Source: an optimization exercise on an open RTL-to-GDS flow (aim: small area, a short achievable clock period and few clock cycles). Production flows keep margins and buffers that such runs may drop. Only simulation tests tie the RTL to the original design; equivalence was not proved. Some runs may be left out. An edit can pass the tests and still lose a function that they never use. With no activity given, the tool overestimates toggling in this design, so its power and IR-drop figures are unreliable.

==> design/flow/design.v <==
`timescale 1ns / 1ps
module Viterbi(
		input wire clock,
		input wire reset,
		input wire enable,
		input wire [1:0] Vinput,
		output reg outputValid,
		output reg Voutput
    );
	parameter N = 96;
	reg [64*N-1:0] preState;      
	reg [8*64-1:0] stateMetric;   
	reg [7:0] inputCounter;
	reg [4*64-1:0] encOut;        
	reg [N - 1:0] decoded;
	reg [5:0] min;
	integer i, k;
	reg [7:0] bm0 [0:63];
	reg [7:0] bm1 [0:63];
	reg [7:0] pathA [0:63];   
	reg [7:0] pathB [0:63];   
	reg [63:0] sel;
	reg [7:0] best [0:63];
	reg [5:0] minNext;
	reg [7:0] minMetric;
	always @*
	begin
		for(i = 0; i < 64; i = i + 1)
		begin
			bm0[i] = (encOut[i*4+1] ^ Vinput[1]) + (encOut[i*4+0] ^ Vinput[0]);
			bm1[i] = (encOut[i*4+3] ^ Vinput[1]) + (encOut[i*4+2] ^ Vinput[0]);
			pathA[i] = bm1[i] + stateMetric[((i + 64)/2)*8 +: 8];
			pathB[i] = bm0[i] + stateMetric[(i/2)*8 +: 8];
			sel[i] = (pathA[i] <= pathB[i]);
			best[i] = sel[i] ? pathA[i] : pathB[i];
		end
		minNext = min;
		minMetric = stateMetric[min*8 +: 8];
		for(i = 0; i < 64; i = i + 1)
			if(best[i] < minMetric)
			begin
				minNext = i;
				minMetric = stateMetric[i*8 +: 8];
			end
	end
	reg [5:0] tbState [0:N];
	reg [N - 1:0] tbBits;
	always @*
	begin
		tbState[N] = min;
		for(k = N - 1; k >= 0; k = k - 1)
		begin
			tbBits[k] = tbState[k+1][0];
			tbState[k] = {preState[k*64 + tbState[k+1]], tbState[k+1][5:1]};
		end
	end
	always@(posedge clock)
	begin
		if(reset)
		begin
			inputCounter <= 'd0;
			outputValid <= 'd0;
			min <= 0;
			encOut <= {4'b1100, 4'b0011, 4'b1001, 4'b0110, 4'b0011, 4'b1100, 4'b0110, 4'b1001,
			           4'b0011, 4'b1100, 4'b0110, 4'b1001, 4'b1100, 4'b0011, 4'b1001, 4'b0110,
			           4'b1100, 4'b0011, 4'b1001, 4'b0110, 4'b0011, 4'b1100, 4'b0110, 4'b1001,
			           4'b0011, 4'b1100, 4'b0110, 4'b1001, 4'b1100, 4'b0011, 4'b1001, 4'b0110,
			           4'b0110, 4'b1001, 4'b0011, 4'b1100, 4'b1001, 4'b0110, 4'b1100, 4'b0011,
			           4'b1001, 4'b0110, 4'b1100, 4'b0011, 4'b0110, 4'b1001, 4'b0011, 4'b1100,
			           4'b0110, 4'b1001, 4'b0011, 4'b1100, 4'b1001, 4'b0110, 4'b1100, 4'b0011,
			           4'b1001, 4'b0110, 4'b1100, 4'b0011, 4'b0110, 4'b1001, 4'b0011, 4'b1100};   
		end
		else if(enable)
		begin
			if(inputCounter < 2 * N + 2)
				inputCounter <= inputCounter + 1;
			if(inputCounter < 6)
			begin
				for(k = 0; k < 6; k = k + 1)
					if(inputCounter == k)
						preState[k*64 +: 64] <= preState[k*64 +: 64] & ~((64'd2 << k) - 64'd1);
				for(i = 0; i < 64; i = i + 1)
				begin
					if(i < (2 << inputCounter))
					begin
						if(inputCounter == 0)
							stateMetric[i*8 +: 8] <= bm0[i];
						else
							stateMetric[i*8 +: 8] <= pathB[i];
					end
				end
			end
			else if(inputCounter < N)
			begin
				for(k = 6; k < N; k = k + 1)
					if(inputCounter == k)
						preState[k*64 +: 64] <= sel;
				for(i = 0; i < 64; i = i + 1)
					stateMetric[i*8 +: 8] <= best[i];
				min <= minNext;
			end
			else if(inputCounter == N)  
			begin
				decoded <= tbBits;
			end
			else if(inputCounter < 2 * N + 1)
			begin
				outputValid <= 1;
				Voutput <= decoded[inputCounter - N - 1];
			end
			else
				outputValid <= 0;
		end
	end
endmodule
==> design/flow/run.sh <==
#!/bin/bash
# synth_recipe.tcl (not shown) runs the flow's synth.tcl, then flattens the netlist and writes it again
# the make line also repeats each setting of config.mk as NAME=value (left out here)
make -C /OpenROAD-flow-scripts/flow DESIGN_CONFIG=/design/flow/config.mk WORK_HOME=/design/flow/orfs CLKGATE_MAP_FILE= SYNTH_SCRIPT=/design/flow/synth_recipe.tcl finish
==> design/flow/config.mk <==
export PLATFORM = sky130hd
export DESIGN_NAME = Viterbi
export DESIGN_NICKNAME = Viterbi
export VERILOG_FILES = /design/flow/design.v
export SDC_FILE = /design/flow/constraint.sdc
export NUM_CORES = 4
export LEC_CHECK = 0
export CAP_MARGIN = 20
export CORE_MARGIN = 2
export CORE_UTILIZATION = 30
export PLACE_DENSITY = 0.5
export SLEW_MARGIN = 20
==> design/flow/constraint.sdc <==
create_clock -name core_clock -period 500.0 [get_ports {clock}]
set_input_delay 100.0000 -clock core_clock [delete_from_list [all_inputs] [get_ports {clock}]]
set_output_delay 100.0000 -clock core_clock [all_outputs]
set_load 0.01 [all_outputs]
### Zoomed window, run 1

Region (239, 758) to (279, 798) µm. Cells in grey, sequential cells in the stronger grey; small squares are vias.
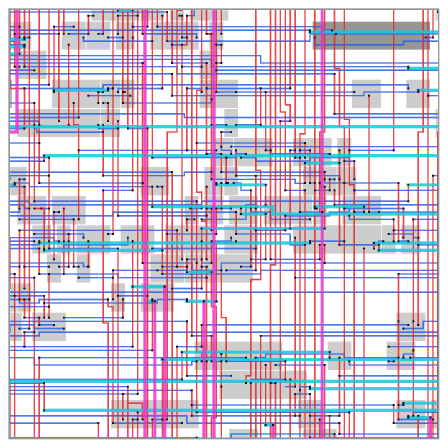
colour	layer
cyan	M3
blue	M1
red	M2
magenta	M4
netlist names of flops here include	stateMetric (1)
sequential cells in the window	1
cells with their middle in the window	62
most frequent	o21ai_0 (8), nand2_1 (7), ha_1 (5)

### Static IR drop, run 1

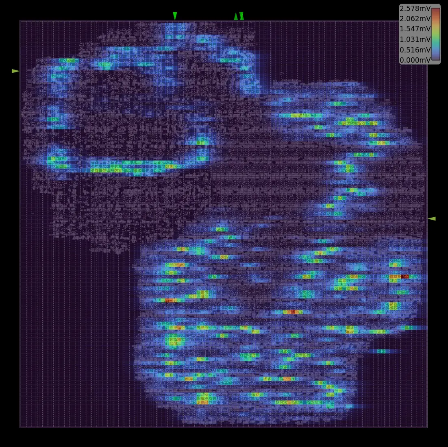

### Metal 4, run 1

Supply wires on this layer in grey. Cells faint in the background.
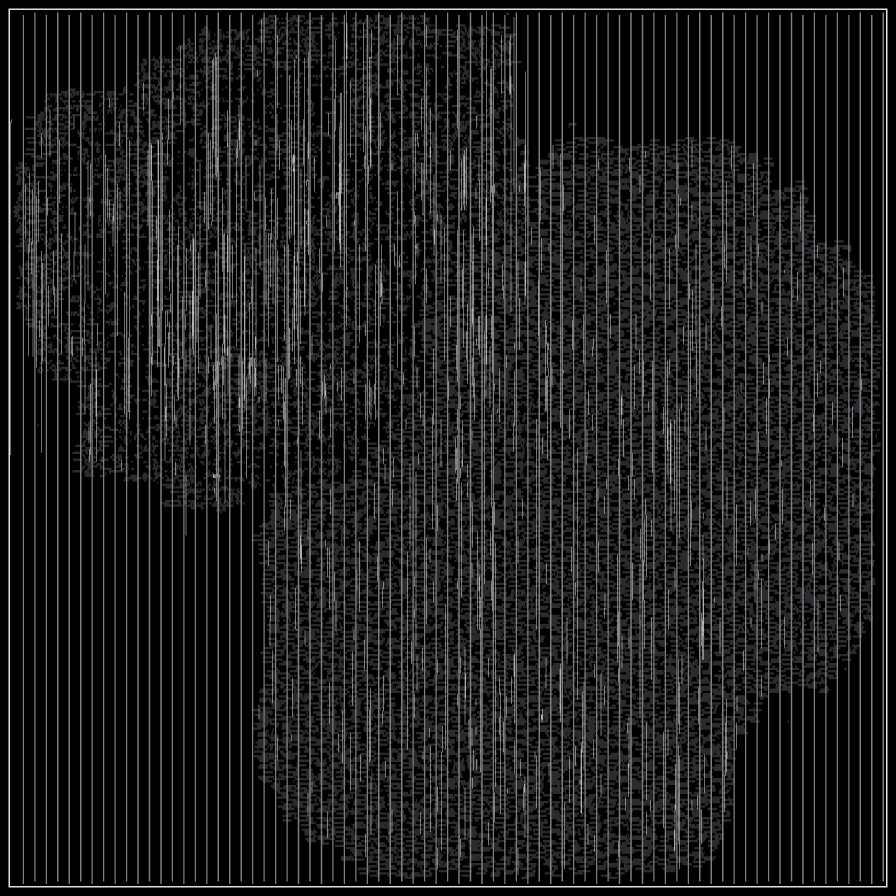
wire length on this layer	40.9 mm
main direction	vertical
drt total wl: 1260 mm
Vias: 213k

### Routed metal per tile, run 1

The die is cut into 26 by 26 equal tiles; dark blue is low, red is high, scaled to the fullest tile. Values are wire area over tile area, all layers added.
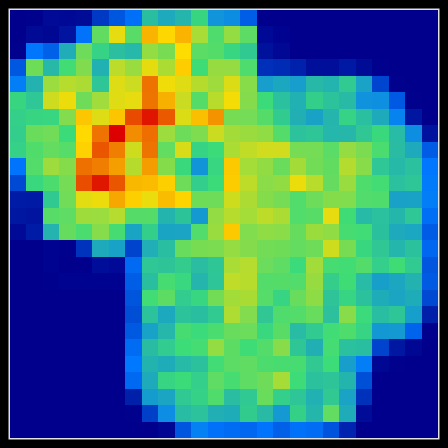
tiles over half the peak	39%
fullest tile	0.51
emptiest ninth of the die	lower left
mean over tiles	0.19
densest ninth of the die	centre
nearly empty tiles	23%
GR Util All Layers: 22.6%
routed len/inst: 32.4 µm

==> metrics.md, run 1 <==
| Metric | Value |
|---|---|
| Avg Vias per Cell | `5.49` |
| Main combinational cell family by area after synthesis | `multiplexers` |
| CP Buf/Inv Count | `45` |
| Fraction of area in multi-input gates | `33.5%` |
| Synth Flop Type | `edfxtp_1` |
| Synth Warn # | `7` |
| # Post-CTS Setup Buffers | `0` |
| # Taps | `14.1k` |
| Synth Area in Adders | `4.31%` |
| Critical path class | `input port to register` |
| Pre-antenna DRT Iters | `6` |
| Seq/Total Area, Yosys | `59.8%` |
| XOR/XNOR share of the synthesized area | `2.42%` |
| Worst-path clk slew | `50 ps` |
| Diodes inserted | `79` |
| Hold WC Path Type | `register to register` |
| Crit. End Element | `register` |
| Worst EP arrival | `239980 ps` |
| FF-to-FF setup slack | `360560 ps` |
| Worst Setup EP | `min[1]` |
| Number of nets with antenna violations after routing | `0` |
| # clk buffers | `890` |
| Die ar. | `1080000 µm²` |
| Most frequent CP cell | `ha_1` |
| Largest net degree at the start of global routing | `129` |
| Startpoint types | `input port` |
| Buffering overhead | `1.60%` |
| Status | `no timing/DRC/antenna violations` |
| Placed Instances | `37.5k` |
| Clk sinks | `6384` |
| Met3 Track Usage GR | `3.04%` |
| Setup tns final | `0 ps` |
| GRT overflow | `0` |
| Fraction of area in registers | `53.0%` |
| Syn nets | `25.2k` |
| Area Overhead vs Synth | `13.0%` |
| Post-Syn Instances | `24.1k` |
| Clk Latency, worst-skew pair | `1140 ps` |
| Number of global-route vias before repair | `203k` |
| Dominant cell type by area after synthesis | `edfxtp_1` |
| CP startpoint | `Vinput[0]` |
| Most frequent cells in the layout | `edfxtp_1 (6369), mux2i_1 (2054), nand2_1 (2014)` |
| CTS max path bufs | `5` |
| Post-route insts no fill | `38.8k` |
| Share of layout cells above drive strength 1 | `15.3%` |
| Post-synth top cells | `edfxtp_1 (6369), mux2i_1 (2067), nand2_1 (2058)` |
| Synth Area in Simple Gates | `6.50%` |
| Routed wl met3 | `96.1 mm` |
| Mapped Area | `320000 µm²` |
| Post-DP HPWL | `789 mm` |
| Metal2 WL | `584 mm` |
| Pre-CTS setup slack | `260920 ps` |
| Area of the multi-input gates | `121000 µm²` |
Testbench counts for the RTL of run 1, summed over its fixed seeds: cycles 24,704.
==> run 2: changes to the inputs <==
==> design/flow/design.v (replaced) <==
`timescale 1ns / 1ps
module Viterbi(
		input wire clock,
		input wire reset,
		input wire enable,
		input wire [1:0] Vinput,
		output reg outputValid,
		output reg Voutput
    );
	parameter N = 96;
	localparam NC = N - 6;        
	localparam [63:0] LAB = {2'd3,2'd2,2'd0,2'd1,2'd0,2'd1,2'd3,2'd2,
	                         2'd3,2'd2,2'd0,2'd1,2'd0,2'd1,2'd3,2'd2,
	                         2'd1,2'd0,2'd2,2'd3,2'd2,2'd3,2'd1,2'd0,
	                         2'd1,2'd0,2'd2,2'd3,2'd2,2'd3,2'd1,2'd0};  
	reg rst_q, en_q;
	reg [1:0] vin_q;
	always @(posedge clock)
	begin
		rst_q <= reset;
		en_q <= enable;
		vin_q <= Vinput;
	end
	reg [7:0] cnt;                
	reg [5*64-1:0] sm;            
	reg [5:0] min;
	reg [64*NC-1:0] surv;         
	wire step = en_q & (cnt < N);
	wire full = (cnt >= 6);       
	integer i, j, k;
	reg [1:0] bmL [0:3];
	reg [4:0] D, Do;
	reg [1:0] x, y;
	reg s0, s1;
	reg [63:0] sel;
	reg [4:0] best [0:63];
	reg [4:0] base0, base1;
	always @*
	begin
		for(i = 0; i < 4; i = i + 1)
			bmL[i] = (i[1] ^ vin_q[1]) + (i[0] ^ vin_q[0]);
		for(j = 0; j < 32; j = j + 1)
		begin
			x = bmL[LAB[2*j +: 2]];
			y = 2'd2 - x;
			D = sm[(j+32)*5 +: 5] - sm[j*5 +: 5];
			Do = D ^ 5'b10000;
			case(x)
				2'd0: begin s0 = (Do <= 5'd14); s1 = (Do <= 5'd18); end
				2'd1: begin s0 = (Do <= 5'd16); s1 = s0; end
				default: begin s0 = (Do <= 5'd18); s1 = (Do <= 5'd14); end
			endcase
			s0 = s0 & full;
			s1 = s1 & full;
			sel[2*j] = s0;
			sel[2*j+1] = s1;
			base0 = s0 ? sm[(j+32)*5 +: 5] : sm[j*5 +: 5];
			base1 = s1 ? sm[(j+32)*5 +: 5] : sm[j*5 +: 5];
			best[2*j] = base0 + (s0 ? y : x);
			best[2*j+1] = base1 + (s1 ? x : y);
		end
	end
	reg [4:0] M;
	reg [4:0] dM;
	reg [63:0] lt;
	reg [5:0] minNext;
	always @*
	begin
		M = sm[min*5 +: 5];
		for(i = 0; i < 64; i = i + 1)
		begin
			dM = best[i] - M;
			lt[i] = dM[4];
			if(lt[i])
				M = sm[i*5 +: 5];
		end
	end
	reg [63:0] any1;
	reg [5:0] idx1 [0:63];
	always @*
	begin
		for(i = 0; i < 64; i = i + 1)
		begin
			any1[i] = lt[i];
			idx1[i] = 6'd0;
		end
		for(k = 1; k < 64; k = k * 2)
			for(i = 0; i < 64; i = i + 2*k)
			begin
				idx1[i] = any1[i+k] ? (idx1[i+k] | k) : idx1[i];
				any1[i] = any1[i] | any1[i+k];
			end
		minNext = any1[0] ? idx1[0] : min;
	end
	reg [5:0] S;
	reg [N-1:0] tb;
	reg [63:0] col;
	reg [31:0] h5;
	reg [15:0] h4;
	reg [7:0] h3;
	reg [3:0] h2;
	reg [1:0] h1;
	always @*
	begin
		S = min;
		for(i = 0; i < 6; i = i + 1)
			tb[N-1-i] = min[i];
		for(k = N - 1; k >= 6; k = k - 1)
		begin
			col = surv[(k-6)*64 +: 64];
			for(i = 0; i < 32; i = i + 1) h5[i] = S[0] ? col[2*i+1] : col[2*i];
			for(i = 0; i < 16; i = i + 1) h4[i] = S[1] ? h5[2*i+1] : h5[2*i];
			for(i = 0; i < 8; i = i + 1) h3[i] = S[2] ? h4[2*i+1] : h4[2*i];
			for(i = 0; i < 4; i = i + 1) h2[i] = S[3] ? h3[2*i+1] : h3[2*i];
			for(i = 0; i < 2; i = i + 1) h1[i] = S[4] ? h2[2*i+1] : h2[2*i];
			tb[k-6] = S[5] ? h1[1] : h1[0];
			S = {tb[k-6], S[5:1]};
		end
	end
	always @(posedge clock)
	begin
		if(step)
		begin
			for(i = 0; i < 64; i = i + 1)
				sm[i*5 +: 5] <= best[i];
			if(full)
			begin
				surv <= {sel, surv[64*NC-1:64]};
				min <= minNext;
			end
		end
		if(rst_q)
		begin
			cnt <= 8'd0;
			min <= 6'd0;
			sm[4:0] <= 5'd0;      
		end
		else if(step || (cnt >= N && cnt < 2 * N + 1))
			cnt <= cnt + 8'd1;
	end
	wire [7:0] oidx = cnt - 8'd96;
	always @(posedge clock)
	begin
		if(reset || rst_q)
			outputValid <= 1'b0;
		else
			outputValid <= (cnt >= N) && (cnt < 2 * N);
		Voutput <= tb[oidx[6:0]];
	end
endmodule
### Zoomed window, run 2

Region (221, 704) to (261, 744) µm. Cells in grey, sequential cells in the stronger grey; small squares are vias.
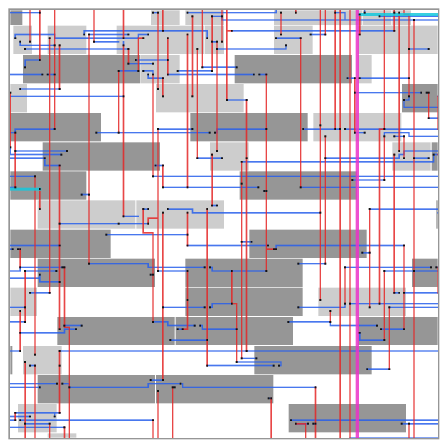
colour	layer
magenta	M4
blue	M1
red	M2
cyan	M3
netlist names of flops here include	surv (19)
sequential cells in the window	19
cells with their middle in the window	41
most frequent	edfxtp_1 (19), mux2i_1 (8), mux4_2 (4)

==> run 2 against run 1 <==
  * Die area is 13% lower
  * Cell count is 27% lower
  * Cell area down 14%
  * Critical path depth down 103
  * Worst setup slack gained 120000 ps
  * Critical endpoint is now min[2]
==> metrics.md, run 2 <==
| Metric | Value |
|---|---|
| Clk sinks | `6100 (was 6384)` |
| Area Overhead vs Synth | `12.1% (was 13.0%)` |
| Fraction of area in multi-input gates | `27.9% (was 33.5%)` |
| Met3 Track Usage GR | `2.68% (was 3.04%)` |
| Setup tns final | `0 ps (unchanged)` |
| Pre-CTS setup slack | `383580 ps (was 260920 ps)` |
| Number of global-route vias before repair | `147k (was 203k)` |
| Crit. End Element | `register (unchanged)` |
| Synth Area in Adders | `2.62% (was 4.31%)` |
| Hold WC Path Type | `register to register (unchanged)` |
| Main combinational cell family by area after synthesis | `multiplexers (unchanged)` |
| Critical path class | `register to register (was input port to register)` |
| Number of nets with antenna violations after routing | `0 (unchanged)` |
| Routed wl met3 | `36.0 mm (was 96.1 mm)` |
| Area of the multi-input gates | `86500 µm² (was 121000 µm²)` |
| Post-Syn Instances | `15.3k (was 24.1k)` |
| Synth Flop Type | `edfxtp_1 (unchanged)` |
| Post-DP HPWL | `478 mm (was 789 mm)` |
| Status | `no timing/DRC/antenna violations (unchanged)` |
| Drt total wl | `698 mm (was 1260 mm)` |
| Metal2 WL | `324 mm (was 584 mm)` |
| Dominant cell type by area after synthesis | `edfxtp_1 (unchanged)` |
| Startpoint types | `register (was input port)` |
| Placed Instances | `27.2k (was 37.5k)` |
| Cts bufs inserted | `696 (was 720)` |
| Worst EP arrival | `119150 ps (was 239980 ps)` |
| # resized after CTS | `0 (unchanged)` |
| Avg Vias per Cell | `5.00 (was 5.49)` |
| # Taps | `12.2k (was 14.1k)` |
| Post-route insts no fill | `28.5k (was 38.8k)` |
| XOR/XNOR share of the synthesized area | `1.53% (was 2.42%)` |
| CP startpoint | `sm[2] (was Vinput[0])` |
| Routed len/inst | `24.5 µm (was 32.4 µm)` |
| Worst Setup EP | `min[2] (was min[1])` |
| Largest net degree at the start of global routing | `204 (was 129)` |
| # clk buffers | `837 (was 890)` |
| # Post-CTS Setup Buffers | `0 (unchanged)` |
| Vias | `142k (was 213k)` |
| Clk Latency, worst-skew pair | `1090 ps (was 1140 ps)` |
| Syn nets | `15.8k (was 25.2k)` |
| Mapped Area | `277000 µm² (was 320000 µm²)` |
| Seq/Total Area, Yosys | `66.0% (was 59.8%)` |
| Buffering overhead | `0.847% (was 1.60%)` |
| CTS max path bufs | `5 (unchanged)` |
| GR Util All Layers | `14.6% (was 22.6%)` |
| FF-to-FF setup slack | `381780 ps (was 360560 ps)` |
| Fraction of area in registers | `58.9% (was 53.0%)` |
| CP Buf/Inv Count | `28 (was 45)` |
| Diodes inserted | `29 (was 79)` |
| Pre-antenna DRT Iters | `6 (unchanged)` |
Testbench counts for the RTL of run 2, summed over its fixed seeds: cycles 24,704.
### Cells coloured by class, run 2

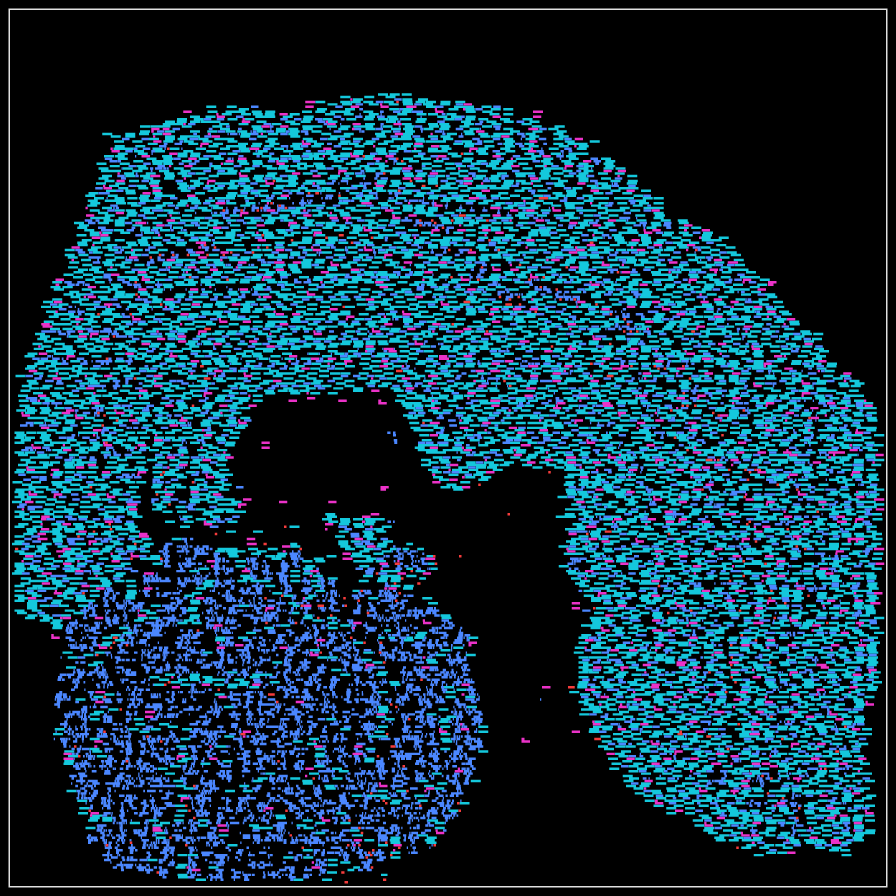
colour	class	cells	share of their area
red	remaining buffers and delay cells	321	0.89%
magenta	clock drivers and dummy loads	1203	7.2%
blue	remaining logic cells	8588	30%
cyan	registers	6100	62%
Finished Cell Area: 310000 µm²
row count: 352
post-layout util: 33.8%
core box area: 920000 µm²

==> run 3: a larger rewrite; changed files in full <==
==> design/flow/design.v <==
`timescale 1ns / 1ps
module Viterbi(
		input wire clock,
		input wire reset,
		input wire enable,
		input wire [1:0] Vinput,
		output reg outputValid,
		output reg Voutput
    );
	parameter N = 96;
	localparam NC = N - 6;        
	localparam [63:0] LAB = {2'd3,2'd2,2'd0,2'd1,2'd0,2'd1,2'd3,2'd2,
	                         2'd3,2'd2,2'd0,2'd1,2'd0,2'd1,2'd3,2'd2,
	                         2'd1,2'd0,2'd2,2'd3,2'd2,2'd3,2'd1,2'd0,
	                         2'd1,2'd0,2'd2,2'd3,2'd2,2'd3,2'd1,2'd0};  
	reg rst_q, en_q;
	reg [1:0] vin_q;
	always @(posedge clock)
	begin
		rst_q <= reset;
		en_q <= enable;
		vin_q <= Vinput;
	end
	reg [7:0] cnt;                
	reg [5*64-1:0] sm;            
	reg [5:0] min;
	localparam CW = 49;
	reg [CW*NC-1:0] surv;
	wire step = en_q & (cnt < N);
	wire pv = vin_q[1] ^ vin_q[0];
	wire full = (cnt >= 6);       
	integer i, j, k;
	reg [1:0] bmL [0:3];
	reg [4:0] D, Do;
	reg [1:0] x, y;
	reg s0, s1;
	reg [63:0] sel;
	reg [4:0] best [0:63];
	reg [4:0] base0, base1;
	always @*
	begin
		for(i = 0; i < 4; i = i + 1)
			bmL[i] = (i[1] ^ vin_q[1]) + (i[0] ^ vin_q[0]);
		for(j = 0; j < 32; j = j + 1)
		begin
			x = bmL[LAB[2*j +: 2]];
			y = 2'd2 - x;
			D = sm[(j+32)*5 +: 5] - sm[j*5 +: 5];
			Do = D ^ 5'b10000;
			case(x)
				2'd0: begin s0 = (Do <= 5'd14); s1 = (Do <= 5'd18); end
				2'd1: begin s0 = (Do <= 5'd16); s1 = s0; end
				default: begin s0 = (Do <= 5'd18); s1 = (Do <= 5'd14); end
			endcase
			s0 = s0 & full;
			s1 = s1 & full;
			sel[2*j] = s0;
			sel[2*j+1] = s1;
			base0 = s0 ? sm[(j+32)*5 +: 5] : sm[j*5 +: 5];
			base1 = s1 ? sm[(j+32)*5 +: 5] : sm[j*5 +: 5];
			best[2*j] = base0 + (s0 ? y : x);
			best[2*j+1] = base1 + (s1 ? x : y);
		end
	end
	reg [CW-1:0] newcol;
	reg dmq;
	always @*
	begin
		for(i = 0; i < 16; i = i + 1)
		begin
			dmq = i[0] ^ pv;        
			newcol[3*i+0] = dmq ? sel[2*(i+16)] : sel[2*i];
			newcol[3*i+1] = dmq ? sel[2*(i+16)+1] : sel[2*i+1];
			newcol[3*i+2] = dmq ? sel[2*i] : sel[2*(i+16)];
		end
		newcol[48] = pv;
	end
	reg [4:0] M;
	reg [63:0] lt;
	reg [5:0] minNext;
	reg c0, c1, cc, l0;
	integer n;
	always @*
	begin
		M = sm[min*5 +: 5];
		for(i = 0; i < 64; i = i + 2)
		begin
			c0 = 1'b0;
			c1 = 1'b0;
			cc = 1'b0;
			for(n = 0; n < 4; n = n + 1)
			begin
				c0 = (~best[i][n] & M[n]) | ((~best[i][n] | M[n]) & c0);
				c1 = (~best[i+1][n] & M[n]) | ((~best[i+1][n] | M[n]) & c1);
				cc = (~best[i+1][n] & sm[i*5+n]) | ((~best[i+1][n] | sm[i*5+n]) & cc);
			end
			l0 = best[i][4] ^ M[4] ^ c0;
			lt[i] = l0;
			lt[i+1] = l0 ? (best[i+1][4] ^ sm[i*5+4] ^ cc) : (best[i+1][4] ^ M[4] ^ c1);
			M = lt[i+1] ? sm[(i+1)*5 +: 5] : (lt[i] ? sm[i*5 +: 5] : M);
		end
	end
	reg [63:0] any1;
	reg [5:0] idx1 [0:63];
	always @*
	begin
		for(i = 0; i < 64; i = i + 1)
		begin
			any1[i] = lt[i];
			idx1[i] = 6'd0;
		end
		for(k = 1; k < 64; k = k * 2)
			for(i = 0; i < 64; i = i + 2*k)
			begin
				idx1[i] = any1[i+k] ? (idx1[i+k] | k) : idx1[i];
				any1[i] = any1[i] | any1[i+k];
			end
		minNext = any1[0] ? idx1[0] : min;
	end
	localparam KS = 51;
	reg [5:0] S, Smid;
	reg [N-1:0] tb;
	reg [CW-1:0] col;
	reg [2:0] h4 [0:7];
	reg [2:0] h3 [0:3];
	reg [2:0] h2 [0:1];
	reg [2:0] w;
	reg x0, x1;
	reg [5:0] Sup;
	always @*
	begin
		S = min;
		Sup = 6'd0;
		for(i = 0; i < 6; i = i + 1)
			tb[N-1-i] = min[i];
		for(k = N - 1; k >= 6; k = k - 1)
		begin
			if(k == KS - 1)
			begin
				Sup = S;
				S = Smid;
			end
			col = surv[(k-6)*CW +: CW];
			for(i = 0; i < 8; i = i + 1) h4[i] = S[1] ? col[3*(2*i+1) +: 3] : col[3*(2*i) +: 3];
			for(i = 0; i < 4; i = i + 1) h3[i] = S[2] ? h4[2*i+1] : h4[2*i];
			for(i = 0; i < 2; i = i + 1) h2[i] = S[3] ? h3[2*i+1] : h3[2*i];
			w = S[4] ? h2[1] : h2[0];
			x0 = (S[1] ^ col[48]) ? w[2] : (S[0] ? w[1] : w[0]);
			x1 = (S[1] ^ col[48]) ? (S[0] ? w[1] : w[0]) : w[2];
			tb[k-6] = S[5] ? x1 : x0;
			S = {tb[k-6], S[5:1]};
		end
	end
	always @(posedge clock)
		Smid <= Sup;
	always @(posedge clock)
	begin
		if(step)
		begin
			for(i = 0; i < 64; i = i + 1)
				sm[i*5 +: 5] <= best[i];
			if(full)
			begin
				surv <= {newcol, surv[CW*NC-1:CW]};
				min <= minNext;
			end
		end
		if(rst_q)
		begin
			cnt <= 8'd0;
			min <= 6'd0;
			sm[4:0] <= 5'd0;      
		end
		else if(step || (cnt >= N && cnt < 2 * N + 2))
			cnt <= cnt + 8'd1;
	end
	wire [7:0] oidx = cnt - 8'd97;
	always @(posedge clock)
	begin
		if(reset || rst_q)
			outputValid <= 1'b0;
		else
			outputValid <= (cnt >= N + 1) && (cnt < 2 * N + 1);
		Voutput <= tb[oidx[6:0]];
	end
endmodule
==> design/flow/config.mk <==
export PLATFORM = sky130hd
export DESIGN_NAME = Viterbi
export DESIGN_NICKNAME = Viterbi
export VERILOG_FILES = /design/flow/design.v
export SDC_FILE = /design/flow/constraint.sdc
export NUM_CORES = 4
export LEC_CHECK = 0
export CAP_MARGIN = 20
export CORE_MARGIN = 2
export CORE_UTILIZATION = 50
export CTS_BUF_LIST = sky130_fd_sc_hd__clkbuf_8
export CTS_CLUSTER_DIAMETER = 45
export CTS_CLUSTER_SIZE = 18
export PLACE_DENSITY = 0.6
export SLEW_MARGIN = 20
### Cells coloured by class, run 3

Drawn at 1 px/µm.
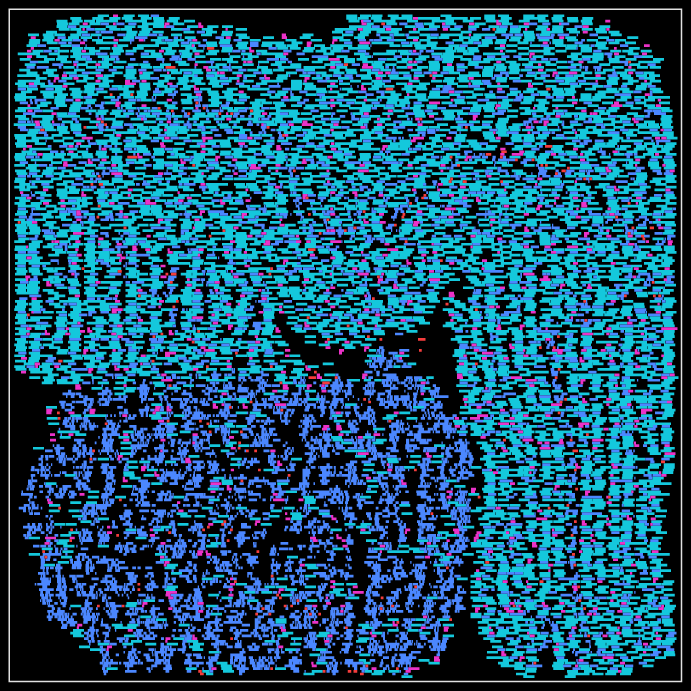
colour	class	cells	share of their area
blue	remaining logic cells	7821	33%
red	remaining buffers and delay cells	235	0.83%
magenta	clock drivers and dummy loads	1022	5.4%
cyan	registers	4756	61%
core box area: 442000 µm²
row count: 244
fraction of area in registers: 58.8%
Finished Cell Area: 242000 µm²

==> run 3 against run 2 <==
  * Hold slack improved by 27 ps
  * Critical endpoint is now outputValid
  * First-iteration DRC count rose by 1.3%
  * Core utilization rose by 21 points
  * Critical path depth fell by 473
==> metrics.md, run 3 <==
| Metric | Value |
|---|---|
| Synth Area in Compound Gates | `7.20% (was 5.14%)` |
| Drt total wl | `562 mm (was 698 mm)` |
| Hold Vio Cnt, Final | `0 (unchanged)` |
| Met3 Track Usage GR | `4.45% (was 2.68%)` |
| Syn nets | `13.5k (was 15.8k)` |
| Post-route insts no fill | `19.8k (was 28.5k)` |
| WHS | `386 ps (was 359 ps)` |
| Metal2 WL | `263 mm (was 324 mm)` |
| Dominant cell type by area after synthesis | `edfxtp_1 (unchanged)` |
| # Taps | `5904 (was 12.2k)` |
| Largest net degree at the start of global routing | `221 (was 204)` |
| Synth Flop Type | `edfxtp_1 (unchanged)` |
| Synth Area in Adders | `2.94% (was 2.62%)` |
| CP Buf/Inv Count | `1 (was 28)` |
| CTS H-tree depth | `6 (unchanged)` |
| Pre-CTS setup slack | `398740 ps (was 383580 ps)` |
| Area Overhead vs Synth | `9.07% (was 12.1%)` |
| Vias | `123k (was 142k)` |
| Flops & latches, synth | `4756 (was 6100)` |
| Post-synth top cells | `edfxtp_1 (4725), mux4_2 (1161), nand2_1 (730) (was edfxtp_1 (6075), mux4_2 (1518), nand2_1 (930))` |
| Post-synth EDFFs | `4725 (was 6075)` |
| Post-layout util | `54.8% (was 33.8%)` |
| Synth Area in Simple Gates | `4.29% (was 3.88%)` |
| Clk sinks | `4756 (was 6100)` |
| Slew Limit Fails | `0 (unchanged)` |
| Diodes inserted | `20 (was 29)` |
| Cts bufs inserted | `556 (was 696)` |
| #MultiIn Comb | `7388 (was 8083)` |
| FF-to-FF setup slack | `430900 ps (was 381780 ps)` |
| Startpoint types | `register (unchanged)` |
| Buffers, non-clock | `235 (was 321)` |
| CP startpoint | `outputValid (was sm[2])` |
| CTS max path bufs | `4 (was 5)` |
| Hold Path Origin | `surv[4305] (was surv[2702])` |
| Worst-path clk slew | `90 ps (was 60 ps)` |
| GR Util All Layers | `24.6% (was 14.6%)` |
| Fin Clk Skew | `119 ps (was 104 ps)` |
| Avg Vias per Cell | `6.24 (was 5.00)` |
| Critical path class | `register to output pin (was register to register)` |
| Commonest non-fill, non-tap cell in the layout | `edfxtp_1 (unchanged)` |
| # Post-CTS Setup Buffers | `0 (unchanged)` |
| Max Fclk | `9.80 MHz (was 8.46 MHz)` |
| # IOs | `7 (unchanged)` |
| Post-Syn Instances | `13.1k (was 15.3k)` |
| Post-synth top area share | `63.8% (was 65.9%)` |
| ClkCell Share | `5.20% (was 6.80%)` |
| Register Area | `143000 µm² (was 183000 µm²)` |
| Stages on the worst setup path | `1 (was 474)` |
| Hold buffer count at CTS | `0 (unchanged)` |
| GRT overflow | `0 (unchanged)` |
| Main combinational cell family by area after synthesis | `multiplexers (unchanged)` |
| Seq/Total Area, Yosys | `64.1% (was 66.0%)` |
| Number of nets with antenna violations after routing | `0 (unchanged)` |
| Dominant kind of cell by area | `sequential cells (unchanged)` |
| Mean post-synth cell area | `16.9 µm² (was 18.1 µm²)` |
| Crit. End Element | `output pin (was register)` |
| Setup tns final | `0 ps (unchanged)` |
| Area of the multi-input gates | `76300 µm² (was 86500 µm²)` |
| Mapped Area | `222000 µm² (was 277000 µm²)` |
| Gpl congestion | `0.986 (was 0.892)` |
| Worst EP arrival | `2050 ps (was 119150 ps)` |
| Routed len/inst | `28.4 µm (was 24.5 µm)` |
| Critical path required time | `400000 ps (was 500940 ps)` |
| Number of fill cells | `34.6k (was 87.2k)` |
| Share of layout cells above drive strength 1 | `23.4% (was 23.2%)` |
| Placed Instances | `18.7k (was 27.2k)` |
| Number of global-route vias before repair | `124k (was 147k)` |
| Post-DP HPWL | `389 mm (was 478 mm)` |
| Initial antenna violation count | `45 (was 36)` |
| Synth cell types | `203 (was 196)` |
| Synth Warn # | `7 (was 4)` |
| Most frequent cells in the layout | `edfxtp_1 (4725), mux4_2 (1161), nand2_1 (730) (was edfxtp_1 (6075), mux4_2 (1519), nand2_1 (930))` |
| Port bufs | `6 (unchanged)` |
| XOR/XNOR share of the synthesized area | `2.87% (was 1.53%)` |
| Slowest CP cell | `clkdlybuf4s50_1 (was xnor2_1)` |
| Highest routed metal layer | `met5 (unchanged)` |
| Status | `no timing/DRC/antenna violations (unchanged)` |
| Die ar. | `450000 µm² (was 931000 µm²)` |
| Routed wl met3 | `40.1 mm (was 36.0 mm)` |
| Hold WC Path Type | `register to register (unchanged)` |
| Clk Latency, worst-skew pair | `1260 ps (was 1090 ps)` |
| Fin crit share | `20.4% (was 23.6%)` |
| Final setup fails | `0 (unchanged)` |
| # resized after CTS | `0 (unchanged)` |
| Worst Setup EP | `outputValid (was min[2])` |
| # clk buffers | `576 (was 837)` |
| Buffering overhead | `0.805% (was 0.847%)` |
| Fraction of area in multi-input gates | `31.5% (was 27.9%)` |
| Pre-antenna DRT Iters | `7 (was 6)` |
Testbench counts for the RTL of run 3, summed over its fixed seeds: cycles 24,832.
### Static IR drop, run 3

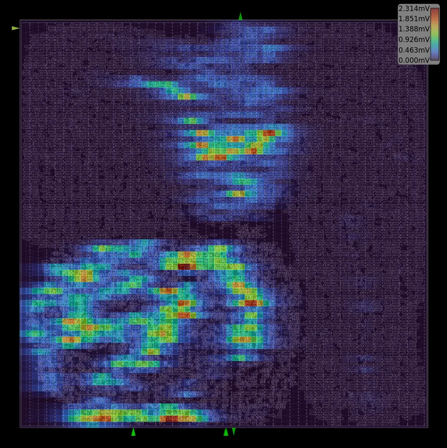

==> run 4: changes to the inputs <==
--- a/design/flow/design.v
+++ b/design/flow/design.v
@@ -117,42 +117,51 @@
 			end
 		minNext = any1[0] ? idx1[0] : min;
 	end
-	localparam KS = 51;
+	localparam K = 10;
 	reg [5:0] S, Smid;
-	reg [N-1:0] tb;
+	reg [N-7-K:0] tb;
+	reg [K+5:0] ub, ubits;
 	reg [CW-1:0] col;
 	reg [2:0] h4 [0:7];
 	reg [2:0] h3 [0:3];
 	reg [2:0] h2 [0:1];
 	reg [2:0] w;
-	reg x0, x1;
+	reg x0, x1, p;
 	reg [5:0] Sup;
 	always @*
 	begin
-		S = min;
+		S = minNext;
 		Sup = 6'd0;
 		for(i = 0; i < 6; i = i + 1)
-			tb[N-1-i] = min[i];
+			ub[K+5-i] = minNext[i];
 		for(k = N - 1; k >= 6; k = k - 1)
 		begin
-			if(k == KS - 1)
+			if(k == N - K - 1)
 			begin
 				Sup = S;
 				S = Smid;
 			end
-			col = surv[(k-6)*CW +: CW];
+			col = (k == N - 1) ? newcol : (k >= N - K) ? surv[(k-5)*CW +: CW] : surv[(k-6)*CW +: CW];
 			for(i = 0; i < 8; i = i + 1) h4[i] = S[1] ? col[3*(2*i+1) +: 3] : col[3*(2*i) +: 3];
 			for(i = 0; i < 4; i = i + 1) h3[i] = S[2] ? h4[2*i+1] : h4[2*i];
 			for(i = 0; i < 2; i = i + 1) h2[i] = S[3] ? h3[2*i+1] : h3[2*i];
 			w = S[4] ? h2[1] : h2[0];
 			x0 = (S[1] ^ col[48]) ? w[2] : (S[0] ? w[1] : w[0]);
 			x1 = (S[1] ^ col[48]) ? (S[0] ? w[1] : w[0]) : w[2];
-			tb[k-6] = S[5] ? x1 : x0;
-			S = {tb[k-6], S[5:1]};
+			p = S[5] ? x1 : x0;
+			if(k >= N - K)
+				ub[k-(N-K)] = p;
+			else
+				tb[k-6] = p;
+			S = {p, S[5:1]};
 		end
 	end
 	always @(posedge clock)
-		Smid <= Sup;
+		if(step && cnt == N - 1)
+		begin
+			Smid <= Sup;
+			ubits <= ub;
+		end
 	always @(posedge clock)
 	begin
 		if(step)
@@ -171,16 +180,17 @@
 			min <= 6'd0;
 			sm[4:0] <= 5'd0;      
 		end
-		else if(step || (cnt >= N && cnt < 2 * N + 2))
+		else if(step || (cnt >= N && cnt < 2 * N + 1))
 			cnt <= cnt + 8'd1;
 	end
-	wire [7:0] oidx = cnt - 8'd97;
+	wire [7:0] oidx = cnt - 8'd96;
+	wire [N-1:0] bits = {ubits, tb};
 	always @(posedge clock)
 	begin
 		if(reset || rst_q)
 			outputValid <= 1'b0;
 		else
-			outputValid <= (cnt >= N + 1) && (cnt < 2 * N + 1);
-		Voutput <= tb[oidx[6:0]];
+			outputValid <= (cnt >= N) && (cnt < 2 * N);
+		Voutput <= bits[oidx[6:0]];
 	end
 endmodule
### Metal 4, run 4

Drawn at 1 px/µm. Supply wires on this layer in grey. Cells faint in the background.
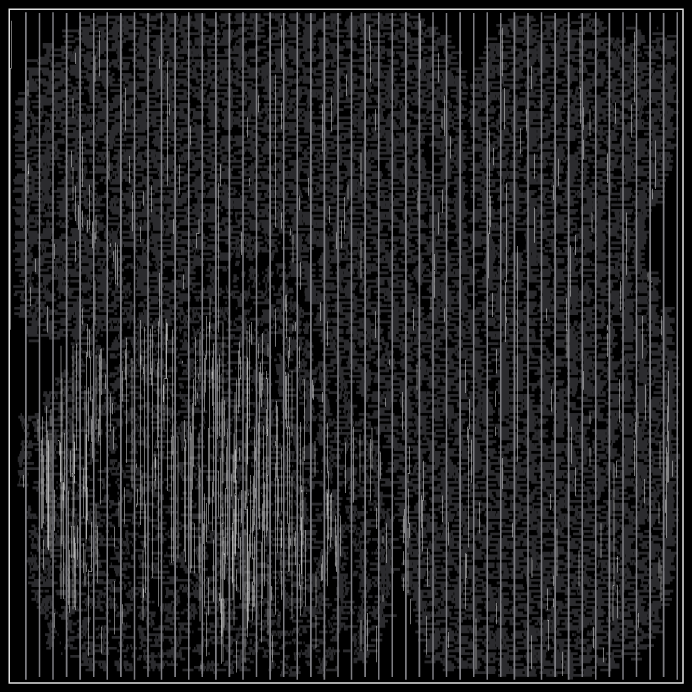
wire length on this layer	24.0 mm
nets with wire on the layer	299
main direction	vertical
share of all routed wire	4.2%
longest straight run	262 µm
Vias: 124k
drt total wl: 569 mm

==> run 4 against run 3 <==
  * Die area is 0.43% higher
  * Still clean on timing, DRC and antenna
  * Core utilization is 0.39 points lower
  * Cell area is essentially flat
  * Sequential cell count increased by 10
  * Critical path type unchanged
  * Sequential share of layout area is 0.16 points higher
  * Area after synthesis up 0.43%
==> metrics.md, run 4 <==
| Metric | Value |
|---|---|
| Finished Cell Area | `242000 µm² (about the same)` |
| Dominant kind of cell by area | `sequential cells (unchanged)` |
| Hold buffer count at CTS | `0 (unchanged)` |
| Synth Area in Compound Gates | `7.14% (was 7.20%)` |
| Share of layout cells above drive strength 1 | `22.0% (was 23.4%)` |
| Worst-path clk slew | `100 ps (was 90 ps)` |
| Avg Vias per Cell | `6.21 (was 6.24)` |
| Fin crit share | `20.4% (about the same)` |
| Fraction of area in registers | `58.9% (was 58.8%)` |
| Number of nets with antenna violations after routing | `0 (unchanged)` |
| Routed len/inst | `28.4 µm (about the same)` |
| Mapped Area | `223000 µm² (was 222000 µm²)` |
| Syn nets | `13.8k (was 13.5k)` |
| Post-route insts no fill | `20.1k (was 19.8k)` |
| Most frequent cells in the layout | `edfxtp_1 (4741), mux4_2 (1068), mux2i_1 (815) (was edfxtp_1 (4725), mux4_2 (1161), nand2_1 (730))` |
| Setup tns final | `0 ps (unchanged)` |
| Worst Setup EP | `outputValid (unchanged)` |
| Slowest CP cell | `clkdlybuf4s50_1 (unchanged)` |
| Status | `no timing/DRC/antenna violations (unchanged)` |
| Register Area | `143000 µm² (about the same)` |
| Critical path required time | `400000 ps (about the same)` |
| Fraction of area in multi-input gates | `31.4% (was 31.5%)` |
| GR Util All Layers | `24.8% (was 24.6%)` |
| Synth Area in Adders | `2.89% (was 2.94%)` |
| Synth Area in Simple Gates | `4.81% (was 4.29%)` |
| GRT overflow | `0 (unchanged)` |
| Post-synth top area share | `63.8% (about the same)` |
| Clk Latency, worst-skew pair | `1200 ps (was 1260 ps)` |
| Pre-antenna DRT Iters | `6 (was 7)` |
| Hold Vio Cnt, Final | `0 (unchanged)` |
| # resized after CTS | `0 (unchanged)` |
| Clk sinks | `4766 (was 4756)` |
| Routed wl met3 | `33.9 mm (was 40.1 mm)` |
| Post-DP HPWL | `396 mm (was 389 mm)` |
| Startpoint types | `register (unchanged)` |
| Crit. End Element | `output pin (unchanged)` |
| Post-Syn Instances | `13.5k (was 13.1k)` |
| Number of fill cells | `35.1k (was 34.6k)` |
Testbench counts for the RTL of run 4, summed over its fixed seeds: cycles 24,704.
### Zoomed window, run 4

Region (148, 484) to (188, 524) µm. Cells in grey, sequential cells in the stronger grey; small squares are vias.
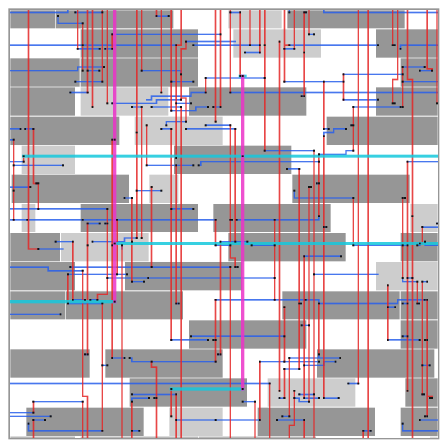
colour	layer
magenta	M4
blue	M1
cyan	M3
red	M2
most frequent	edfxtp_1 (28), mux4_2 (6), clkbuf_8 (3)
netlist names of flops here include	surv (27), ubits (1)
cells with their middle in the window	39
sequential cells in the window	28

==> run 5: changes to the inputs <==
--- a/design/flow/design.v
+++ b/design/flow/design.v
@@ -78,26 +78,43 @@
 	reg [4:0] M;
 	reg [63:0] lt;
 	reg [5:0] minNext;
-	reg c0, c1, cc, l0;
-	integer n;
+	reg [3:0] ca;           
+	reg [3:0] cm [0:2];     
+	reg c, t;
+	reg [4:0] ca_a, ca_b;
+	integer n, l, g;
 	always @*
 	begin
 		M = sm[min*5 +: 5];
-		for(i = 0; i < 64; i = i + 2)
-		begin
-			c0 = 1'b0;
-			c1 = 1'b0;
-			cc = 1'b0;
-			for(n = 0; n < 4; n = n + 1)
-			begin
-				c0 = (~best[i][n] & M[n]) | ((~best[i][n] | M[n]) & c0);
-				c1 = (~best[i+1][n] & M[n]) | ((~best[i+1][n] | M[n]) & c1);
-				cc = (~best[i+1][n] & sm[i*5+n]) | ((~best[i+1][n] | sm[i*5+n]) & cc);
-			end
-			l0 = best[i][4] ^ M[4] ^ c0;
-			lt[i] = l0;
-			lt[i+1] = l0 ? (best[i+1][4] ^ sm[i*5+4] ^ cc) : (best[i+1][4] ^ M[4] ^ c1);
-			M = lt[i+1] ? sm[(i+1)*5 +: 5] : (lt[i] ? sm[i*5 +: 5] : M);
+		for(g = 0; g < 64; g = g + 4)
+		begin
+			for(l = 0; l < 4; l = l + 1)
+			begin
+				ca_a = best[g+l];
+				c = 1'b0;
+				for(n = 0; n < 4; n = n + 1)
+					c = (~ca_a[n] & M[n]) | ((~ca_a[n] | M[n]) & c);
+				ca[l] = ca_a[4] ^ M[4] ^ c;
+			end
+			for(k = 0; k < 3; k = k + 1)
+			begin
+				cm[k] = 4'd0;
+				for(l = k + 1; l < 4; l = l + 1)
+				begin
+					ca_a = best[g+l];
+					ca_b = sm[(g+k)*5 +: 5];
+					c = 1'b0;
+					for(n = 0; n < 4; n = n + 1)
+						c = (~ca_a[n] & ca_b[n]) | ((~ca_a[n] | ca_b[n]) & c);
+					cm[k][l] = ca_a[4] ^ ca_b[4] ^ c;
+				end
+			end
+			lt[g] = ca[0];
+			lt[g+1] = lt[g] ? cm[0][1] : ca[1];
+			lt[g+2] = lt[g+1] ? cm[1][2] : (lt[g] ? cm[0][2] : ca[2]);
+			lt[g+3] = lt[g+2] ? cm[2][3] : (lt[g+1] ? cm[1][3] : (lt[g] ? cm[0][3] : ca[3]));
+			M = lt[g+3] ? sm[(g+3)*5 +: 5] : lt[g+2] ? sm[(g+2)*5 +: 5] :
+			    lt[g+1] ? sm[(g+1)*5 +: 5] : lt[g] ? sm[g*5 +: 5] : M;
 		end
 	end
 	reg [63:0] any1;
@@ -117,7 +134,7 @@
 			end
 		minNext = any1[0] ? idx1[0] : min;
 	end
-	localparam K = 10;
+	localparam K = 20;
 	reg [5:0] S, Smid;
 	reg [N-7-K:0] tb;
 	reg [K+5:0] ub, ubits;
==> design/flow/flow/run.sh (new file) <==
#!/bin/bash
# Own layout flow: the standard ORFS flow (standard.sh) with two changes:
#  * the ABC script that maps the combinational logic in synthesis is an
#    area-oriented one (flow/abc_area_map.script: structural choices + amap);
#    registers, their names and cell types come out of synthesis unchanged;
#  * clock tree synthesis inserts no dummy load cells.
# Each make/tool step writes its own log under orfs/logs; make's output goes
# to flow_make.log.
set -euo pipefail
work=$(pwd)
rm -rf "$work/orfs_scripts"
cp -r "$FLOW_HOME/scripts" "$work/orfs_scripts"
cp "$work/flow/abc_area_map.script" "$work/orfs_scripts/abc_speed.script"
export CTS_ARGS="-sink_clustering_enable -repair_clock_nets -sink_clustering_size 18 -sink_clustering_max_diameter 45 -buf_list sky130_fd_sc_hd__clkbuf_8 -dont_use_dummy_load"
bash "$work/standard.sh" SCRIPTS_DIR="$work/orfs_scripts" finish > "$work/flow_make.log" 2>&1
==> design/flow/flow/abc_area_map.script (new file) <==
strash
dch -f
amap
strash
dch -f
amap
topo
stime -c
buffer -c
dnsize -c
==> design/flow/standard.sh (new file) <==
#!/bin/bash
# synth_recipe.tcl (not shown) runs the flow's synth.tcl, then flattens the netlist and writes it again
# the make line also repeats each setting of config.mk as NAME=value (left out here)
make -C /OpenROAD-flow-scripts/flow DESIGN_CONFIG=/design/flow/config.mk WORK_HOME=/design/flow/orfs CLKGATE_MAP_FILE= SYNTH_SCRIPT=/design/flow/synth_recipe.tcl "${@:-finish}"
removed: design/flow/run.sh
### Routed metal per tile, run 5

Drawn at 0.5 px/µm. The die is cut into 33 by 33 equal tiles; dark blue is low, red is high, scaled to the fullest tile. Values are wire area over tile area, all layers added.
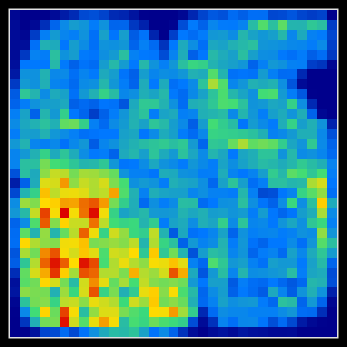
nearly empty tiles	4.4%
densest ninth of the die	lower left
mean over tiles	0.25
GR Util All Layers: 28.8%
routed len/inst: 29.7 µm
drt total wl: 637 mm
Vias: 147k

==> run 5 against run 4 <==
  * Clock skew rose by 81 ps
  * Core utilization fell by 0.93 points
  * Synthesized cell count rose by 18%
  * Critical endpoint is now ubits[0]
==> metrics.md, run 5 <==
| Metric | Value |
|---|---|
| Clk Latency, worst-skew pair | `1300 ps (was 1200 ps)` |
| Die ar. | `428000 µm² (was 452000 µm²)` |
| Critical path class | `register to register (was register to output pin)` |
| Crit. End Element | `register (was output pin)` |
| Largest net degree at the start of global routing | `188 (was 209)` |
| Worst EP arrival | `103310 ps (was 2060 ps)` |
| Startpoint types | `register (unchanged)` |
| Clk sinks | `4776 (was 4766)` |
| WHS | `365 ps (was 423 ps)` |
| Most frequent cells in the layout | `edfxtp_1 (4751), o22ai_1 (2770), a21oi_1 (1329) (was edfxtp_1 (4741), mux4_2 (1068), mux2i_1 (815))` |
| Avg Vias per Cell | `6.86 (was 6.21)` |
| Share of layout cells above drive strength 1 | `7.12% (was 22.0%)` |
| Main combinational cell family by area after synthesis | `compound AO/OA/AOI/OAI gates (was multiplexers)` |
| Metal2 WL | `292 mm (was 276 mm)` |
| Synth Area in Adders | `2.50% (was 2.89%)` |
| CTS H-tree depth | `6 (unchanged)` |
| #MultiIn Comb | `9122 (was 7635)` |
| Routed wl met3 | `54.7 mm (was 33.9 mm)` |
| Hold buffer count at CTS | `0 (unchanged)` |
| # Post-CTS Setup Buffers | `0 (unchanged)` |
| Buffering overhead | `1.22% (was 0.801%)` |
| Flops & latches, synth | `4776 (was 4766)` |
| Hold Path Origin | `surv[3447] (was surv[3934])` |
| Post-DP HPWL | `423 mm (was 396 mm)` |
| Synth Flop Type | `edfxtp_1 (unchanged)` |
| Met3 Track Usage GR | `5.49% (was 3.83%)` |
| Stages on the worst setup path | `362 (was 1)` |
| Highest routed metal layer | `met5 (unchanged)` |
| Status | `no timing/DRC/antenna violations (unchanged)` |
| Fin crit share | `20.5% (was 20.4%)` |
| Syn nets | `16.3k (was 13.8k)` |
| Register Area | `143000 µm² (about the same)` |
| Max Fclk | `9.77 MHz (was 9.80 MHz)` |
| Pre-CTS setup slack | `398620 ps (was 399090 ps)` |
| Slowest CP cell | `o32ai_1 (was clkdlybuf4s50_1)` |
| Dominant cell type by area after synthesis | `edfxtp_1 (unchanged)` |
| Worst-path clk slew | `90 ps (was 100 ps)` |
| # clk buffers | `535 (was 563)` |
| Post-synth top area share | `67.5% (was 63.8%)` |
| Synth cell types | `77 (was 203)` |
| Hold WC Path Type | `register to register (unchanged)` |
| ClkCell Share | `3.27% (was 5.01%)` |
| Post-synth top cells | `edfxtp_1 (4751), o22ai_1 (2823), a21oi_1 (1334) (was edfxtp_1 (4741), mux4_2 (1068), mux2i_1 (848))` |
| Post-synth EDFFs | `4751 (was 4741)` |
| Worst Setup EP | `ubits[0] (was outputValid)` |
| Cts bufs inserted | `535 (was 543)` |
| Number of global-route vias before repair | `138k (was 126k)` |
| Seq/Total Area, Yosys | `67.8% (was 64.0%)` |
| Port bufs | `6 (unchanged)` |
| Synth Area in Simple Gates | `3.49% (was 4.81%)` |
| # Taps | `5640 (was 5928)` |
| Synth Area in Compound Gates | `22.3% (was 7.14%)` |
| Placed Instances | `20.9k (was 19.1k)` |
| Fin Clk Skew | `165 ps (was 84.0 ps)` |
Testbench counts for the RTL of run 5, summed over its fixed seeds: cycles 24,704.
### Cells coloured by class, run 5

Drawn at 1 px/µm.
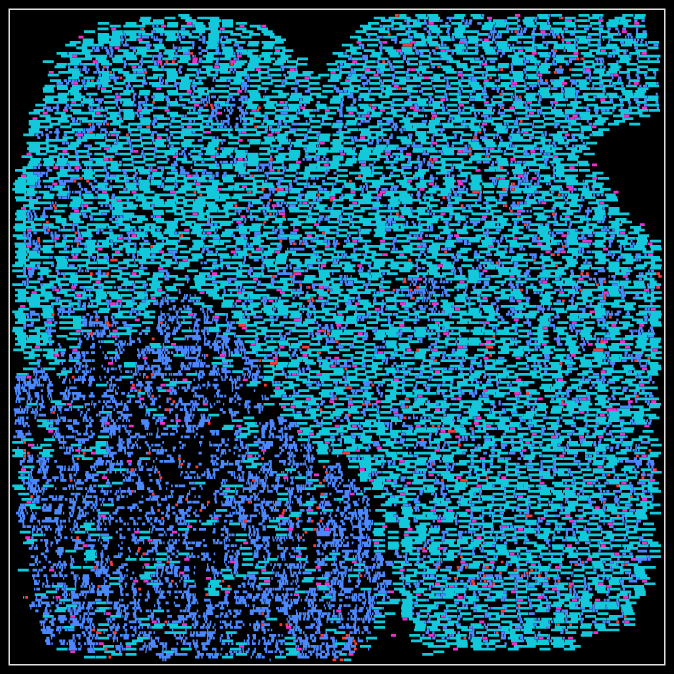
colour	class	cells	share of their area
magenta	clock-net drivers	535	3.4%
blue	remaining logic cells	10126	30%
cyan	registers	4776	66%
red	remaining buffers and delay cells	339	1.3%
row count: 238
fraction of area in registers: 63.6%
post-layout util: 53.5%
Finished Cell Area: 225000 µm²
core box area: 420000 µm²

==> run 6: changes to the inputs <==
--- a/design/flow/design.v
+++ b/design/flow/design.v
@@ -8,7 +8,7 @@
 		output reg Voutput
     );
 	parameter N = 96;
-	localparam NC = N - 6;        
+	localparam NC = N - 7;        
 	localparam [63:0] LAB = {2'd3,2'd2,2'd0,2'd1,2'd0,2'd1,2'd3,2'd2,
 	                         2'd3,2'd2,2'd0,2'd1,2'd0,2'd1,2'd3,2'd2,
 	                         2'd1,2'd0,2'd2,2'd3,2'd2,2'd3,2'd1,2'd0,
@@ -158,7 +158,7 @@
 				Sup = S;
 				S = Smid;
 			end
-			col = (k == N - 1) ? newcol : (k >= N - K) ? surv[(k-5)*CW +: CW] : surv[(k-6)*CW +: CW];
+			col = (k == N - 1) ? newcol : surv[(k-6)*CW +: CW];
 			for(i = 0; i < 8; i = i + 1) h4[i] = S[1] ? col[3*(2*i+1) +: 3] : col[3*(2*i) +: 3];
 			for(i = 0; i < 4; i = i + 1) h3[i] = S[2] ? h4[2*i+1] : h4[2*i];
 			for(i = 0; i < 2; i = i + 1) h2[i] = S[3] ? h3[2*i+1] : h3[2*i];
@@ -187,7 +187,8 @@
 				sm[i*5 +: 5] <= best[i];
 			if(full)
 			begin
-				surv <= {newcol, surv[CW*NC-1:CW]};
+				if(cnt != N - 1)
+					surv <= {newcol, surv[CW*NC-1:CW]};
 				min <= minNext;
 			end
 		end
--- a/design/flow/config.mk
+++ b/design/flow/config.mk
@@ -7,9 +7,9 @@
 export LEC_CHECK = 0
 export CAP_MARGIN = 20
 export CORE_MARGIN = 2
-export CORE_UTILIZATION = 50
+export CORE_UTILIZATION = 60
 export CTS_BUF_LIST = sky130_fd_sc_hd__clkbuf_8
 export CTS_CLUSTER_DIAMETER = 45
 export CTS_CLUSTER_SIZE = 18
-export PLACE_DENSITY = 0.6
+export PLACE_DENSITY = 0.7
 export SLEW_MARGIN = 20
### Zoomed window, run 6

Region (129, 427) to (169, 467) µm. Cells in grey, sequential cells in the stronger grey; small squares are vias.
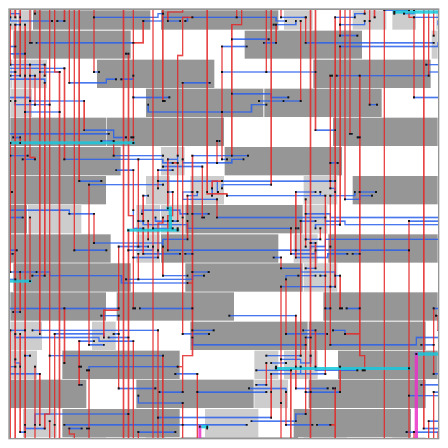
colour	layer
red	M2
blue	M1
cyan	M3
magenta	M4
most frequent	edfxtp_1 (33), o22ai_1 (10), o22a_1 (7)
sequential cells in the window	33
cells with their middle in the window	59
netlist names of flops here include	surv (33)

==> run 6 against run 5 <==
  * Sequential cell count decreased by 49
  * First-iteration DRC count increased by 9.3%
  * Cell area decreased by 1.7%
  * Critical path depth decreased by 9
  * Hold slack improved by 3.4 ps
  * Core utilization increased by 9.9 points
==> metrics.md, run 6 <==
| Metric | Value |
|---|---|
| Routed wl met3 | `63.2 mm (was 54.7 mm)` |
| Critical path required time | `500980 ps (was 500940 ps)` |
| Commonest non-fill, non-tap cell in the layout | `edfxtp_1 (unchanged)` |
| # Post-CTS Setup Buffers | `0 (unchanged)` |
| Main combinational cell family by area after synthesis | `compound AO/OA/AOI/OAI gates (unchanged)` |
| Buffers, non-clock | `314 (was 339)` |
| Initial antenna violation count | `14 (was 20)` |
| # clk buffers | `470 (was 535)` |
| Seq/Total Area, Yosys | `67.4% (was 67.8%)` |
| Post-synth top cells | `edfxtp_1 (4702), o22ai_1 (2801), a21oi_1 (1390) (was edfxtp_1 (4751), o22ai_1 (2823), a21oi_1 (1334))` |
| # resized after CTS | `0 (unchanged)` |
| Cts bufs inserted | `470 (was 535)` |
| Worst Setup EP | `ubits[0] (unchanged)` |
| Register Area | `142000 µm² (was 143000 µm²)` |
| Mapped Area | `210000 µm² (was 211000 µm²)` |
| Clk sinks | `4727 (was 4776)` |
| # Taps | `4599 (was 5640)` |
| Met3 Track Usage GR | `6.37% (was 5.49%)` |
| Worst EP arrival | `109410 ps (was 103310 ps)` |
| Highest routed metal layer | `met5 (unchanged)` |
| Port bufs | `6 (unchanged)` |
| Max Fclk | `9.22 MHz (was 9.77 MHz)` |
| ClkCell Share | `2.92% (was 3.27%)` |
| Fin crit share | `21.7% (was 20.5%)` |
| Stages on the worst setup path | `353 (was 362)` |
| Most frequent cells in the layout | `edfxtp_1 (4702), o22ai_1 (2749), a21oi_1 (1387) (was edfxtp_1 (4751), o22ai_1 (2770), a21oi_1 (1329))` |
| XOR/XNOR share of the synthesized area | `0.0208% (was 0.0124%)` |
| Dominant cell type by area after synthesis | `edfxtp_1 (unchanged)` |
| CP Buf/Inv Count | `102 (was 108)` |
| Fraction of area in registers | `64.0% (was 63.6%)` |
| Hold Vio Cnt, Final | `0 (unchanged)` |
| Mean post-synth cell area | `13.2 µm² (was 13.3 µm²)` |
| Avg Vias per Cell | `7.23 (was 6.86)` |
| CP startpoint | `sm[2] (was min[0])` |
| Synth cell types | `81 (was 77)` |
| Dominant kind of cell by area | `sequential cells (unchanged)` |
| Core box area | `349000 µm² (was 420000 µm²)` |
| Clk Latency, worst-skew pair | `1230 ps (was 1300 ps)` |
| Worst-path clk slew | `90 ps (about the same)` |
| Pre-CTS setup slack | `395220 ps (was 398620 ps)` |
| Post-DP HPWL | `388 mm (was 423 mm)` |
| Status | `no timing/DRC/antenna violations (unchanged)` |
Testbench counts for the RTL of run 6, summed over its fixed seeds: cycles 24,704.
### Routed metal per tile, run 6

Drawn at 0.5 px/µm. The die is cut into 30 by 30 equal tiles; dark blue is low, red is high, scaled to the fullest tile. Values are wire area over tile area, all layers added.
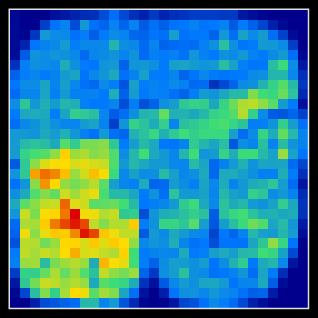
mean over tiles	0.29
densest ninth of the die	lower left
tiles over half the peak	19%
Vias: 147k
GR Util All Layers: 32.0%
routed len/inst: 28.9 µm
drt total wl: 587 mm

--- run 7 (changed files replaced; the others as in run 6) ---
==> design/flow/design.v <==
`timescale 1ns / 1ps
module Viterbi(
		input wire clock,
		input wire reset,
		input wire enable,
		input wire [1:0] Vinput,
		output reg outputValid,
		output reg Voutput
    );
	parameter N = 96;
	localparam NC = N - 6;        
	localparam [63:0] LAB = {2'd3,2'd2,2'd0,2'd1,2'd0,2'd1,2'd3,2'd2,
	                         2'd3,2'd2,2'd0,2'd1,2'd0,2'd1,2'd3,2'd2,
	                         2'd1,2'd0,2'd2,2'd3,2'd2,2'd3,2'd1,2'd0,
	                         2'd1,2'd0,2'd2,2'd3,2'd2,2'd3,2'd1,2'd0};  
	reg rst_q, en_q;
	reg [1:0] vin_q;
	always @(posedge clock)
	begin
		rst_q <= reset;
		en_q <= enable;
		vin_q <= Vinput;
	end
	reg [7:0] cnt;                
	reg [5*64-1:0] sm;            
	reg [5:0] min;
	localparam CW = 49;
	reg [CW*NC-1:0] surv;
	wire step = en_q & (cnt < N);
	wire pv = vin_q[1] ^ vin_q[0];
	wire full = (cnt >= 6);       
	integer i, j, k;
	reg [1:0] bmL [0:3];
	reg [4:0] D, Do;
	reg [1:0] x, y;
	reg s0, s1;
	reg [63:0] sel;
	reg [4:0] best [0:63];
	reg [4:0] base0, base1;
	always @*
	begin
		for(i = 0; i < 4; i = i + 1)
			bmL[i] = (i[1] ^ vin_q[1]) + (i[0] ^ vin_q[0]);
		for(j = 0; j < 32; j = j + 1)
		begin
			x = bmL[LAB[2*j +: 2]];
			y = 2'd2 - x;
			D = sm[(j+32)*5 +: 5] - sm[j*5 +: 5];
			Do = D ^ 5'b10000;
			case(x)
				2'd0: begin s0 = (Do <= 5'd14); s1 = (Do <= 5'd18); end
				2'd1: begin s0 = (Do <= 5'd16); s1 = s0; end
				default: begin s0 = (Do <= 5'd18); s1 = (Do <= 5'd14); end
			endcase
			s0 = s0 & full;
			s1 = s1 & full;
			sel[2*j] = s0;
			sel[2*j+1] = s1;
			base0 = s0 ? sm[(j+32)*5 +: 5] : sm[j*5 +: 5];
			base1 = s1 ? sm[(j+32)*5 +: 5] : sm[j*5 +: 5];
			best[2*j] = base0 + (s0 ? y : x);
			best[2*j+1] = base1 + (s1 ? x : y);
		end
	end
	reg [CW-1:0] newcol;
	reg dmq;
	always @*
	begin
		for(i = 0; i < 16; i = i + 1)
		begin
			dmq = i[0] ^ pv;        
			newcol[3*i+0] = dmq ? sel[2*(i+16)] : sel[2*i];
			newcol[3*i+1] = dmq ? sel[2*(i+16)+1] : sel[2*i+1];
			newcol[3*i+2] = dmq ? sel[2*i] : sel[2*(i+16)];
		end
		newcol[48] = pv;
	end
	reg [4:0] M;
	reg [63:0] lt;
	reg [5:0] minNext;
	reg [3:0] ca;           
	reg [3:0] cm [0:2];     
	reg c, t;
	reg [4:0] ua, ub;
	integer n, l, g;
	always @*
	begin
		M = sm[min*5 +: 5];
		for(g = 0; g < 64; g = g + 4)
		begin
			for(l = 0; l < 4; l = l + 1)
			begin
				ua = best[g+l];
				c = 1'b0;
				for(n = 0; n < 4; n = n + 1)
					c = (~ua[n] & M[n]) | ((~ua[n] | M[n]) & c);
				ca[l] = ua[4] ^ M[4] ^ c;
			end
			for(k = 0; k < 3; k = k + 1)
			begin
				cm[k] = 4'd0;
				for(l = k + 1; l < 4; l = l + 1)
				begin
					ua = best[g+l];
					ub = sm[(g+k)*5 +: 5];
					c = 1'b0;
					for(n = 0; n < 4; n = n + 1)
						c = (~ua[n] & ub[n]) | ((~ua[n] | ub[n]) & c);
					cm[k][l] = ua[4] ^ ub[4] ^ c;
				end
			end
			lt[g] = ca[0];
			lt[g+1] = lt[g] ? cm[0][1] : ca[1];
			lt[g+2] = lt[g+1] ? cm[1][2] : (lt[g] ? cm[0][2] : ca[2]);
			lt[g+3] = lt[g+2] ? cm[2][3] : (lt[g+1] ? cm[1][3] : (lt[g] ? cm[0][3] : ca[3]));
			M = lt[g+3] ? sm[(g+3)*5 +: 5] : lt[g+2] ? sm[(g+2)*5 +: 5] :
			    lt[g+1] ? sm[(g+1)*5 +: 5] : lt[g] ? sm[g*5 +: 5] : M;
		end
	end
	reg [63:0] any1;
	reg [5:0] idx1 [0:63];
	always @*
	begin
		for(i = 0; i < 64; i = i + 1)
		begin
			any1[i] = lt[i];
			idx1[i] = 6'd0;
		end
		for(k = 1; k < 64; k = k * 2)
			for(i = 0; i < 64; i = i + 2*k)
			begin
				idx1[i] = any1[i+k] ? (idx1[i+k] | k) : idx1[i];
				any1[i] = any1[i] | any1[i+k];
			end
		minNext = any1[0] ? idx1[0] : min;
	end
	localparam KS = 51;
	reg [5:0] S, Smid;
	reg [N-1:0] tb;
	reg [CW-1:0] col;
	reg [2:0] h4 [0:7];
	reg [2:0] h3 [0:3];
	reg [2:0] h2 [0:1];
	reg [2:0] w;
	reg x0, x1;
	reg [5:0] Sup;
	always @*
	begin
		S = min;
		Sup = 6'd0;
		for(i = 0; i < 6; i = i + 1)
			tb[N-1-i] = min[i];
		for(k = N - 1; k >= 6; k = k - 1)
		begin
			if(k == KS - 1)
			begin
				Sup = S;
				S = Smid;
			end
			col = surv[(k-6)*CW +: CW];
			for(i = 0; i < 8; i = i + 1) h4[i] = S[1] ? col[3*(2*i+1) +: 3] : col[3*(2*i) +: 3];
			for(i = 0; i < 4; i = i + 1) h3[i] = S[2] ? h4[2*i+1] : h4[2*i];
			for(i = 0; i < 2; i = i + 1) h2[i] = S[3] ? h3[2*i+1] : h3[2*i];
			w = S[4] ? h2[1] : h2[0];
			x0 = (S[1] ^ col[48]) ? w[2] : (S[0] ? w[1] : w[0]);
			x1 = (S[1] ^ col[48]) ? (S[0] ? w[1] : w[0]) : w[2];
			tb[k-6] = S[5] ? x1 : x0;
			S = {tb[k-6], S[5:1]};
		end
	end
	always @(posedge clock)
		Smid <= Sup;
	always @(posedge clock)
	begin
		if(step)
		begin
			for(i = 0; i < 64; i = i + 1)
				sm[i*5 +: 5] <= best[i];
			if(full)
			begin
				surv <= {newcol, surv[CW*NC-1:CW]};
				min <= minNext;
			end
		end
		if(rst_q)
		begin
			cnt <= 8'd0;
			min <= 6'd0;
			sm[4:0] <= 5'd0;      
		end
		else if(step || (cnt >= N && cnt < 2 * N + 2))
			cnt <= cnt + 8'd1;
	end
	wire [7:0] oidx = cnt - 8'd97;
	always @(posedge clock)
	begin
		if(reset || rst_q)
			outputValid <= 1'b0;
		else
			outputValid <= (cnt >= N + 1) && (cnt < 2 * N + 1);
		Voutput <= tb[oidx[6:0]];
	end
endmodule
==> design/flow/flow/run.sh <==
#!/bin/bash
# Own layout flow: the standard ORFS flow (standard.sh), with one change:
# the ABC script that maps the combinational logic in synthesis is replaced by
# an area-oriented one (flow/abc_area_map.script: structural choices + amap).
# Registers, their names and cell types come out of synthesis unchanged.
set -euo pipefail
work=$(pwd)
rm -rf "$work/orfs_scripts"
cp -r "$FLOW_HOME/scripts" "$work/orfs_scripts"
cp "$work/flow/abc_area_map.script" "$work/orfs_scripts/abc_speed.script"
bash "$work/standard.sh" SCRIPTS_DIR="$work/orfs_scripts" finish > "$work/flow_make.log" 2>&1
==> design/flow/config.mk <==
export PLATFORM = sky130hd
export DESIGN_NAME = Viterbi
export DESIGN_NICKNAME = Viterbi
export VERILOG_FILES = /design/flow/design.v
export SDC_FILE = /design/flow/constraint.sdc
export NUM_CORES = 4
export LEC_CHECK = 0
export CAP_MARGIN = 20
export CORE_MARGIN = 2
export CORE_UTILIZATION = 50
export CTS_BUF_LIST = sky130_fd_sc_hd__clkbuf_8
export CTS_CLUSTER_DIAMETER = 45
export CTS_CLUSTER_SIZE = 18
export PLACE_DENSITY = 0.6
export SLEW_MARGIN = 20
### Static IR drop, run 7

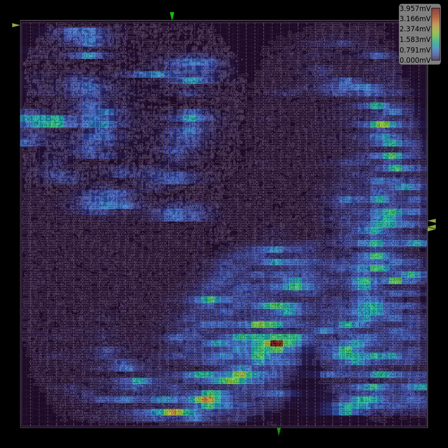

==> run 7 against run 6 <==
  * Largest cell class unchanged
  * Still clean on timing, DRC and antenna
  * Synthesized cell count shrank 0.36%
  * Cell count is 6.9% higher
  * Die area rose by 20%
  * Wire length up 5.0%
==> metrics.md, run 7 <==
| Metric | Value |
|---|---|
| Routed wl met3 | `52.6 mm (was 63.2 mm)` |
| Register Area | `143000 µm² (was 142000 µm²)` |
| Critical path class | `register to output pin (was register to register)` |
| XOR/XNOR share of the synthesized area | `0.00836% (was 0.0208%)` |
| Number of nets with antenna violations after routing | `0 (unchanged)` |
| Post-synth top area share | `67.7% (was 67.2%)` |
| GR Util All Layers | `27.9% (was 32.0%)` |
| # IOs | `7 (unchanged)` |
| WHS | `375 ps (was 368 ps)` |
| Commonest non-fill, non-tap cell in the layout | `edfxtp_1 (unchanged)` |
| Slew Limit Fails | `0 (unchanged)` |
| Main combinational cell family by area after synthesis | `compound AO/OA/AOI/OAI gates (unchanged)` |
| Number of fill cells | `34.1k (was 25.7k)` |
| Startpoint types | `register (unchanged)` |
| Syn nets | `16.2k (was 16.3k)` |
| # Taps | `5497 (was 4599)` |
| Diodes inserted | `8 (was 4)` |
| Synth Warn # | `8 (unchanged)` |
| Post-DP HPWL | `401 mm (was 388 mm)` |
| Post-synth EDFFs | `4725 (was 4702)` |
| Setup tns final | `0 ps (unchanged)` |
| #MultiIn Comb | `9038 (was 9158)` |
| Avg Vias per Cell | `6.76 (was 7.23)` |
| First-pass GRT wire length | `906 mm (was 869 mm)` |
| CP Buf/Inv Count | `1 (was 102)` |
| Pre-CTS setup slack | `399040 ps (was 395220 ps)` |
| Synth cell types | `56 (was 81)` |
| Finished Cell Area | `229000 µm² (was 221000 µm²)` |
| Port bufs | `6 (unchanged)` |
| Post-synth top cells | `edfxtp_1 (4725), o22ai_1 (2884), a21oi_1 (1354) (was edfxtp_1 (4702), o22ai_1 (2801), a21oi_1 (1390))` |
| CTS max path bufs | `4 (unchanged)` |
| Hold WC Path Type | `register to register (unchanged)` |
| Dominant kind of cell by area | `sequential cells (unchanged)` |
| Fraction of area in multi-input gates | `26.4% (was 27.6%)` |
| # clk buffers | `543 (was 470)` |
| Row count | `237 (was 217)` |
| Synth Area in Adders | `2.52% (was 2.51%)` |
| # resized after CTS | `0 (unchanged)` |
| Synth Flop Type | `edfxtp_1 (unchanged)` |
| Number of global-route vias before repair | `138k (was 137k)` |
| Seq/Total Area, Yosys | `68.0% (was 67.4%)` |
| Area Overhead vs Synth | `9.11% (was 5.33%)` |
| Hold Vio Cnt, Final | `0 (unchanged)` |
| Post-layout util | `54.8% (was 63.4%)` |
| FF-to-FF setup slack | `417380 ps (was 391570 ps)` |
| Routed len/inst | `28.4 µm (was 28.9 µm)` |
| Buffering overhead | `1.23% (was 1.14%)` |
| Final setup fails | `0 (unchanged)` |
| Critical path required time | `400000 ps (was 500980 ps)` |
| Core box area | `417000 µm² (was 349000 µm²)` |
| ClkCell Share | `5.27% (was 2.92%)` |
| Die ar. | `424000 µm² (was 355000 µm²)` |
| Post-Syn Instances | `15.9k (about the same)` |
| Post-route insts no fill | `21.7k (was 20.3k)` |
| Hold Path Origin | `surv[2349] (was surv[1967])` |
| Status | `no timing/DRC/antenna violations (unchanged)` |
| Synth Area in Simple Gates | `3.32% (was 3.53%)` |
| Gpl congestion | `0.984 (was 1.06)` |
| # Post-CTS Setup Buffers | `0 (unchanged)` |
| Clk Latency, worst-skew pair | `1280 ps (was 1230 ps)` |
| Pre-antenna DRT Iters | `9 (unchanged)` |
| Metal2 WL | `281 mm (was 266 mm)` |
| CTS H-tree depth | `6 (was 5)` |
| Buffers, non-clock | `352 (was 314)` |
| Worst EP arrival | `2050 ps (was 109410 ps)` |
| Hold buffer count at CTS | `0 (unchanged)` |
| Worst Setup EP | `outputValid (was ubits[0])` |
| CP startpoint | `outputValid (was sm[2])` |
| Mean post-synth cell area | `13.2 µm² (about the same)` |
| Clk sinks | `4756 (was 4727)` |
| Dominant cell type by area after synthesis | `edfxtp_1 (unchanged)` |
| Cts bufs inserted | `536 (was 470)` |
| Flops & latches, synth | `4756 (was 4727)` |
| Fraction of area in registers | `62.3% (was 64.0%)` |
| GRT overflow | `0 (unchanged)` |
| Mapped Area | `210000 µm² (about the same)` |
| Fin Clk Skew | `120 ps (was 150 ps)` |
| Share of layout cells above drive strength 1 | `8.86% (was 6.68%)` |
| Highest routed metal layer | `met5 (unchanged)` |
Testbench counts for the RTL of run 7, summed over its fixed seeds: cycles 24,832.
### Metal 4, run 7

Drawn at 1 px/µm. Supply wires on this layer in grey. Cells faint in the background.
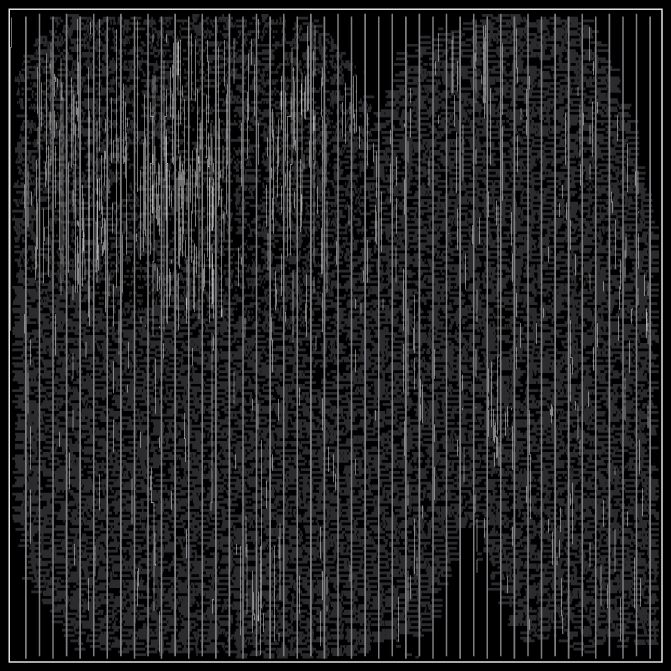
share of all routed wire	3.7%
longest straight run	283 µm
wire length on this layer	23.0 mm
nets with wire on the layer	333
main direction	vertical
Vias: 146k
drt total wl: 616 mm

==> run 8: changes to the inputs <==
--- a/design/flow/design.v
+++ b/design/flow/design.v
@@ -8,7 +8,7 @@
 		output reg Voutput
     );
 	parameter N = 96;
-	localparam NC = N - 6;        
+	localparam NC = N - 7;        
 	localparam [63:0] LAB = {2'd3,2'd2,2'd0,2'd1,2'd0,2'd1,2'd3,2'd2,
 	                         2'd3,2'd2,2'd0,2'd1,2'd0,2'd1,2'd3,2'd2,
 	                         2'd1,2'd0,2'd2,2'd3,2'd2,2'd3,2'd1,2'd0,
@@ -142,15 +142,25 @@
 	reg [2:0] h3 [0:3];
 	reg [2:0] h2 [0:1];
 	reg [2:0] w;
-	reg x0, x1;
+	reg x0, x1, p, p95, p95r;
 	reg [5:0] Sup;
 	always @*
 	begin
-		S = min;
-		Sup = 6'd0;
+		S = minNext;
+		col = newcol;
+		for(i = 0; i < 8; i = i + 1) h4[i] = S[1] ? col[3*(2*i+1) +: 3] : col[3*(2*i) +: 3];
+		for(i = 0; i < 4; i = i + 1) h3[i] = S[2] ? h4[2*i+1] : h4[2*i];
+		for(i = 0; i < 2; i = i + 1) h2[i] = S[3] ? h3[2*i+1] : h3[2*i];
+		w = S[4] ? h2[1] : h2[0];
+		x0 = (S[1] ^ col[48]) ? w[2] : (S[0] ? w[1] : w[0]);
+		x1 = (S[1] ^ col[48]) ? (S[0] ? w[1] : w[0]) : w[2];
+		p95 = S[5] ? x1 : x0;
 		for(i = 0; i < 6; i = i + 1)
 			tb[N-1-i] = min[i];
-		for(k = N - 1; k >= 6; k = k - 1)
+		tb[N-7] = p95r;
+		S = {p95r, min[5:1]};
+		Sup = 6'd0;
+		for(k = N - 2; k >= 6; k = k - 1)
 		begin
 			if(k == KS - 1)
 			begin
@@ -164,12 +174,17 @@
 			w = S[4] ? h2[1] : h2[0];
 			x0 = (S[1] ^ col[48]) ? w[2] : (S[0] ? w[1] : w[0]);
 			x1 = (S[1] ^ col[48]) ? (S[0] ? w[1] : w[0]) : w[2];
-			tb[k-6] = S[5] ? x1 : x0;
-			S = {tb[k-6], S[5:1]};
-		end
-	end
-	always @(posedge clock)
+			p = S[5] ? x1 : x0;
+			tb[k-6] = p;
+			S = {p, S[5:1]};
+		end
+	end
+	always @(posedge clock)
+	begin
 		Smid <= Sup;
+		if(step && cnt == N - 1)
+			p95r <= p95;
+	end
 	always @(posedge clock)
 	begin
 		if(step)
@@ -178,7 +193,8 @@
 				sm[i*5 +: 5] <= best[i];
 			if(full)
 			begin
-				surv <= {newcol, surv[CW*NC-1:CW]};
+				if(cnt != N - 1)
+					surv <= {newcol, surv[CW*NC-1:CW]};
 				min <= minNext;
 			end
 		end
==> design/flow/flow/run.sh (replaced) <==
#!/bin/bash
# Own layout flow: the standard ORFS flow (standard.sh) with three changes:
#  * the ABC script that maps the combinational logic in synthesis is an
#    area-oriented one (flow/abc_area_map.script: structural choices + amap);
#    registers, their names and cell types come out of synthesis unchanged;
#  * clock tree synthesis inserts no dummy load cells;
#  * the port buffers are buf_2 cells (by default a delay buffer is picked).
# Each make/tool step writes its own log under orfs/logs; make's output goes
# to flow_make.log.
set -euo pipefail
work=$(pwd)
rm -rf "$work/orfs_scripts"
cp -r "$FLOW_HOME/scripts" "$work/orfs_scripts"
cp "$work/flow/abc_area_map.script" "$work/orfs_scripts/abc_speed.script"
export CTS_ARGS="-sink_clustering_enable -repair_clock_nets -sink_clustering_size 18 -sink_clustering_max_diameter 45 -buf_list sky130_fd_sc_hd__clkbuf_8 -dont_use_dummy_load"
export BUFFER_PORTS_ARGS="-buffer_cell sky130_fd_sc_hd__buf_2"
bash "$work/standard.sh" SCRIPTS_DIR="$work/orfs_scripts" finish > "$work/flow_make.log" 2>&1
### Static IR drop, run 8

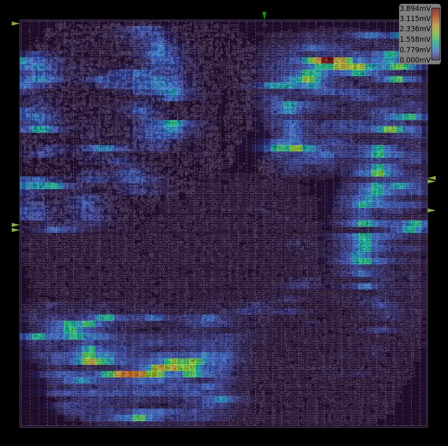

==> run 8 against run 7 <==
  * Still clean
  * Non-clock buffer count down 3
  * Hold slack better by 19 ps
  * Largest cell class unchanged
==> metrics.md, run 8 <==
| Metric | Value |
|---|---|
| Seq/Total Area, Yosys | `67.7% (was 68.0%)` |
| Mean post-synth cell area | `13.1 µm² (was 13.2 µm²)` |
| Synth Area in Compound Gates | `22.7% (was 22.4%)` |
| Fin crit share | `20.3% (was 20.4%)` |
| Initial antenna violation count | `20 (was 13)` |
| Post-Syn Instances | `15.8k (was 15.9k)` |
| Number of nets with antenna violations after routing | `0 (unchanged)` |
| Crit. End Element | `output pin (unchanged)` |
| Die ar. | `422000 µm² (was 424000 µm²)` |
| Fraction of area in multi-input gates | `27.2% (was 26.4%)` |
| Fin Clk Skew | `111 ps (was 120 ps)` |
| Post-synth EDFFs | `4677 (was 4725)` |
| Status | `no timing/DRC/antenna violations (unchanged)` |
| Placed Instances | `20.7k (about the same)` |
| CP startpoint | `outputValid (unchanged)` |
| Finished Cell Area | `223000 µm² (was 229000 µm²)` |
| Post-DP HPWL | `416 mm (was 401 mm)` |
| Dominant cell type by area after synthesis | `edfxtp_1 (unchanged)` |
| FF-to-FF setup slack | `418830 ps (was 417380 ps)` |
| Core box area | `416000 µm² (was 417000 µm²)` |
| Hold Vio Cnt, Final | `0 (unchanged)` |
| Metal2 WL | `274 mm (was 281 mm)` |
| Post-synth top area share | `67.4% (was 67.7%)` |
| # Post-CTS Setup Buffers | `0 (unchanged)` |
| GRT overflow | `0 (unchanged)` |
| Largest net degree at the start of global routing | `199 (was 191)` |
| Dominant kind of cell by area | `sequential cells (unchanged)` |
| Post-layout util | `53.5% (was 54.8%)` |
| Final setup fails | `0 (unchanged)` |
| Syn nets | `16.2k (about the same)` |
| Synth Area in Adders | `2.53% (was 2.52%)` |
| Max Fclk | `9.84 MHz (was 9.80 MHz)` |
| # Taps | `5497 (unchanged)` |
| CP Buf/Inv Count | `1 (unchanged)` |
| Cts bufs inserted | `540 (was 536)` |
| Hold WC Path Type | `register to register (unchanged)` |
| Port bufs | `6 (unchanged)` |
| WHS | `393 ps (was 375 ps)` |
| Critical path class | `register to output pin (unchanged)` |
Testbench counts for the RTL of run 8, summed over its fixed seeds: cycles 24,832.
### Routed metal per tile, run 8

Drawn at 0.5 px/µm. The die is cut into 32 by 32 equal tiles; dark blue is low, red is high, scaled to the fullest tile. Values are wire area over tile area, all layers added.
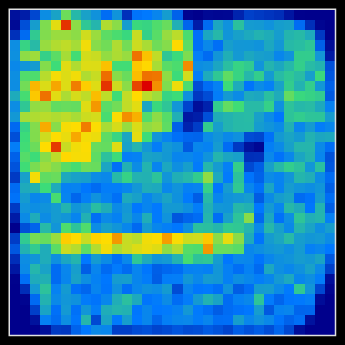
mean over tiles	0.25
tiles over half the peak	24%
densest ninth of the die	upper left
fullest tile	0.67
routed len/inst: 30.0 µm
drt total wl: 635 mm
GR Util All Layers: 28.9%
Vias: 146k

==> run 9: changes to the inputs <==
--- a/design/flow/design.v
+++ b/design/flow/design.v
@@ -78,28 +78,33 @@
 	reg [4:0] M;
 	reg [63:0] lt;
 	reg [5:0] minNext;
-	reg [3:0] ca;           
-	reg [3:0] cm [0:2];     
-	reg c, t;
+	reg [2:0] ca;           
+	reg [2:0] cm [0:1];     
+	reg c, cur;
 	reg [4:0] ua, ub;
 	integer n, l, g;
 	always @*
 	begin
 		M = sm[min*5 +: 5];
-		for(g = 0; g < 64; g = g + 4)
-		begin
-			for(l = 0; l < 4; l = l + 1)
-			begin
-				ua = best[g+l];
-				c = 1'b0;
-				for(n = 0; n < 4; n = n + 1)
-					c = (~ua[n] & M[n]) | ((~ua[n] | M[n]) & c);
-				ca[l] = ua[4] ^ M[4] ^ c;
-			end
-			for(k = 0; k < 3; k = k + 1)
-			begin
-				cm[k] = 4'd0;
-				for(l = k + 1; l < 4; l = l + 1)
+		for(g = 0; g < 64; g = g + 3)
+		begin
+			for(l = 0; l < 3; l = l + 1)
+			begin
+				ca[l] = 1'b0;
+				if(g + l < 64)
+				begin
+					ua = best[g+l];
+					c = 1'b0;
+					for(n = 0; n < 4; n = n + 1)
+						c = (~ua[n] & M[n]) | ((~ua[n] | M[n]) & c);
+					ca[l] = ua[4] ^ M[4] ^ c;
+				end
+			end
+			for(k = 0; k < 2; k = k + 1)
+			begin
+				cm[k] = 3'd0;
+				for(l = k + 1; l < 3; l = l + 1)
+				if(g + l < 64)
 				begin
 					ua = best[g+l];
 					ub = sm[(g+k)*5 +: 5];
@@ -109,12 +114,18 @@
 					cm[k][l] = ua[4] ^ ub[4] ^ c;
 				end
 			end
-			lt[g] = ca[0];
-			lt[g+1] = lt[g] ? cm[0][1] : ca[1];
-			lt[g+2] = lt[g+1] ? cm[1][2] : (lt[g] ? cm[0][2] : ca[2]);
-			lt[g+3] = lt[g+2] ? cm[2][3] : (lt[g+1] ? cm[1][3] : (lt[g] ? cm[0][3] : ca[3]));
-			M = lt[g+3] ? sm[(g+3)*5 +: 5] : lt[g+2] ? sm[(g+2)*5 +: 5] :
-			    lt[g+1] ? sm[(g+1)*5 +: 5] : lt[g] ? sm[g*5 +: 5] : M;
+			for(l = 0; l < 3; l = l + 1)
+			if(g + l < 64)
+			begin
+				cur = ca[l];
+				for(k = 0; k < l; k = k + 1)
+					if(lt[g+k])
+						cur = cm[k][l];
+				lt[g+l] = cur;
+			end
+			for(l = 0; l < 3; l = l + 1)
+				if(g + l < 64 && lt[g+l])
+					M = sm[(g+l)*5 +: 5];
 		end
 	end
 	reg [63:0] any1;
==> design/flow/flow/abc_area_map.script (replaced) <==
strash
dch -f
amap
strash
dch -f
amap
strash
dch -f
amap
topo
stime -c
buffer -c
dnsize -c
--- a/design/flow/config.mk
+++ b/design/flow/config.mk
@@ -7,9 +7,9 @@
 export LEC_CHECK = 0
 export CAP_MARGIN = 20
 export CORE_MARGIN = 2
-export CORE_UTILIZATION = 50
+export CORE_UTILIZATION = 60
 export CTS_BUF_LIST = sky130_fd_sc_hd__clkbuf_8
 export CTS_CLUSTER_DIAMETER = 45
 export CTS_CLUSTER_SIZE = 18
-export PLACE_DENSITY = 0.6
+export PLACE_DENSITY = 0.7
 export SLEW_MARGIN = 20
### Static IR drop, run 9

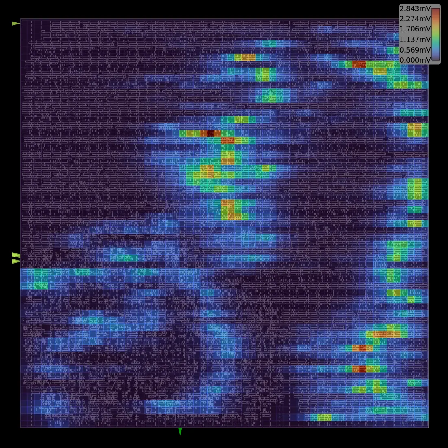

==> run 9 against run 8 <==
  * Core utilization up 10 points
  * Global-route usage rose by 4.9 points
  * Hold slack worse by 1.6 ps
  * Wire length decreased by 4.3%
  * Sequential cell count unchanged
  * Via count decreased by 0.57%
  * Cell count down 5.8%
==> metrics.md, run 9 <==
| Metric | Value |
|---|---|
| Metal2 WL | `275 mm (was 274 mm)` |
| CP startpoint | `outputValid (unchanged)` |
| Dominant kind of cell by area | `sequential cells (unchanged)` |
| Fin crit share | `20.3% (about the same)` |
| Post-layout util | `63.9% (was 53.5%)` |
| Synth Area in Adders | `2.56% (was 2.53%)` |
| Pre-antenna DRT Iters | `7 (unchanged)` |
| Vias | `145k (was 146k)` |
| Hold WC Path Type | `register to register (unchanged)` |
| Fraction of area in multi-input gates | `26.8% (was 27.2%)` |
| Main combinational cell family by area after synthesis | `compound AO/OA/AOI/OAI gates (unchanged)` |
| Synth Area in Simple Gates | `3.42% (was 3.29%)` |
| Flops & latches, synth | `4708 (unchanged)` |
| Max Fclk | `9.84 MHz (about the same)` |
| Setup tns final | `0 ps (unchanged)` |
| Synth Warn # | `12 (was 8)` |
| Area of the multi-input gates | `58700 µm² (was 60600 µm²)` |
| Hold Path Origin | `surv[1510] (was surv[159])` |
| Finished Cell Area | `219000 µm² (was 223000 µm²)` |
| Clk sinks | `4708 (unchanged)` |
| XOR/XNOR share of the synthesized area | `0.00424% (was 0.0126%)` |
| Synth Area in Compound Gates | `21.9% (was 22.7%)` |
| # clk buffers | `483 (was 540)` |
| CTS max path bufs | `4 (unchanged)` |
| Die ar. | `349000 µm² (was 422000 µm²)` |
| Worst EP arrival | `1600 ps (was 1650 ps)` |
| Worst Setup EP | `outputValid (unchanged)` |
| Seq/Total Area, Yosys | `68.3% (was 67.7%)` |
| Gpl congestion | `1.02 (was 0.982)` |
| Buffers, non-clock | `335 (was 349)` |
| Most frequent cells in the layout | `edfxtp_1 (4677), o22ai_1 (3026), a21oi_1 (1003) (was edfxtp_1 (4677), o22ai_1 (2898), a21oi_1 (1412))` |
| Post-Syn Instances | `15.6k (was 15.8k)` |
| Status | `no timing/DRC/antenna violations (unchanged)` |
| Post-synth EDFFs | `4677 (unchanged)` |
| Register Area | `141000 µm² (about the same)` |
| Worst-path clk slew | `90 ps (was 110 ps)` |
| Number of nets with antenna violations after routing | `0 (unchanged)` |
| Post-DP HPWL | `402 mm (was 416 mm)` |
| Final setup fails | `0 (unchanged)` |
| Stages on the worst setup path | `1 (unchanged)` |
| Critical path required time | `400000 ps (about the same)` |
| Number of fill cells | `25.2k (was 34.4k)` |
| GRT overflow | `0 (unchanged)` |
| Mean post-synth cell area | `13.3 µm² (was 13.1 µm²)` |
| Slew Limit Fails | `0 (unchanged)` |
| Cts bufs inserted | `483 (was 540)` |
| Initial antenna violation count | `16 (was 20)` |
| Port bufs | `6 (unchanged)` |
| Dominant cell type by area after synthesis | `edfxtp_1 (unchanged)` |
| Pre-CTS setup slack | `399590 ps (was 399150 ps)` |
| # Post-CTS Setup Buffers | `0 (unchanged)` |
| Post-synth top area share | `68.0% (was 67.4%)` |
| Critical path class | `register to output pin (unchanged)` |
| Routed wl met3 | `65.1 mm (was 64.9 mm)` |
| Syn nets | `15.9k (was 16.2k)` |
| Startpoint types | `register (unchanged)` |
| Avg Vias per Cell | `7.27 (was 6.89)` |
| CP Buf/Inv Count | `1 (unchanged)` |
| Post-synth top cells | `edfxtp_1 (4677), o22ai_1 (3063), inv_1 (1025) (was edfxtp_1 (4677), o22ai_1 (2943), a21oi_1 (1417))` |
| WHS | `392 ps (was 393 ps)` |
| Placed Instances | `19.5k (was 20.7k)` |
| Number of global-route vias before repair | `134k (was 136k)` |
| Commonest non-fill, non-tap cell in the layout | `edfxtp_1 (unchanged)` |
| Synth cell types | `71 (was 62)` |
| ClkCell Share | `3.04% (was 3.34%)` |
Testbench counts for the RTL of run 9, summed over its fixed seeds: cycles 24,832.
### Routed metal per tile, run 9

Drawn at 0.5 px/µm. The die is cut into 30 by 30 equal tiles; dark blue is low, red is high, scaled to the fullest tile. Values are wire area over tile area, all layers added.
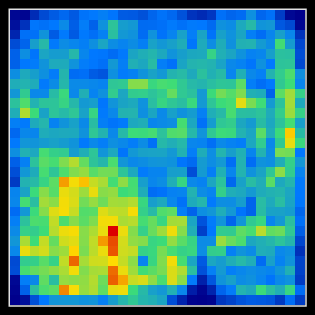
fullest tile	0.76
nearly empty tiles	1.3%
emptiest ninth of the die	upper left
tiles over half the peak	23%
mean over tiles	0.30
routed len/inst: 30.4 µm
GR Util All Layers: 33.8%
drt total wl: 608 mm

==> run 10: changes to the inputs <==
==> design/flow/flow/run.sh (replaced) <==
#!/bin/bash
# Own layout flow: the standard ORFS flow (standard.sh) with these changes:
#  * the ABC script that maps the combinational logic in synthesis is an
#    area-oriented one (flow/abc_area_map.script: structural choices + amap);
#    registers, their names and cell types come out of synthesis unchanged;
#  * clock tree synthesis clusters up to 16 sinks within 70 um per leaf
#    buffer, uses a clkbuf_16 at the root and inserts no dummy load cells;
#  * the port buffers are buf_2 cells (by default a delay buffer is picked).
# Each make/tool step writes its own log under orfs/logs; make's output goes
# to flow_make.log.
set -euo pipefail
work=$(pwd)
rm -rf "$work/orfs_scripts"
cp -r "$FLOW_HOME/scripts" "$work/orfs_scripts"
cp "$work/flow/abc_area_map.script" "$work/orfs_scripts/abc_speed.script"
export CTS_ARGS="-sink_clustering_enable -repair_clock_nets -sink_clustering_size 16 -sink_clustering_max_diameter 70 -buf_list sky130_fd_sc_hd__clkbuf_8 -root_buf sky130_fd_sc_hd__clkbuf_16 -dont_use_dummy_load"
export BUFFER_PORTS_ARGS="-buffer_cell sky130_fd_sc_hd__buf_2"
bash "$work/standard.sh" SCRIPTS_DIR="$work/orfs_scripts" finish > "$work/flow_make.log" 2>&1
### Metal 4, run 10

Drawn at 1 px/µm. Supply wires on this layer in grey. Cells faint in the background.
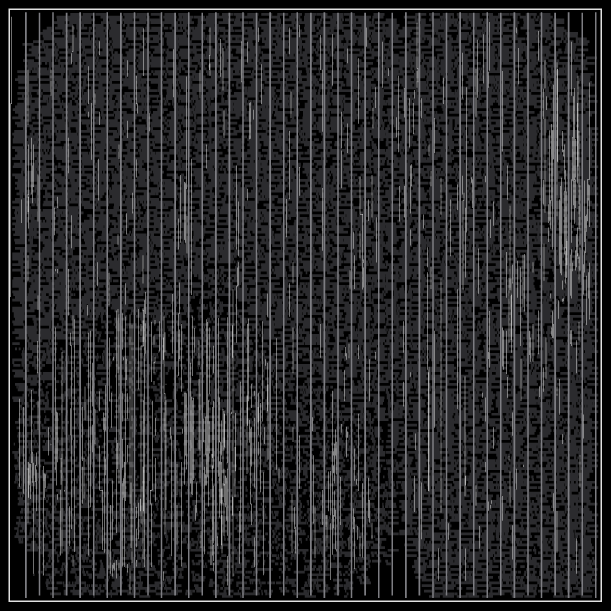
main direction	vertical
nets with wire on the layer	364
share of all routed wire	4.1%
wire length on this layer	24.7 mm
longest straight run	287 µm
drt total wl: 607 mm
Vias: 145k

==> run 10 against run 9 <==
  * Clock skew is 57 ps lower
  * Sequential cell count stayed put
  * Critical path depth stayed put
  * Cell count is 0.62% lower
  * Non-clock buffer count stayed put
  * Wire length is 0.14% lower
  * Core utilization is 0.39 points lower
  * Synthesized cell count stayed put
  * Cell area is 0.62% lower
  * Register-to-register slack worse by 340 ps
  * Die area stayed put
  * Largest cell class unchanged
==> metrics.md, run 10 <==
| Metric | Value |
|---|---|
| Setup tns final | `0 ps (unchanged)` |
| Critical path class | `register to output pin (unchanged)` |
| ClkCell Share | `2.44% (was 3.04%)` |
| Synth Warn # | `12 (unchanged)` |
| Post-route insts no fill | `19.9k (was 20.0k)` |
| XOR/XNOR share of the synthesized area | `0.00424% (unchanged)` |
| Final setup fails | `0 (unchanged)` |
| #MultiIn Comb | `8807 (unchanged)` |
| Pre-CTS setup slack | `399590 ps (unchanged)` |
| Dominant kind of cell by area | `sequential cells (unchanged)` |
| Post-Syn Instances | `15.6k (unchanged)` |
| GRT overflow | `0 (unchanged)` |
| Fraction of area in multi-input gates | `27.0% (was 26.8%)` |
| Mean post-synth cell area | `13.3 µm² (unchanged)` |
| Row count | `215 (unchanged)` |
| Highest routed metal layer | `met5 (unchanged)` |
| Slew Limit Fails | `0 (unchanged)` |
| Syn nets | `15.9k (unchanged)` |
| CP Buf/Inv Count | `1 (unchanged)` |
| Area Overhead vs Synth | `5.36% (was 6.01%)` |
| Diodes inserted | `21 (was 20)` |
| Worst-path clk slew | `110 ps (was 90 ps)` |
| CTS max path bufs | `4 (unchanged)` |
| Seq/Total Area, Yosys | `68.3% (unchanged)` |
| CP startpoint | `outputValid (unchanged)` |
| Fin Clk Skew | `85.2 ps (was 142 ps)` |
| GR Util All Layers | `33.7% (was 33.8%)` |
| Pre-antenna DRT Iters | `7 (unchanged)` |
| Routed len/inst | `30.6 µm (was 30.4 µm)` |
| Crit. End Element | `output pin (unchanged)` |
| Post-layout util | `63.5% (was 63.9%)` |
| Synth cell types | `71 (unchanged)` |
| # IOs | `7 (unchanged)` |
| Hold Vio Cnt, Final | `0 (unchanged)` |
| Commonest non-fill, non-tap cell in the layout | `edfxtp_1 (unchanged)` |
| Port bufs | `6 (unchanged)` |
| Synth Area in Simple Gates | `3.42% (unchanged)` |
| Flops & latches, synth | `4708 (unchanged)` |
| Synth Flop Type | `edfxtp_1 (unchanged)` |
| WHS | `402 ps (was 392 ps)` |
| Buffering overhead | `1.22% (about the same)` |
| Buffers, non-clock | `335 (unchanged)` |
| Main combinational cell family by area after synthesis | `compound AO/OA/AOI/OAI gates (unchanged)` |
| Synth Area in Adders | `2.56% (unchanged)` |
| CTS H-tree depth | `5 (unchanged)` |
| Number of nets with antenna violations after routing | `0 (unchanged)` |
| Post-synth top cells | `edfxtp_1 (4677), o22ai_1 (3063), inv_1 (1025) (unchanged)` |
| Gpl congestion | `1.02 (unchanged)` |
| Largest net degree at the start of global routing | `202 (unchanged)` |
| Placed Instances | `19.5k (unchanged)` |
| Clk Latency, worst-skew pair | `1050 ps (was 1200 ps)` |
| # Taps | `4557 (unchanged)` |
| Cts bufs inserted | `358 (was 483)` |
| Status | `no timing/DRC/antenna violations (unchanged)` |
| Initial antenna violation count | `20 (was 16)` |
| Post-DP HPWL | `402 mm (unchanged)` |
| Number of global-route vias before repair | `134k (about the same)` |
| # Post-CTS Setup Buffers | `0 (unchanged)` |
| Worst EP arrival | `1460 ps (was 1600 ps)` |
| Post-synth EDFFs | `4677 (unchanged)` |
| Finished Cell Area | `218000 µm² (was 219000 µm²)` |
| # resized after CTS | `0 (unchanged)` |
| First-pass GRT wire length | `885 mm (was 887 mm)` |
| Mapped Area | `206000 µm² (unchanged)` |
| Metal2 WL | `275 mm (about the same)` |
| Post-synth top area share | `68.0% (unchanged)` |
| Avg Vias per Cell | `7.30 (was 7.27)` |
| Routed wl met3 | `64.7 mm (was 65.1 mm)` |
| Startpoint types | `register (unchanged)` |
### Zoomed window, run 10

Region (128, 423) to (168, 463) µm. Cells in grey, sequential cells in the stronger grey; small squares are vias.
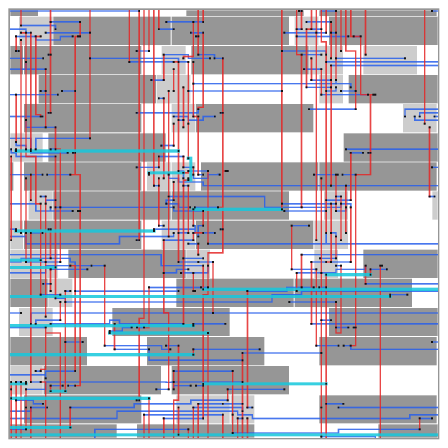
colour	layer
cyan	M3
blue	M1
red	M2
cells with their middle in the window	55
sequential cells in the window	31
most frequent	edfxtp_1 (31), o22ai_1 (12), o22a_1 (4)
netlist names of flops here include	surv (31)

==> run 11: changes to the inputs <==
==> design/flow/config.mk (replaced) <==
export PLATFORM = sky130hd
export DESIGN_NAME = Viterbi
export DESIGN_NICKNAME = Viterbi
export VERILOG_FILES = /design/flow/design.v
export SDC_FILE = /design/flow/constraint.sdc
export NUM_CORES = 4
export LEC_CHECK = 0
export CAP_MARGIN = 20
export CORE_MARGIN = 2
export CORE_UTILIZATION = 68
export CTS_BUF_LIST = sky130_fd_sc_hd__clkbuf_8
export CTS_CLUSTER_DIAMETER = 70
export CTS_CLUSTER_SIZE = 16
export PLACE_DENSITY = 0.78
export SLEW_MARGIN = 20
### Cells coloured by class, run 11

Drawn at 1 px/µm.
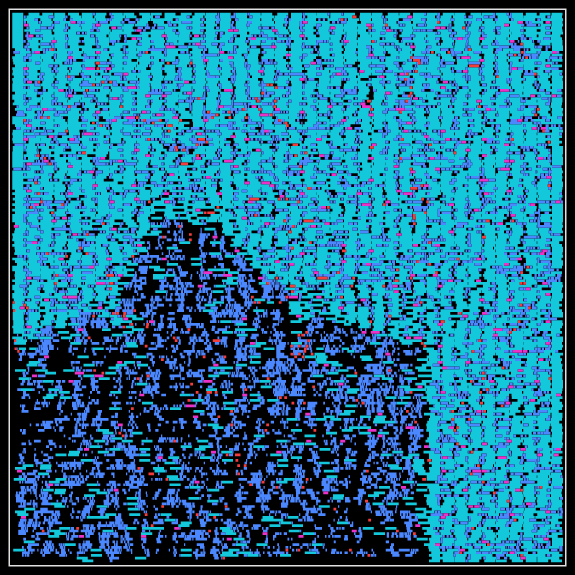
colour	class	cells	share of their area
red	remaining buffers and delay cells	346	1.3%
blue	remaining logic cells	9872	30%
magenta	clock-net drivers	354	2.5%
cyan	registers	4708	67%
row count: 202
core box area: 303000 µm²
fraction of area in registers: 65.0%
Finished Cell Area: 217000 µm²
post-layout util: 71.7%

==> run 11 against run 10 <==
  * Wire length up 4.7%
  * First-iteration DRC count grew 38%
  * Worst setup slack got worse by 45 ps
  * Critical path depth unchanged
  * Fmax hardly changed
==> metrics.md, run 11 <==
| Metric | Value |
|---|---|
| Buffers, non-clock | `346 (was 335)` |
| WHS | `388 ps (was 402 ps)` |
| Fin Clk Skew | `92.1 ps (was 85.2 ps)` |
| Final setup fails | `0 (unchanged)` |
| Synth Area in Simple Gates | `3.42% (unchanged)` |
| Gpl congestion | `1.04 (was 1.02)` |
| Port bufs | `6 (unchanged)` |
| First-pass GRT wire length | `914 mm (was 885 mm)` |
| Dominant kind of cell by area | `sequential cells (unchanged)` |
| Met3 Track Usage GR | `8.88% (was 6.76%)` |
| Routed wl met3 | `82.5 mm (was 64.7 mm)` |
| Pre-CTS setup slack | `399500 ps (was 399590 ps)` |
| Highest routed metal layer | `met5 (unchanged)` |
| Synth cell types | `71 (unchanged)` |
| FF-to-FF setup slack | `413240 ps (was 414280 ps)` |
| Placed Instances | `18.9k (was 19.5k)` |
| Post-route insts no fill | `19.3k (was 19.9k)` |
| GRT overflow | `0 (unchanged)` |
| Largest net degree at the start of global routing | `227 (was 202)` |
| # Post-CTS Setup Buffers | `0 (unchanged)` |
| Seq/Total Area, Yosys | `68.3% (unchanged)` |
| Number of fill cells | `17.8k (was 25.3k)` |
| Synth Area in Adders | `2.56% (unchanged)` |
| Synth Flop Type | `edfxtp_1 (unchanged)` |
| Synth Area in Compound Gates | `21.9% (unchanged)` |
| CP Buf/Inv Count | `1 (unchanged)` |
| Post-DP HPWL | `428 mm (was 402 mm)` |
| Hold Path Origin | `surv[272] (was surv[2880])` |
| Setup tns final | `0 ps (unchanged)` |
| Clk Latency, worst-skew pair | `1000 ps (was 1050 ps)` |
| # resized after CTS | `0 (unchanged)` |
| Metal2 WL | `293 mm (was 275 mm)` |
| Area of the multi-input gates | `58700 µm² (about the same)` |
| Hold Vio Cnt, Final | `0 (unchanged)` |
| CTS H-tree depth | `5 (unchanged)` |
| Register Area | `141000 µm² (about the same)` |
| Startpoint types | `register (unchanged)` |
| Post-synth top area share | `68.0% (unchanged)` |
| # Taps | `3978 (was 4557)` |
| Stages on the worst setup path | `1 (unchanged)` |
| Buffering overhead | `1.29% (was 1.22%)` |
| GR Util All Layers | `39.7% (was 33.7%)` |
| Worst EP arrival | `1500 ps (was 1460 ps)` |
| Number of nets with antenna violations after routing | `0 (unchanged)` |
| # clk buffers | `354 (was 358)` |
| Hold WC Path Type | `register to register (unchanged)` |
| Syn nets | `15.9k (unchanged)` |
| ClkCell Share | `2.42% (was 2.44%)` |
| Die ar. | `308000 µm² (was 349000 µm²)` |
| CP startpoint | `outputValid (unchanged)` |
| Dominant cell type by area after synthesis | `edfxtp_1 (unchanged)` |
| Worst-path clk slew | `90 ps (was 110 ps)` |
| Number of global-route vias before repair | `141k (was 134k)` |
| Commonest non-fill, non-tap cell in the layout | `edfxtp_1 (unchanged)` |
| Slew Limit Fails | `0 (unchanged)` |
| Clk sinks | `4708 (unchanged)` |
| CTS max path bufs | `4 (unchanged)` |
| Fin crit share | `20.3% (about the same)` |
| Diodes inserted | `19 (was 21)` |
| Main combinational cell family by area after synthesis | `compound AO/OA/AOI/OAI gates (unchanged)` |
| Max Fclk | `9.85 MHz (was 9.86 MHz)` |
| Pre-antenna DRT Iters | `13 (was 7)` |
| Share of layout cells above drive strength 1 | `5.90% (was 5.84%)` |
| #MultiIn Comb | `8807 (unchanged)` |
| Status | `no timing/DRC/antenna violations (unchanged)` |
| Post-synth EDFFs | `4677 (unchanged)` |
| Cts bufs inserted | `354 (was 358)` |
| Initial antenna violation count | `23 (was 20)` |
| Post-synth top cells | `edfxtp_1 (4677), o22ai_1 (3063), inv_1 (1025) (unchanged)` |
| Mean post-synth cell area | `13.3 µm² (unchanged)` |
| Flops & latches, synth | `4708 (unchanged)` |
### Metal 4, run 11

Drawn at 1 px/µm. Supply wires on this layer in grey. Cells faint in the background.
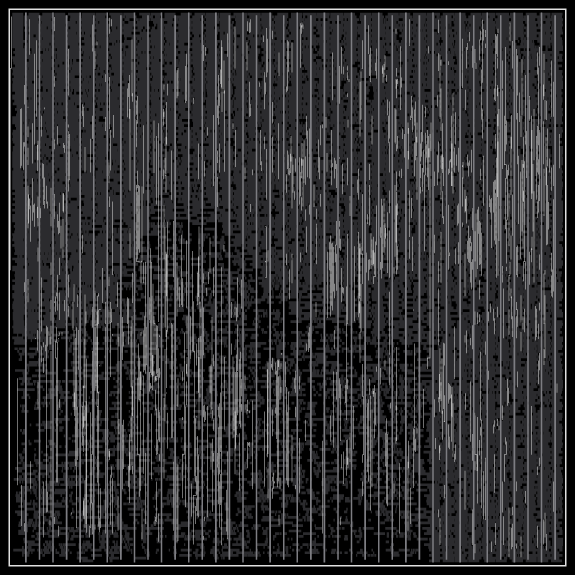
share of all routed wire	5.4%
wire length on this layer	34.2 mm
longest straight run	277 µm
main direction	vertical
nets with wire on the layer	780
Vias: 152k
drt total wl: 635 mm

==> run 12: changes to the inputs <==
--- a/design/flow/config.mk
+++ b/design/flow/config.mk
@@ -7,9 +7,9 @@
 export LEC_CHECK = 0
 export CAP_MARGIN = 20
 export CORE_MARGIN = 2
-export CORE_UTILIZATION = 68
+export CORE_UTILIZATION = 75
 export CTS_BUF_LIST = sky130_fd_sc_hd__clkbuf_8
 export CTS_CLUSTER_DIAMETER = 70
 export CTS_CLUSTER_SIZE = 16
-export PLACE_DENSITY = 0.78
+export PLACE_DENSITY = 0.85
 export SLEW_MARGIN = 20
==> run 12 against run 11 <==
  * Area after synthesis did not move
  * The run now fails in global routing (5_1_grt)
  * Synthesized cell count did not move
==> metrics.md, run 12 <==
| Metric | Value |
|---|---|
| Status | `aborted with a tool error (was no timing/DRC/antenna violations)` |
| Fail Step | `global routing (5_1_grt)` |
| Error Message | `[ERROR GRT-0232] Routing congestion too high. Check the congestion heatmap in the GUI.` |
| Placed Area | `211000 µm² (about the same)` |
| Initial core utilization | `75.4% (was 68.2%)` |
| Mean post-synth cell area | `13.3 µm² (unchanged)` |
| # IOs | `7 (unchanged)` |
| Cts bufs inserted | `354 (unchanged)` |
| Ys async rst share | `0% (unchanged)` |
| Synth Flop Type | `edfxtp_1 (unchanged)` |
| Synth Area in Adders | `2.56% (unchanged)` |
| Met1 Use GR | `71.2%` |
| Post-synth EDFFs | `4677 (unchanged)` |
| GR peak layer | `met2` |
| XOR/XNOR share of the synthesized area | `0.00424% (unchanged)` |
| CTS root buf | `clkbuf_16 (unchanged)` |
| Die Y | `529 µm (was 555 µm)` |
| Synth Warn # | `12 (unchanged)` |
| Synth Area in Simple Gates | `3.42% (unchanged)` |
| # resized after CTS | `0 (unchanged)` |
| Post-Syn Instances | `15.6k (unchanged)` |
| Synth Area in Compound Gates | `21.9% (unchanged)` |
| Clk sinks | `4708 (unchanged)` |
| Dominant cell type by area after synthesis | `edfxtp_1 (unchanged)` |
| Placed Instances | `18.5k (was 18.9k)` |
| Row count | `192 (was 202)` |
| Most numerous cell in the Yosys netlist | `edfxtp_1 (unchanged)` |
| Die Span X | `529 µm (was 555 µm)` |
| Port bufs | `6 (unchanged)` |
| Synth top area cells | `edfxtp_1 (68%), o22ai_1 (9.3%), a21oi_1 (2.5%) (unchanged)` |
| # Post-CTS Setup Buffers | `0 (unchanged)` |
| GR Util All Layers | `68.6%` |
| GRT overflow | `95` |
| Synth cell types | `71 (unchanged)` |
| Main combinational cell family by area after synthesis | `compound AO/OA/AOI/OAI gates (unchanged)` |
| Largest net degree at the start of global routing | `221` |
| Hold buffer count at CTS | `0 (unchanged)` |
| Post-synthesis mux area share | `0% (unchanged)` |
| Post-DP HPWL | `437 mm (was 428 mm)` |
| Met3 Track Usage GR | `52.7%` |
| CTS H-tree depth | `5 (unchanged)` |
| Initial antenna violation count | `100` |
| Post-synth top cells | `edfxtp_1 (4677), o22ai_1 (3063), inv_1 (1025) (unchanged)` |
| Seq/Total Area, Yosys | `68.3% (unchanged)` |
| CTS max path bufs | `4 (unchanged)` |
| Post-synth top area share | `68.0% (unchanged)` |
| Flops & latches, synth | `4708 (unchanged)` |
| Syn nets | `15.9k (unchanged)` |
| Pre-CTS setup slack | `399580 ps (was 399500 ps)` |
| Mapped Area | `206000 µm² (unchanged)` |
| Gpl congestion | `1.06 (was 1.04)` |
| Met2 Track Usage GR | `84.2%` |
==> run 13: changes to the inputs <==
==> design/flow/flow/run.sh (replaced) <==
#!/bin/bash
# Own layout flow: the standard ORFS flow (standard.sh) with these changes:
#  * the ABC script that maps the combinational logic in synthesis is an
#    area-oriented one (flow/abc_area_map.script: structural choices + amap);
#    registers, their names and cell types come out of synthesis unchanged;
#  * clock tree synthesis clusters up to 16 sinks within 85 um per leaf
#    buffer, uses a clkbuf_16 at the root and inserts no dummy load cells;
#  * the port buffers are buf_2 cells (by default a delay buffer is picked).
# Each make/tool step writes its own log under orfs/logs; make's output goes
# to flow_make.log.
set -euo pipefail
work=$(pwd)
rm -rf "$work/orfs_scripts"
cp -r "$FLOW_HOME/scripts" "$work/orfs_scripts"
cp "$work/flow/abc_area_map.script" "$work/orfs_scripts/abc_speed.script"
export CTS_ARGS="-sink_clustering_enable -repair_clock_nets -sink_clustering_size 16 -sink_clustering_max_diameter 85 -buf_list sky130_fd_sc_hd__clkbuf_8 -root_buf sky130_fd_sc_hd__clkbuf_16 -dont_use_dummy_load"
export BUFFER_PORTS_ARGS="-buffer_cell sky130_fd_sc_hd__buf_2"
bash "$work/standard.sh" SCRIPTS_DIR="$work/orfs_scripts" finish > "$work/flow_make.log" 2>&1
--- a/design/flow/config.mk
+++ b/design/flow/config.mk
@@ -7,9 +7,9 @@
 export LEC_CHECK = 0
 export CAP_MARGIN = 20
 export CORE_MARGIN = 2
-export CORE_UTILIZATION = 75
+export CORE_UTILIZATION = 60
 export CTS_BUF_LIST = sky130_fd_sc_hd__clkbuf_8
-export CTS_CLUSTER_DIAMETER = 70
+export CTS_CLUSTER_DIAMETER = 85
 export CTS_CLUSTER_SIZE = 16
-export PLACE_DENSITY = 0.85
+export PLACE_DENSITY = 0.7
 export SLEW_MARGIN = 20
### Routed metal per tile, run 13

Drawn at 0.5 px/µm. The die is cut into 30 by 30 equal tiles; dark blue is low, red is high, scaled to the fullest tile. Values are wire area over tile area, all layers added.
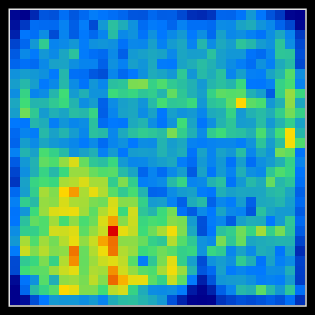
fullest tile	0.78
mean over tiles	0.30
emptiest ninth of the die	upper left
nearly empty tiles	1.3%
tiles over half the peak	21%
GR Util All Layers: 33.7%
Vias: 145k
routed len/inst: 30.5 µm

==> run 13 against run 12 <==
  * The run now finishes clean
  * Synthesized cell count unchanged
  * Area after synthesis unchanged
==> metrics.md, run 13 <==
| Metric | Value |
|---|---|
| Buffering overhead | `1.22%` |
| Hold WC Path Type | `register to register` |
| Most frequent cells in the layout | `edfxtp_1 (4677), o22ai_1 (3026), a21oi_1 (1003)` |
| FF-to-FF setup slack | `414720 ps` |
| Final setup fails | `0` |
| Avg Vias per Cell | `7.30` |
| CP startpoint | `outputValid` |
| Status | `no timing/DRC/antenna violations (was aborted with a tool error)` |
| Clk sinks | `4708 (unchanged)` |
| CTS H-tree depth | `5 (unchanged)` |
| Crit. End Element | `output pin` |
| Critical path class | `register to output pin` |
| Synth Flop Type | `edfxtp_1 (unchanged)` |
| Main combinational cell family by area after synthesis | `compound AO/OA/AOI/OAI gates (unchanged)` |
| # IOs | `7 (unchanged)` |
| Post-Syn Instances | `15.6k (unchanged)` |
| Placed Area | `212000 µm² (was 211000 µm²)` |
| Port bufs | `6 (unchanged)` |
| #MultiIn Comb | `8807` |
| GR peak layer | `met2` |
| XOR/XNOR share of the synthesized area | `0.00424% (unchanged)` |
| Syn nets | `15.9k (unchanged)` |
| Cts bufs inserted | `346 (was 354)` |
| Share of layout cells above drive strength 1 | `5.77%` |
| Placed Instances | `19.5k (was 18.5k)` |
| Worst EP arrival | `1450 ps` |
| Fin Clk Skew | `105 ps` |
| Gpl congestion | `1.02 (was 1.06)` |
| Number of global-route vias before repair | `133k` |
| Die Y | `591 µm (was 529 µm)` |
| Most numerous cell in the Yosys netlist | `edfxtp_1 (unchanged)` |
| Highest routed metal layer | `met5` |
| Clk Latency, worst-skew pair | `1040 ps` |
| Setup tns final | `0 ps` |
| CTS root buf | `clkbuf_16 (unchanged)` |
| Die Span X | `591 µm (was 529 µm)` |
| Critical path required time | `400000 ps` |
| Hold Vio Cnt, Final | `0` |
| Worst-path clk slew | `100 ps` |
| Slowest CP cell | `dfxtp_1` |
| Dominant kind of cell by area | `sequential cells` |
| Synth top area cells | `edfxtp_1 (68%), o22ai_1 (9.3%), a21oi_1 (2.5%) (unchanged)` |
### Metal 4, run 13

Drawn at 1 px/µm. Supply wires on this layer in grey. Cells faint in the background.
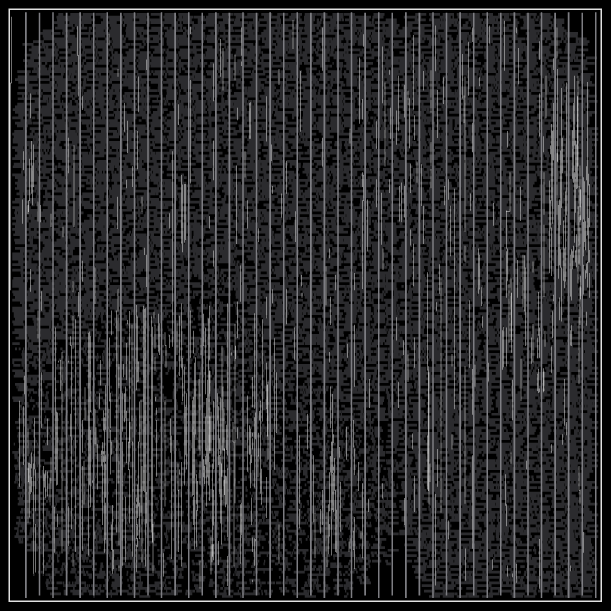
nets with wire on the layer	377
share of all routed wire	4.2%
drt total wl: 606 mm

## separate check: timing with driven ports
In the flow no input, the clock included, has a driving cell. The finished layouts below were timed again as built, in two steps.
Step 1: set_driving_cell puts a clkbuf_16 on clock and a buf_2 on each other input, an assumption about the parent block.
Step 2 moves the port delays by t, midway between the first and last clock arrival at a register: inputs arrive t later, outputs are due t later. That takes back most of the time a late clock gives input paths.
a / b / c = no drivers / after step 1 / after step 2; a / b = the first two.
run	shift t [ns]	setup WS [ns]	worst setup path at the end	worst slew at a driven data input, ns	pins driven straight from the clock port
run 1	1.241	261.018 / 260.809 / 259.568	input to register	0.40	1
run 2	1.170	381.784 / 381.784 / 381.784	register to register	0.30	1
run 3	1.310	397.952 / 397.842 / 398.702	input to register	0.03	1
run 4	1.273	397.945 / 397.835 / 399.109	register to output	0.04	1
run 5	1.318	397.630 / 397.630 / 397.630	register to register	0.05	1
run 6	1.256	391.571 / 391.571 / 391.571	register to register	0.04	1
run 7	1.343	397.953 / 397.839 / 398.988	input to register	0.03	1
run 8	1.321	398.350 / 398.229 / 399.157	input to register	0.03	1
run 9	1.234	398.402 / 398.296 / 399.529	register to output	0.03	1
run 10	1.107	398.544 / 398.436 / 399.543	register to output	0.03	1
run 11	1.077	398.499 / 398.383 / 399.460	register to output	0.04	1
run 13	1.093	398.554 / 398.445 / 399.538	register to output	0.03	1
After both steps every run listed still meets setup and hold. For run 1, which loses most, drivers alone change the setup slack by -0.209 ns; drivers and shift together by -1.450 ns.
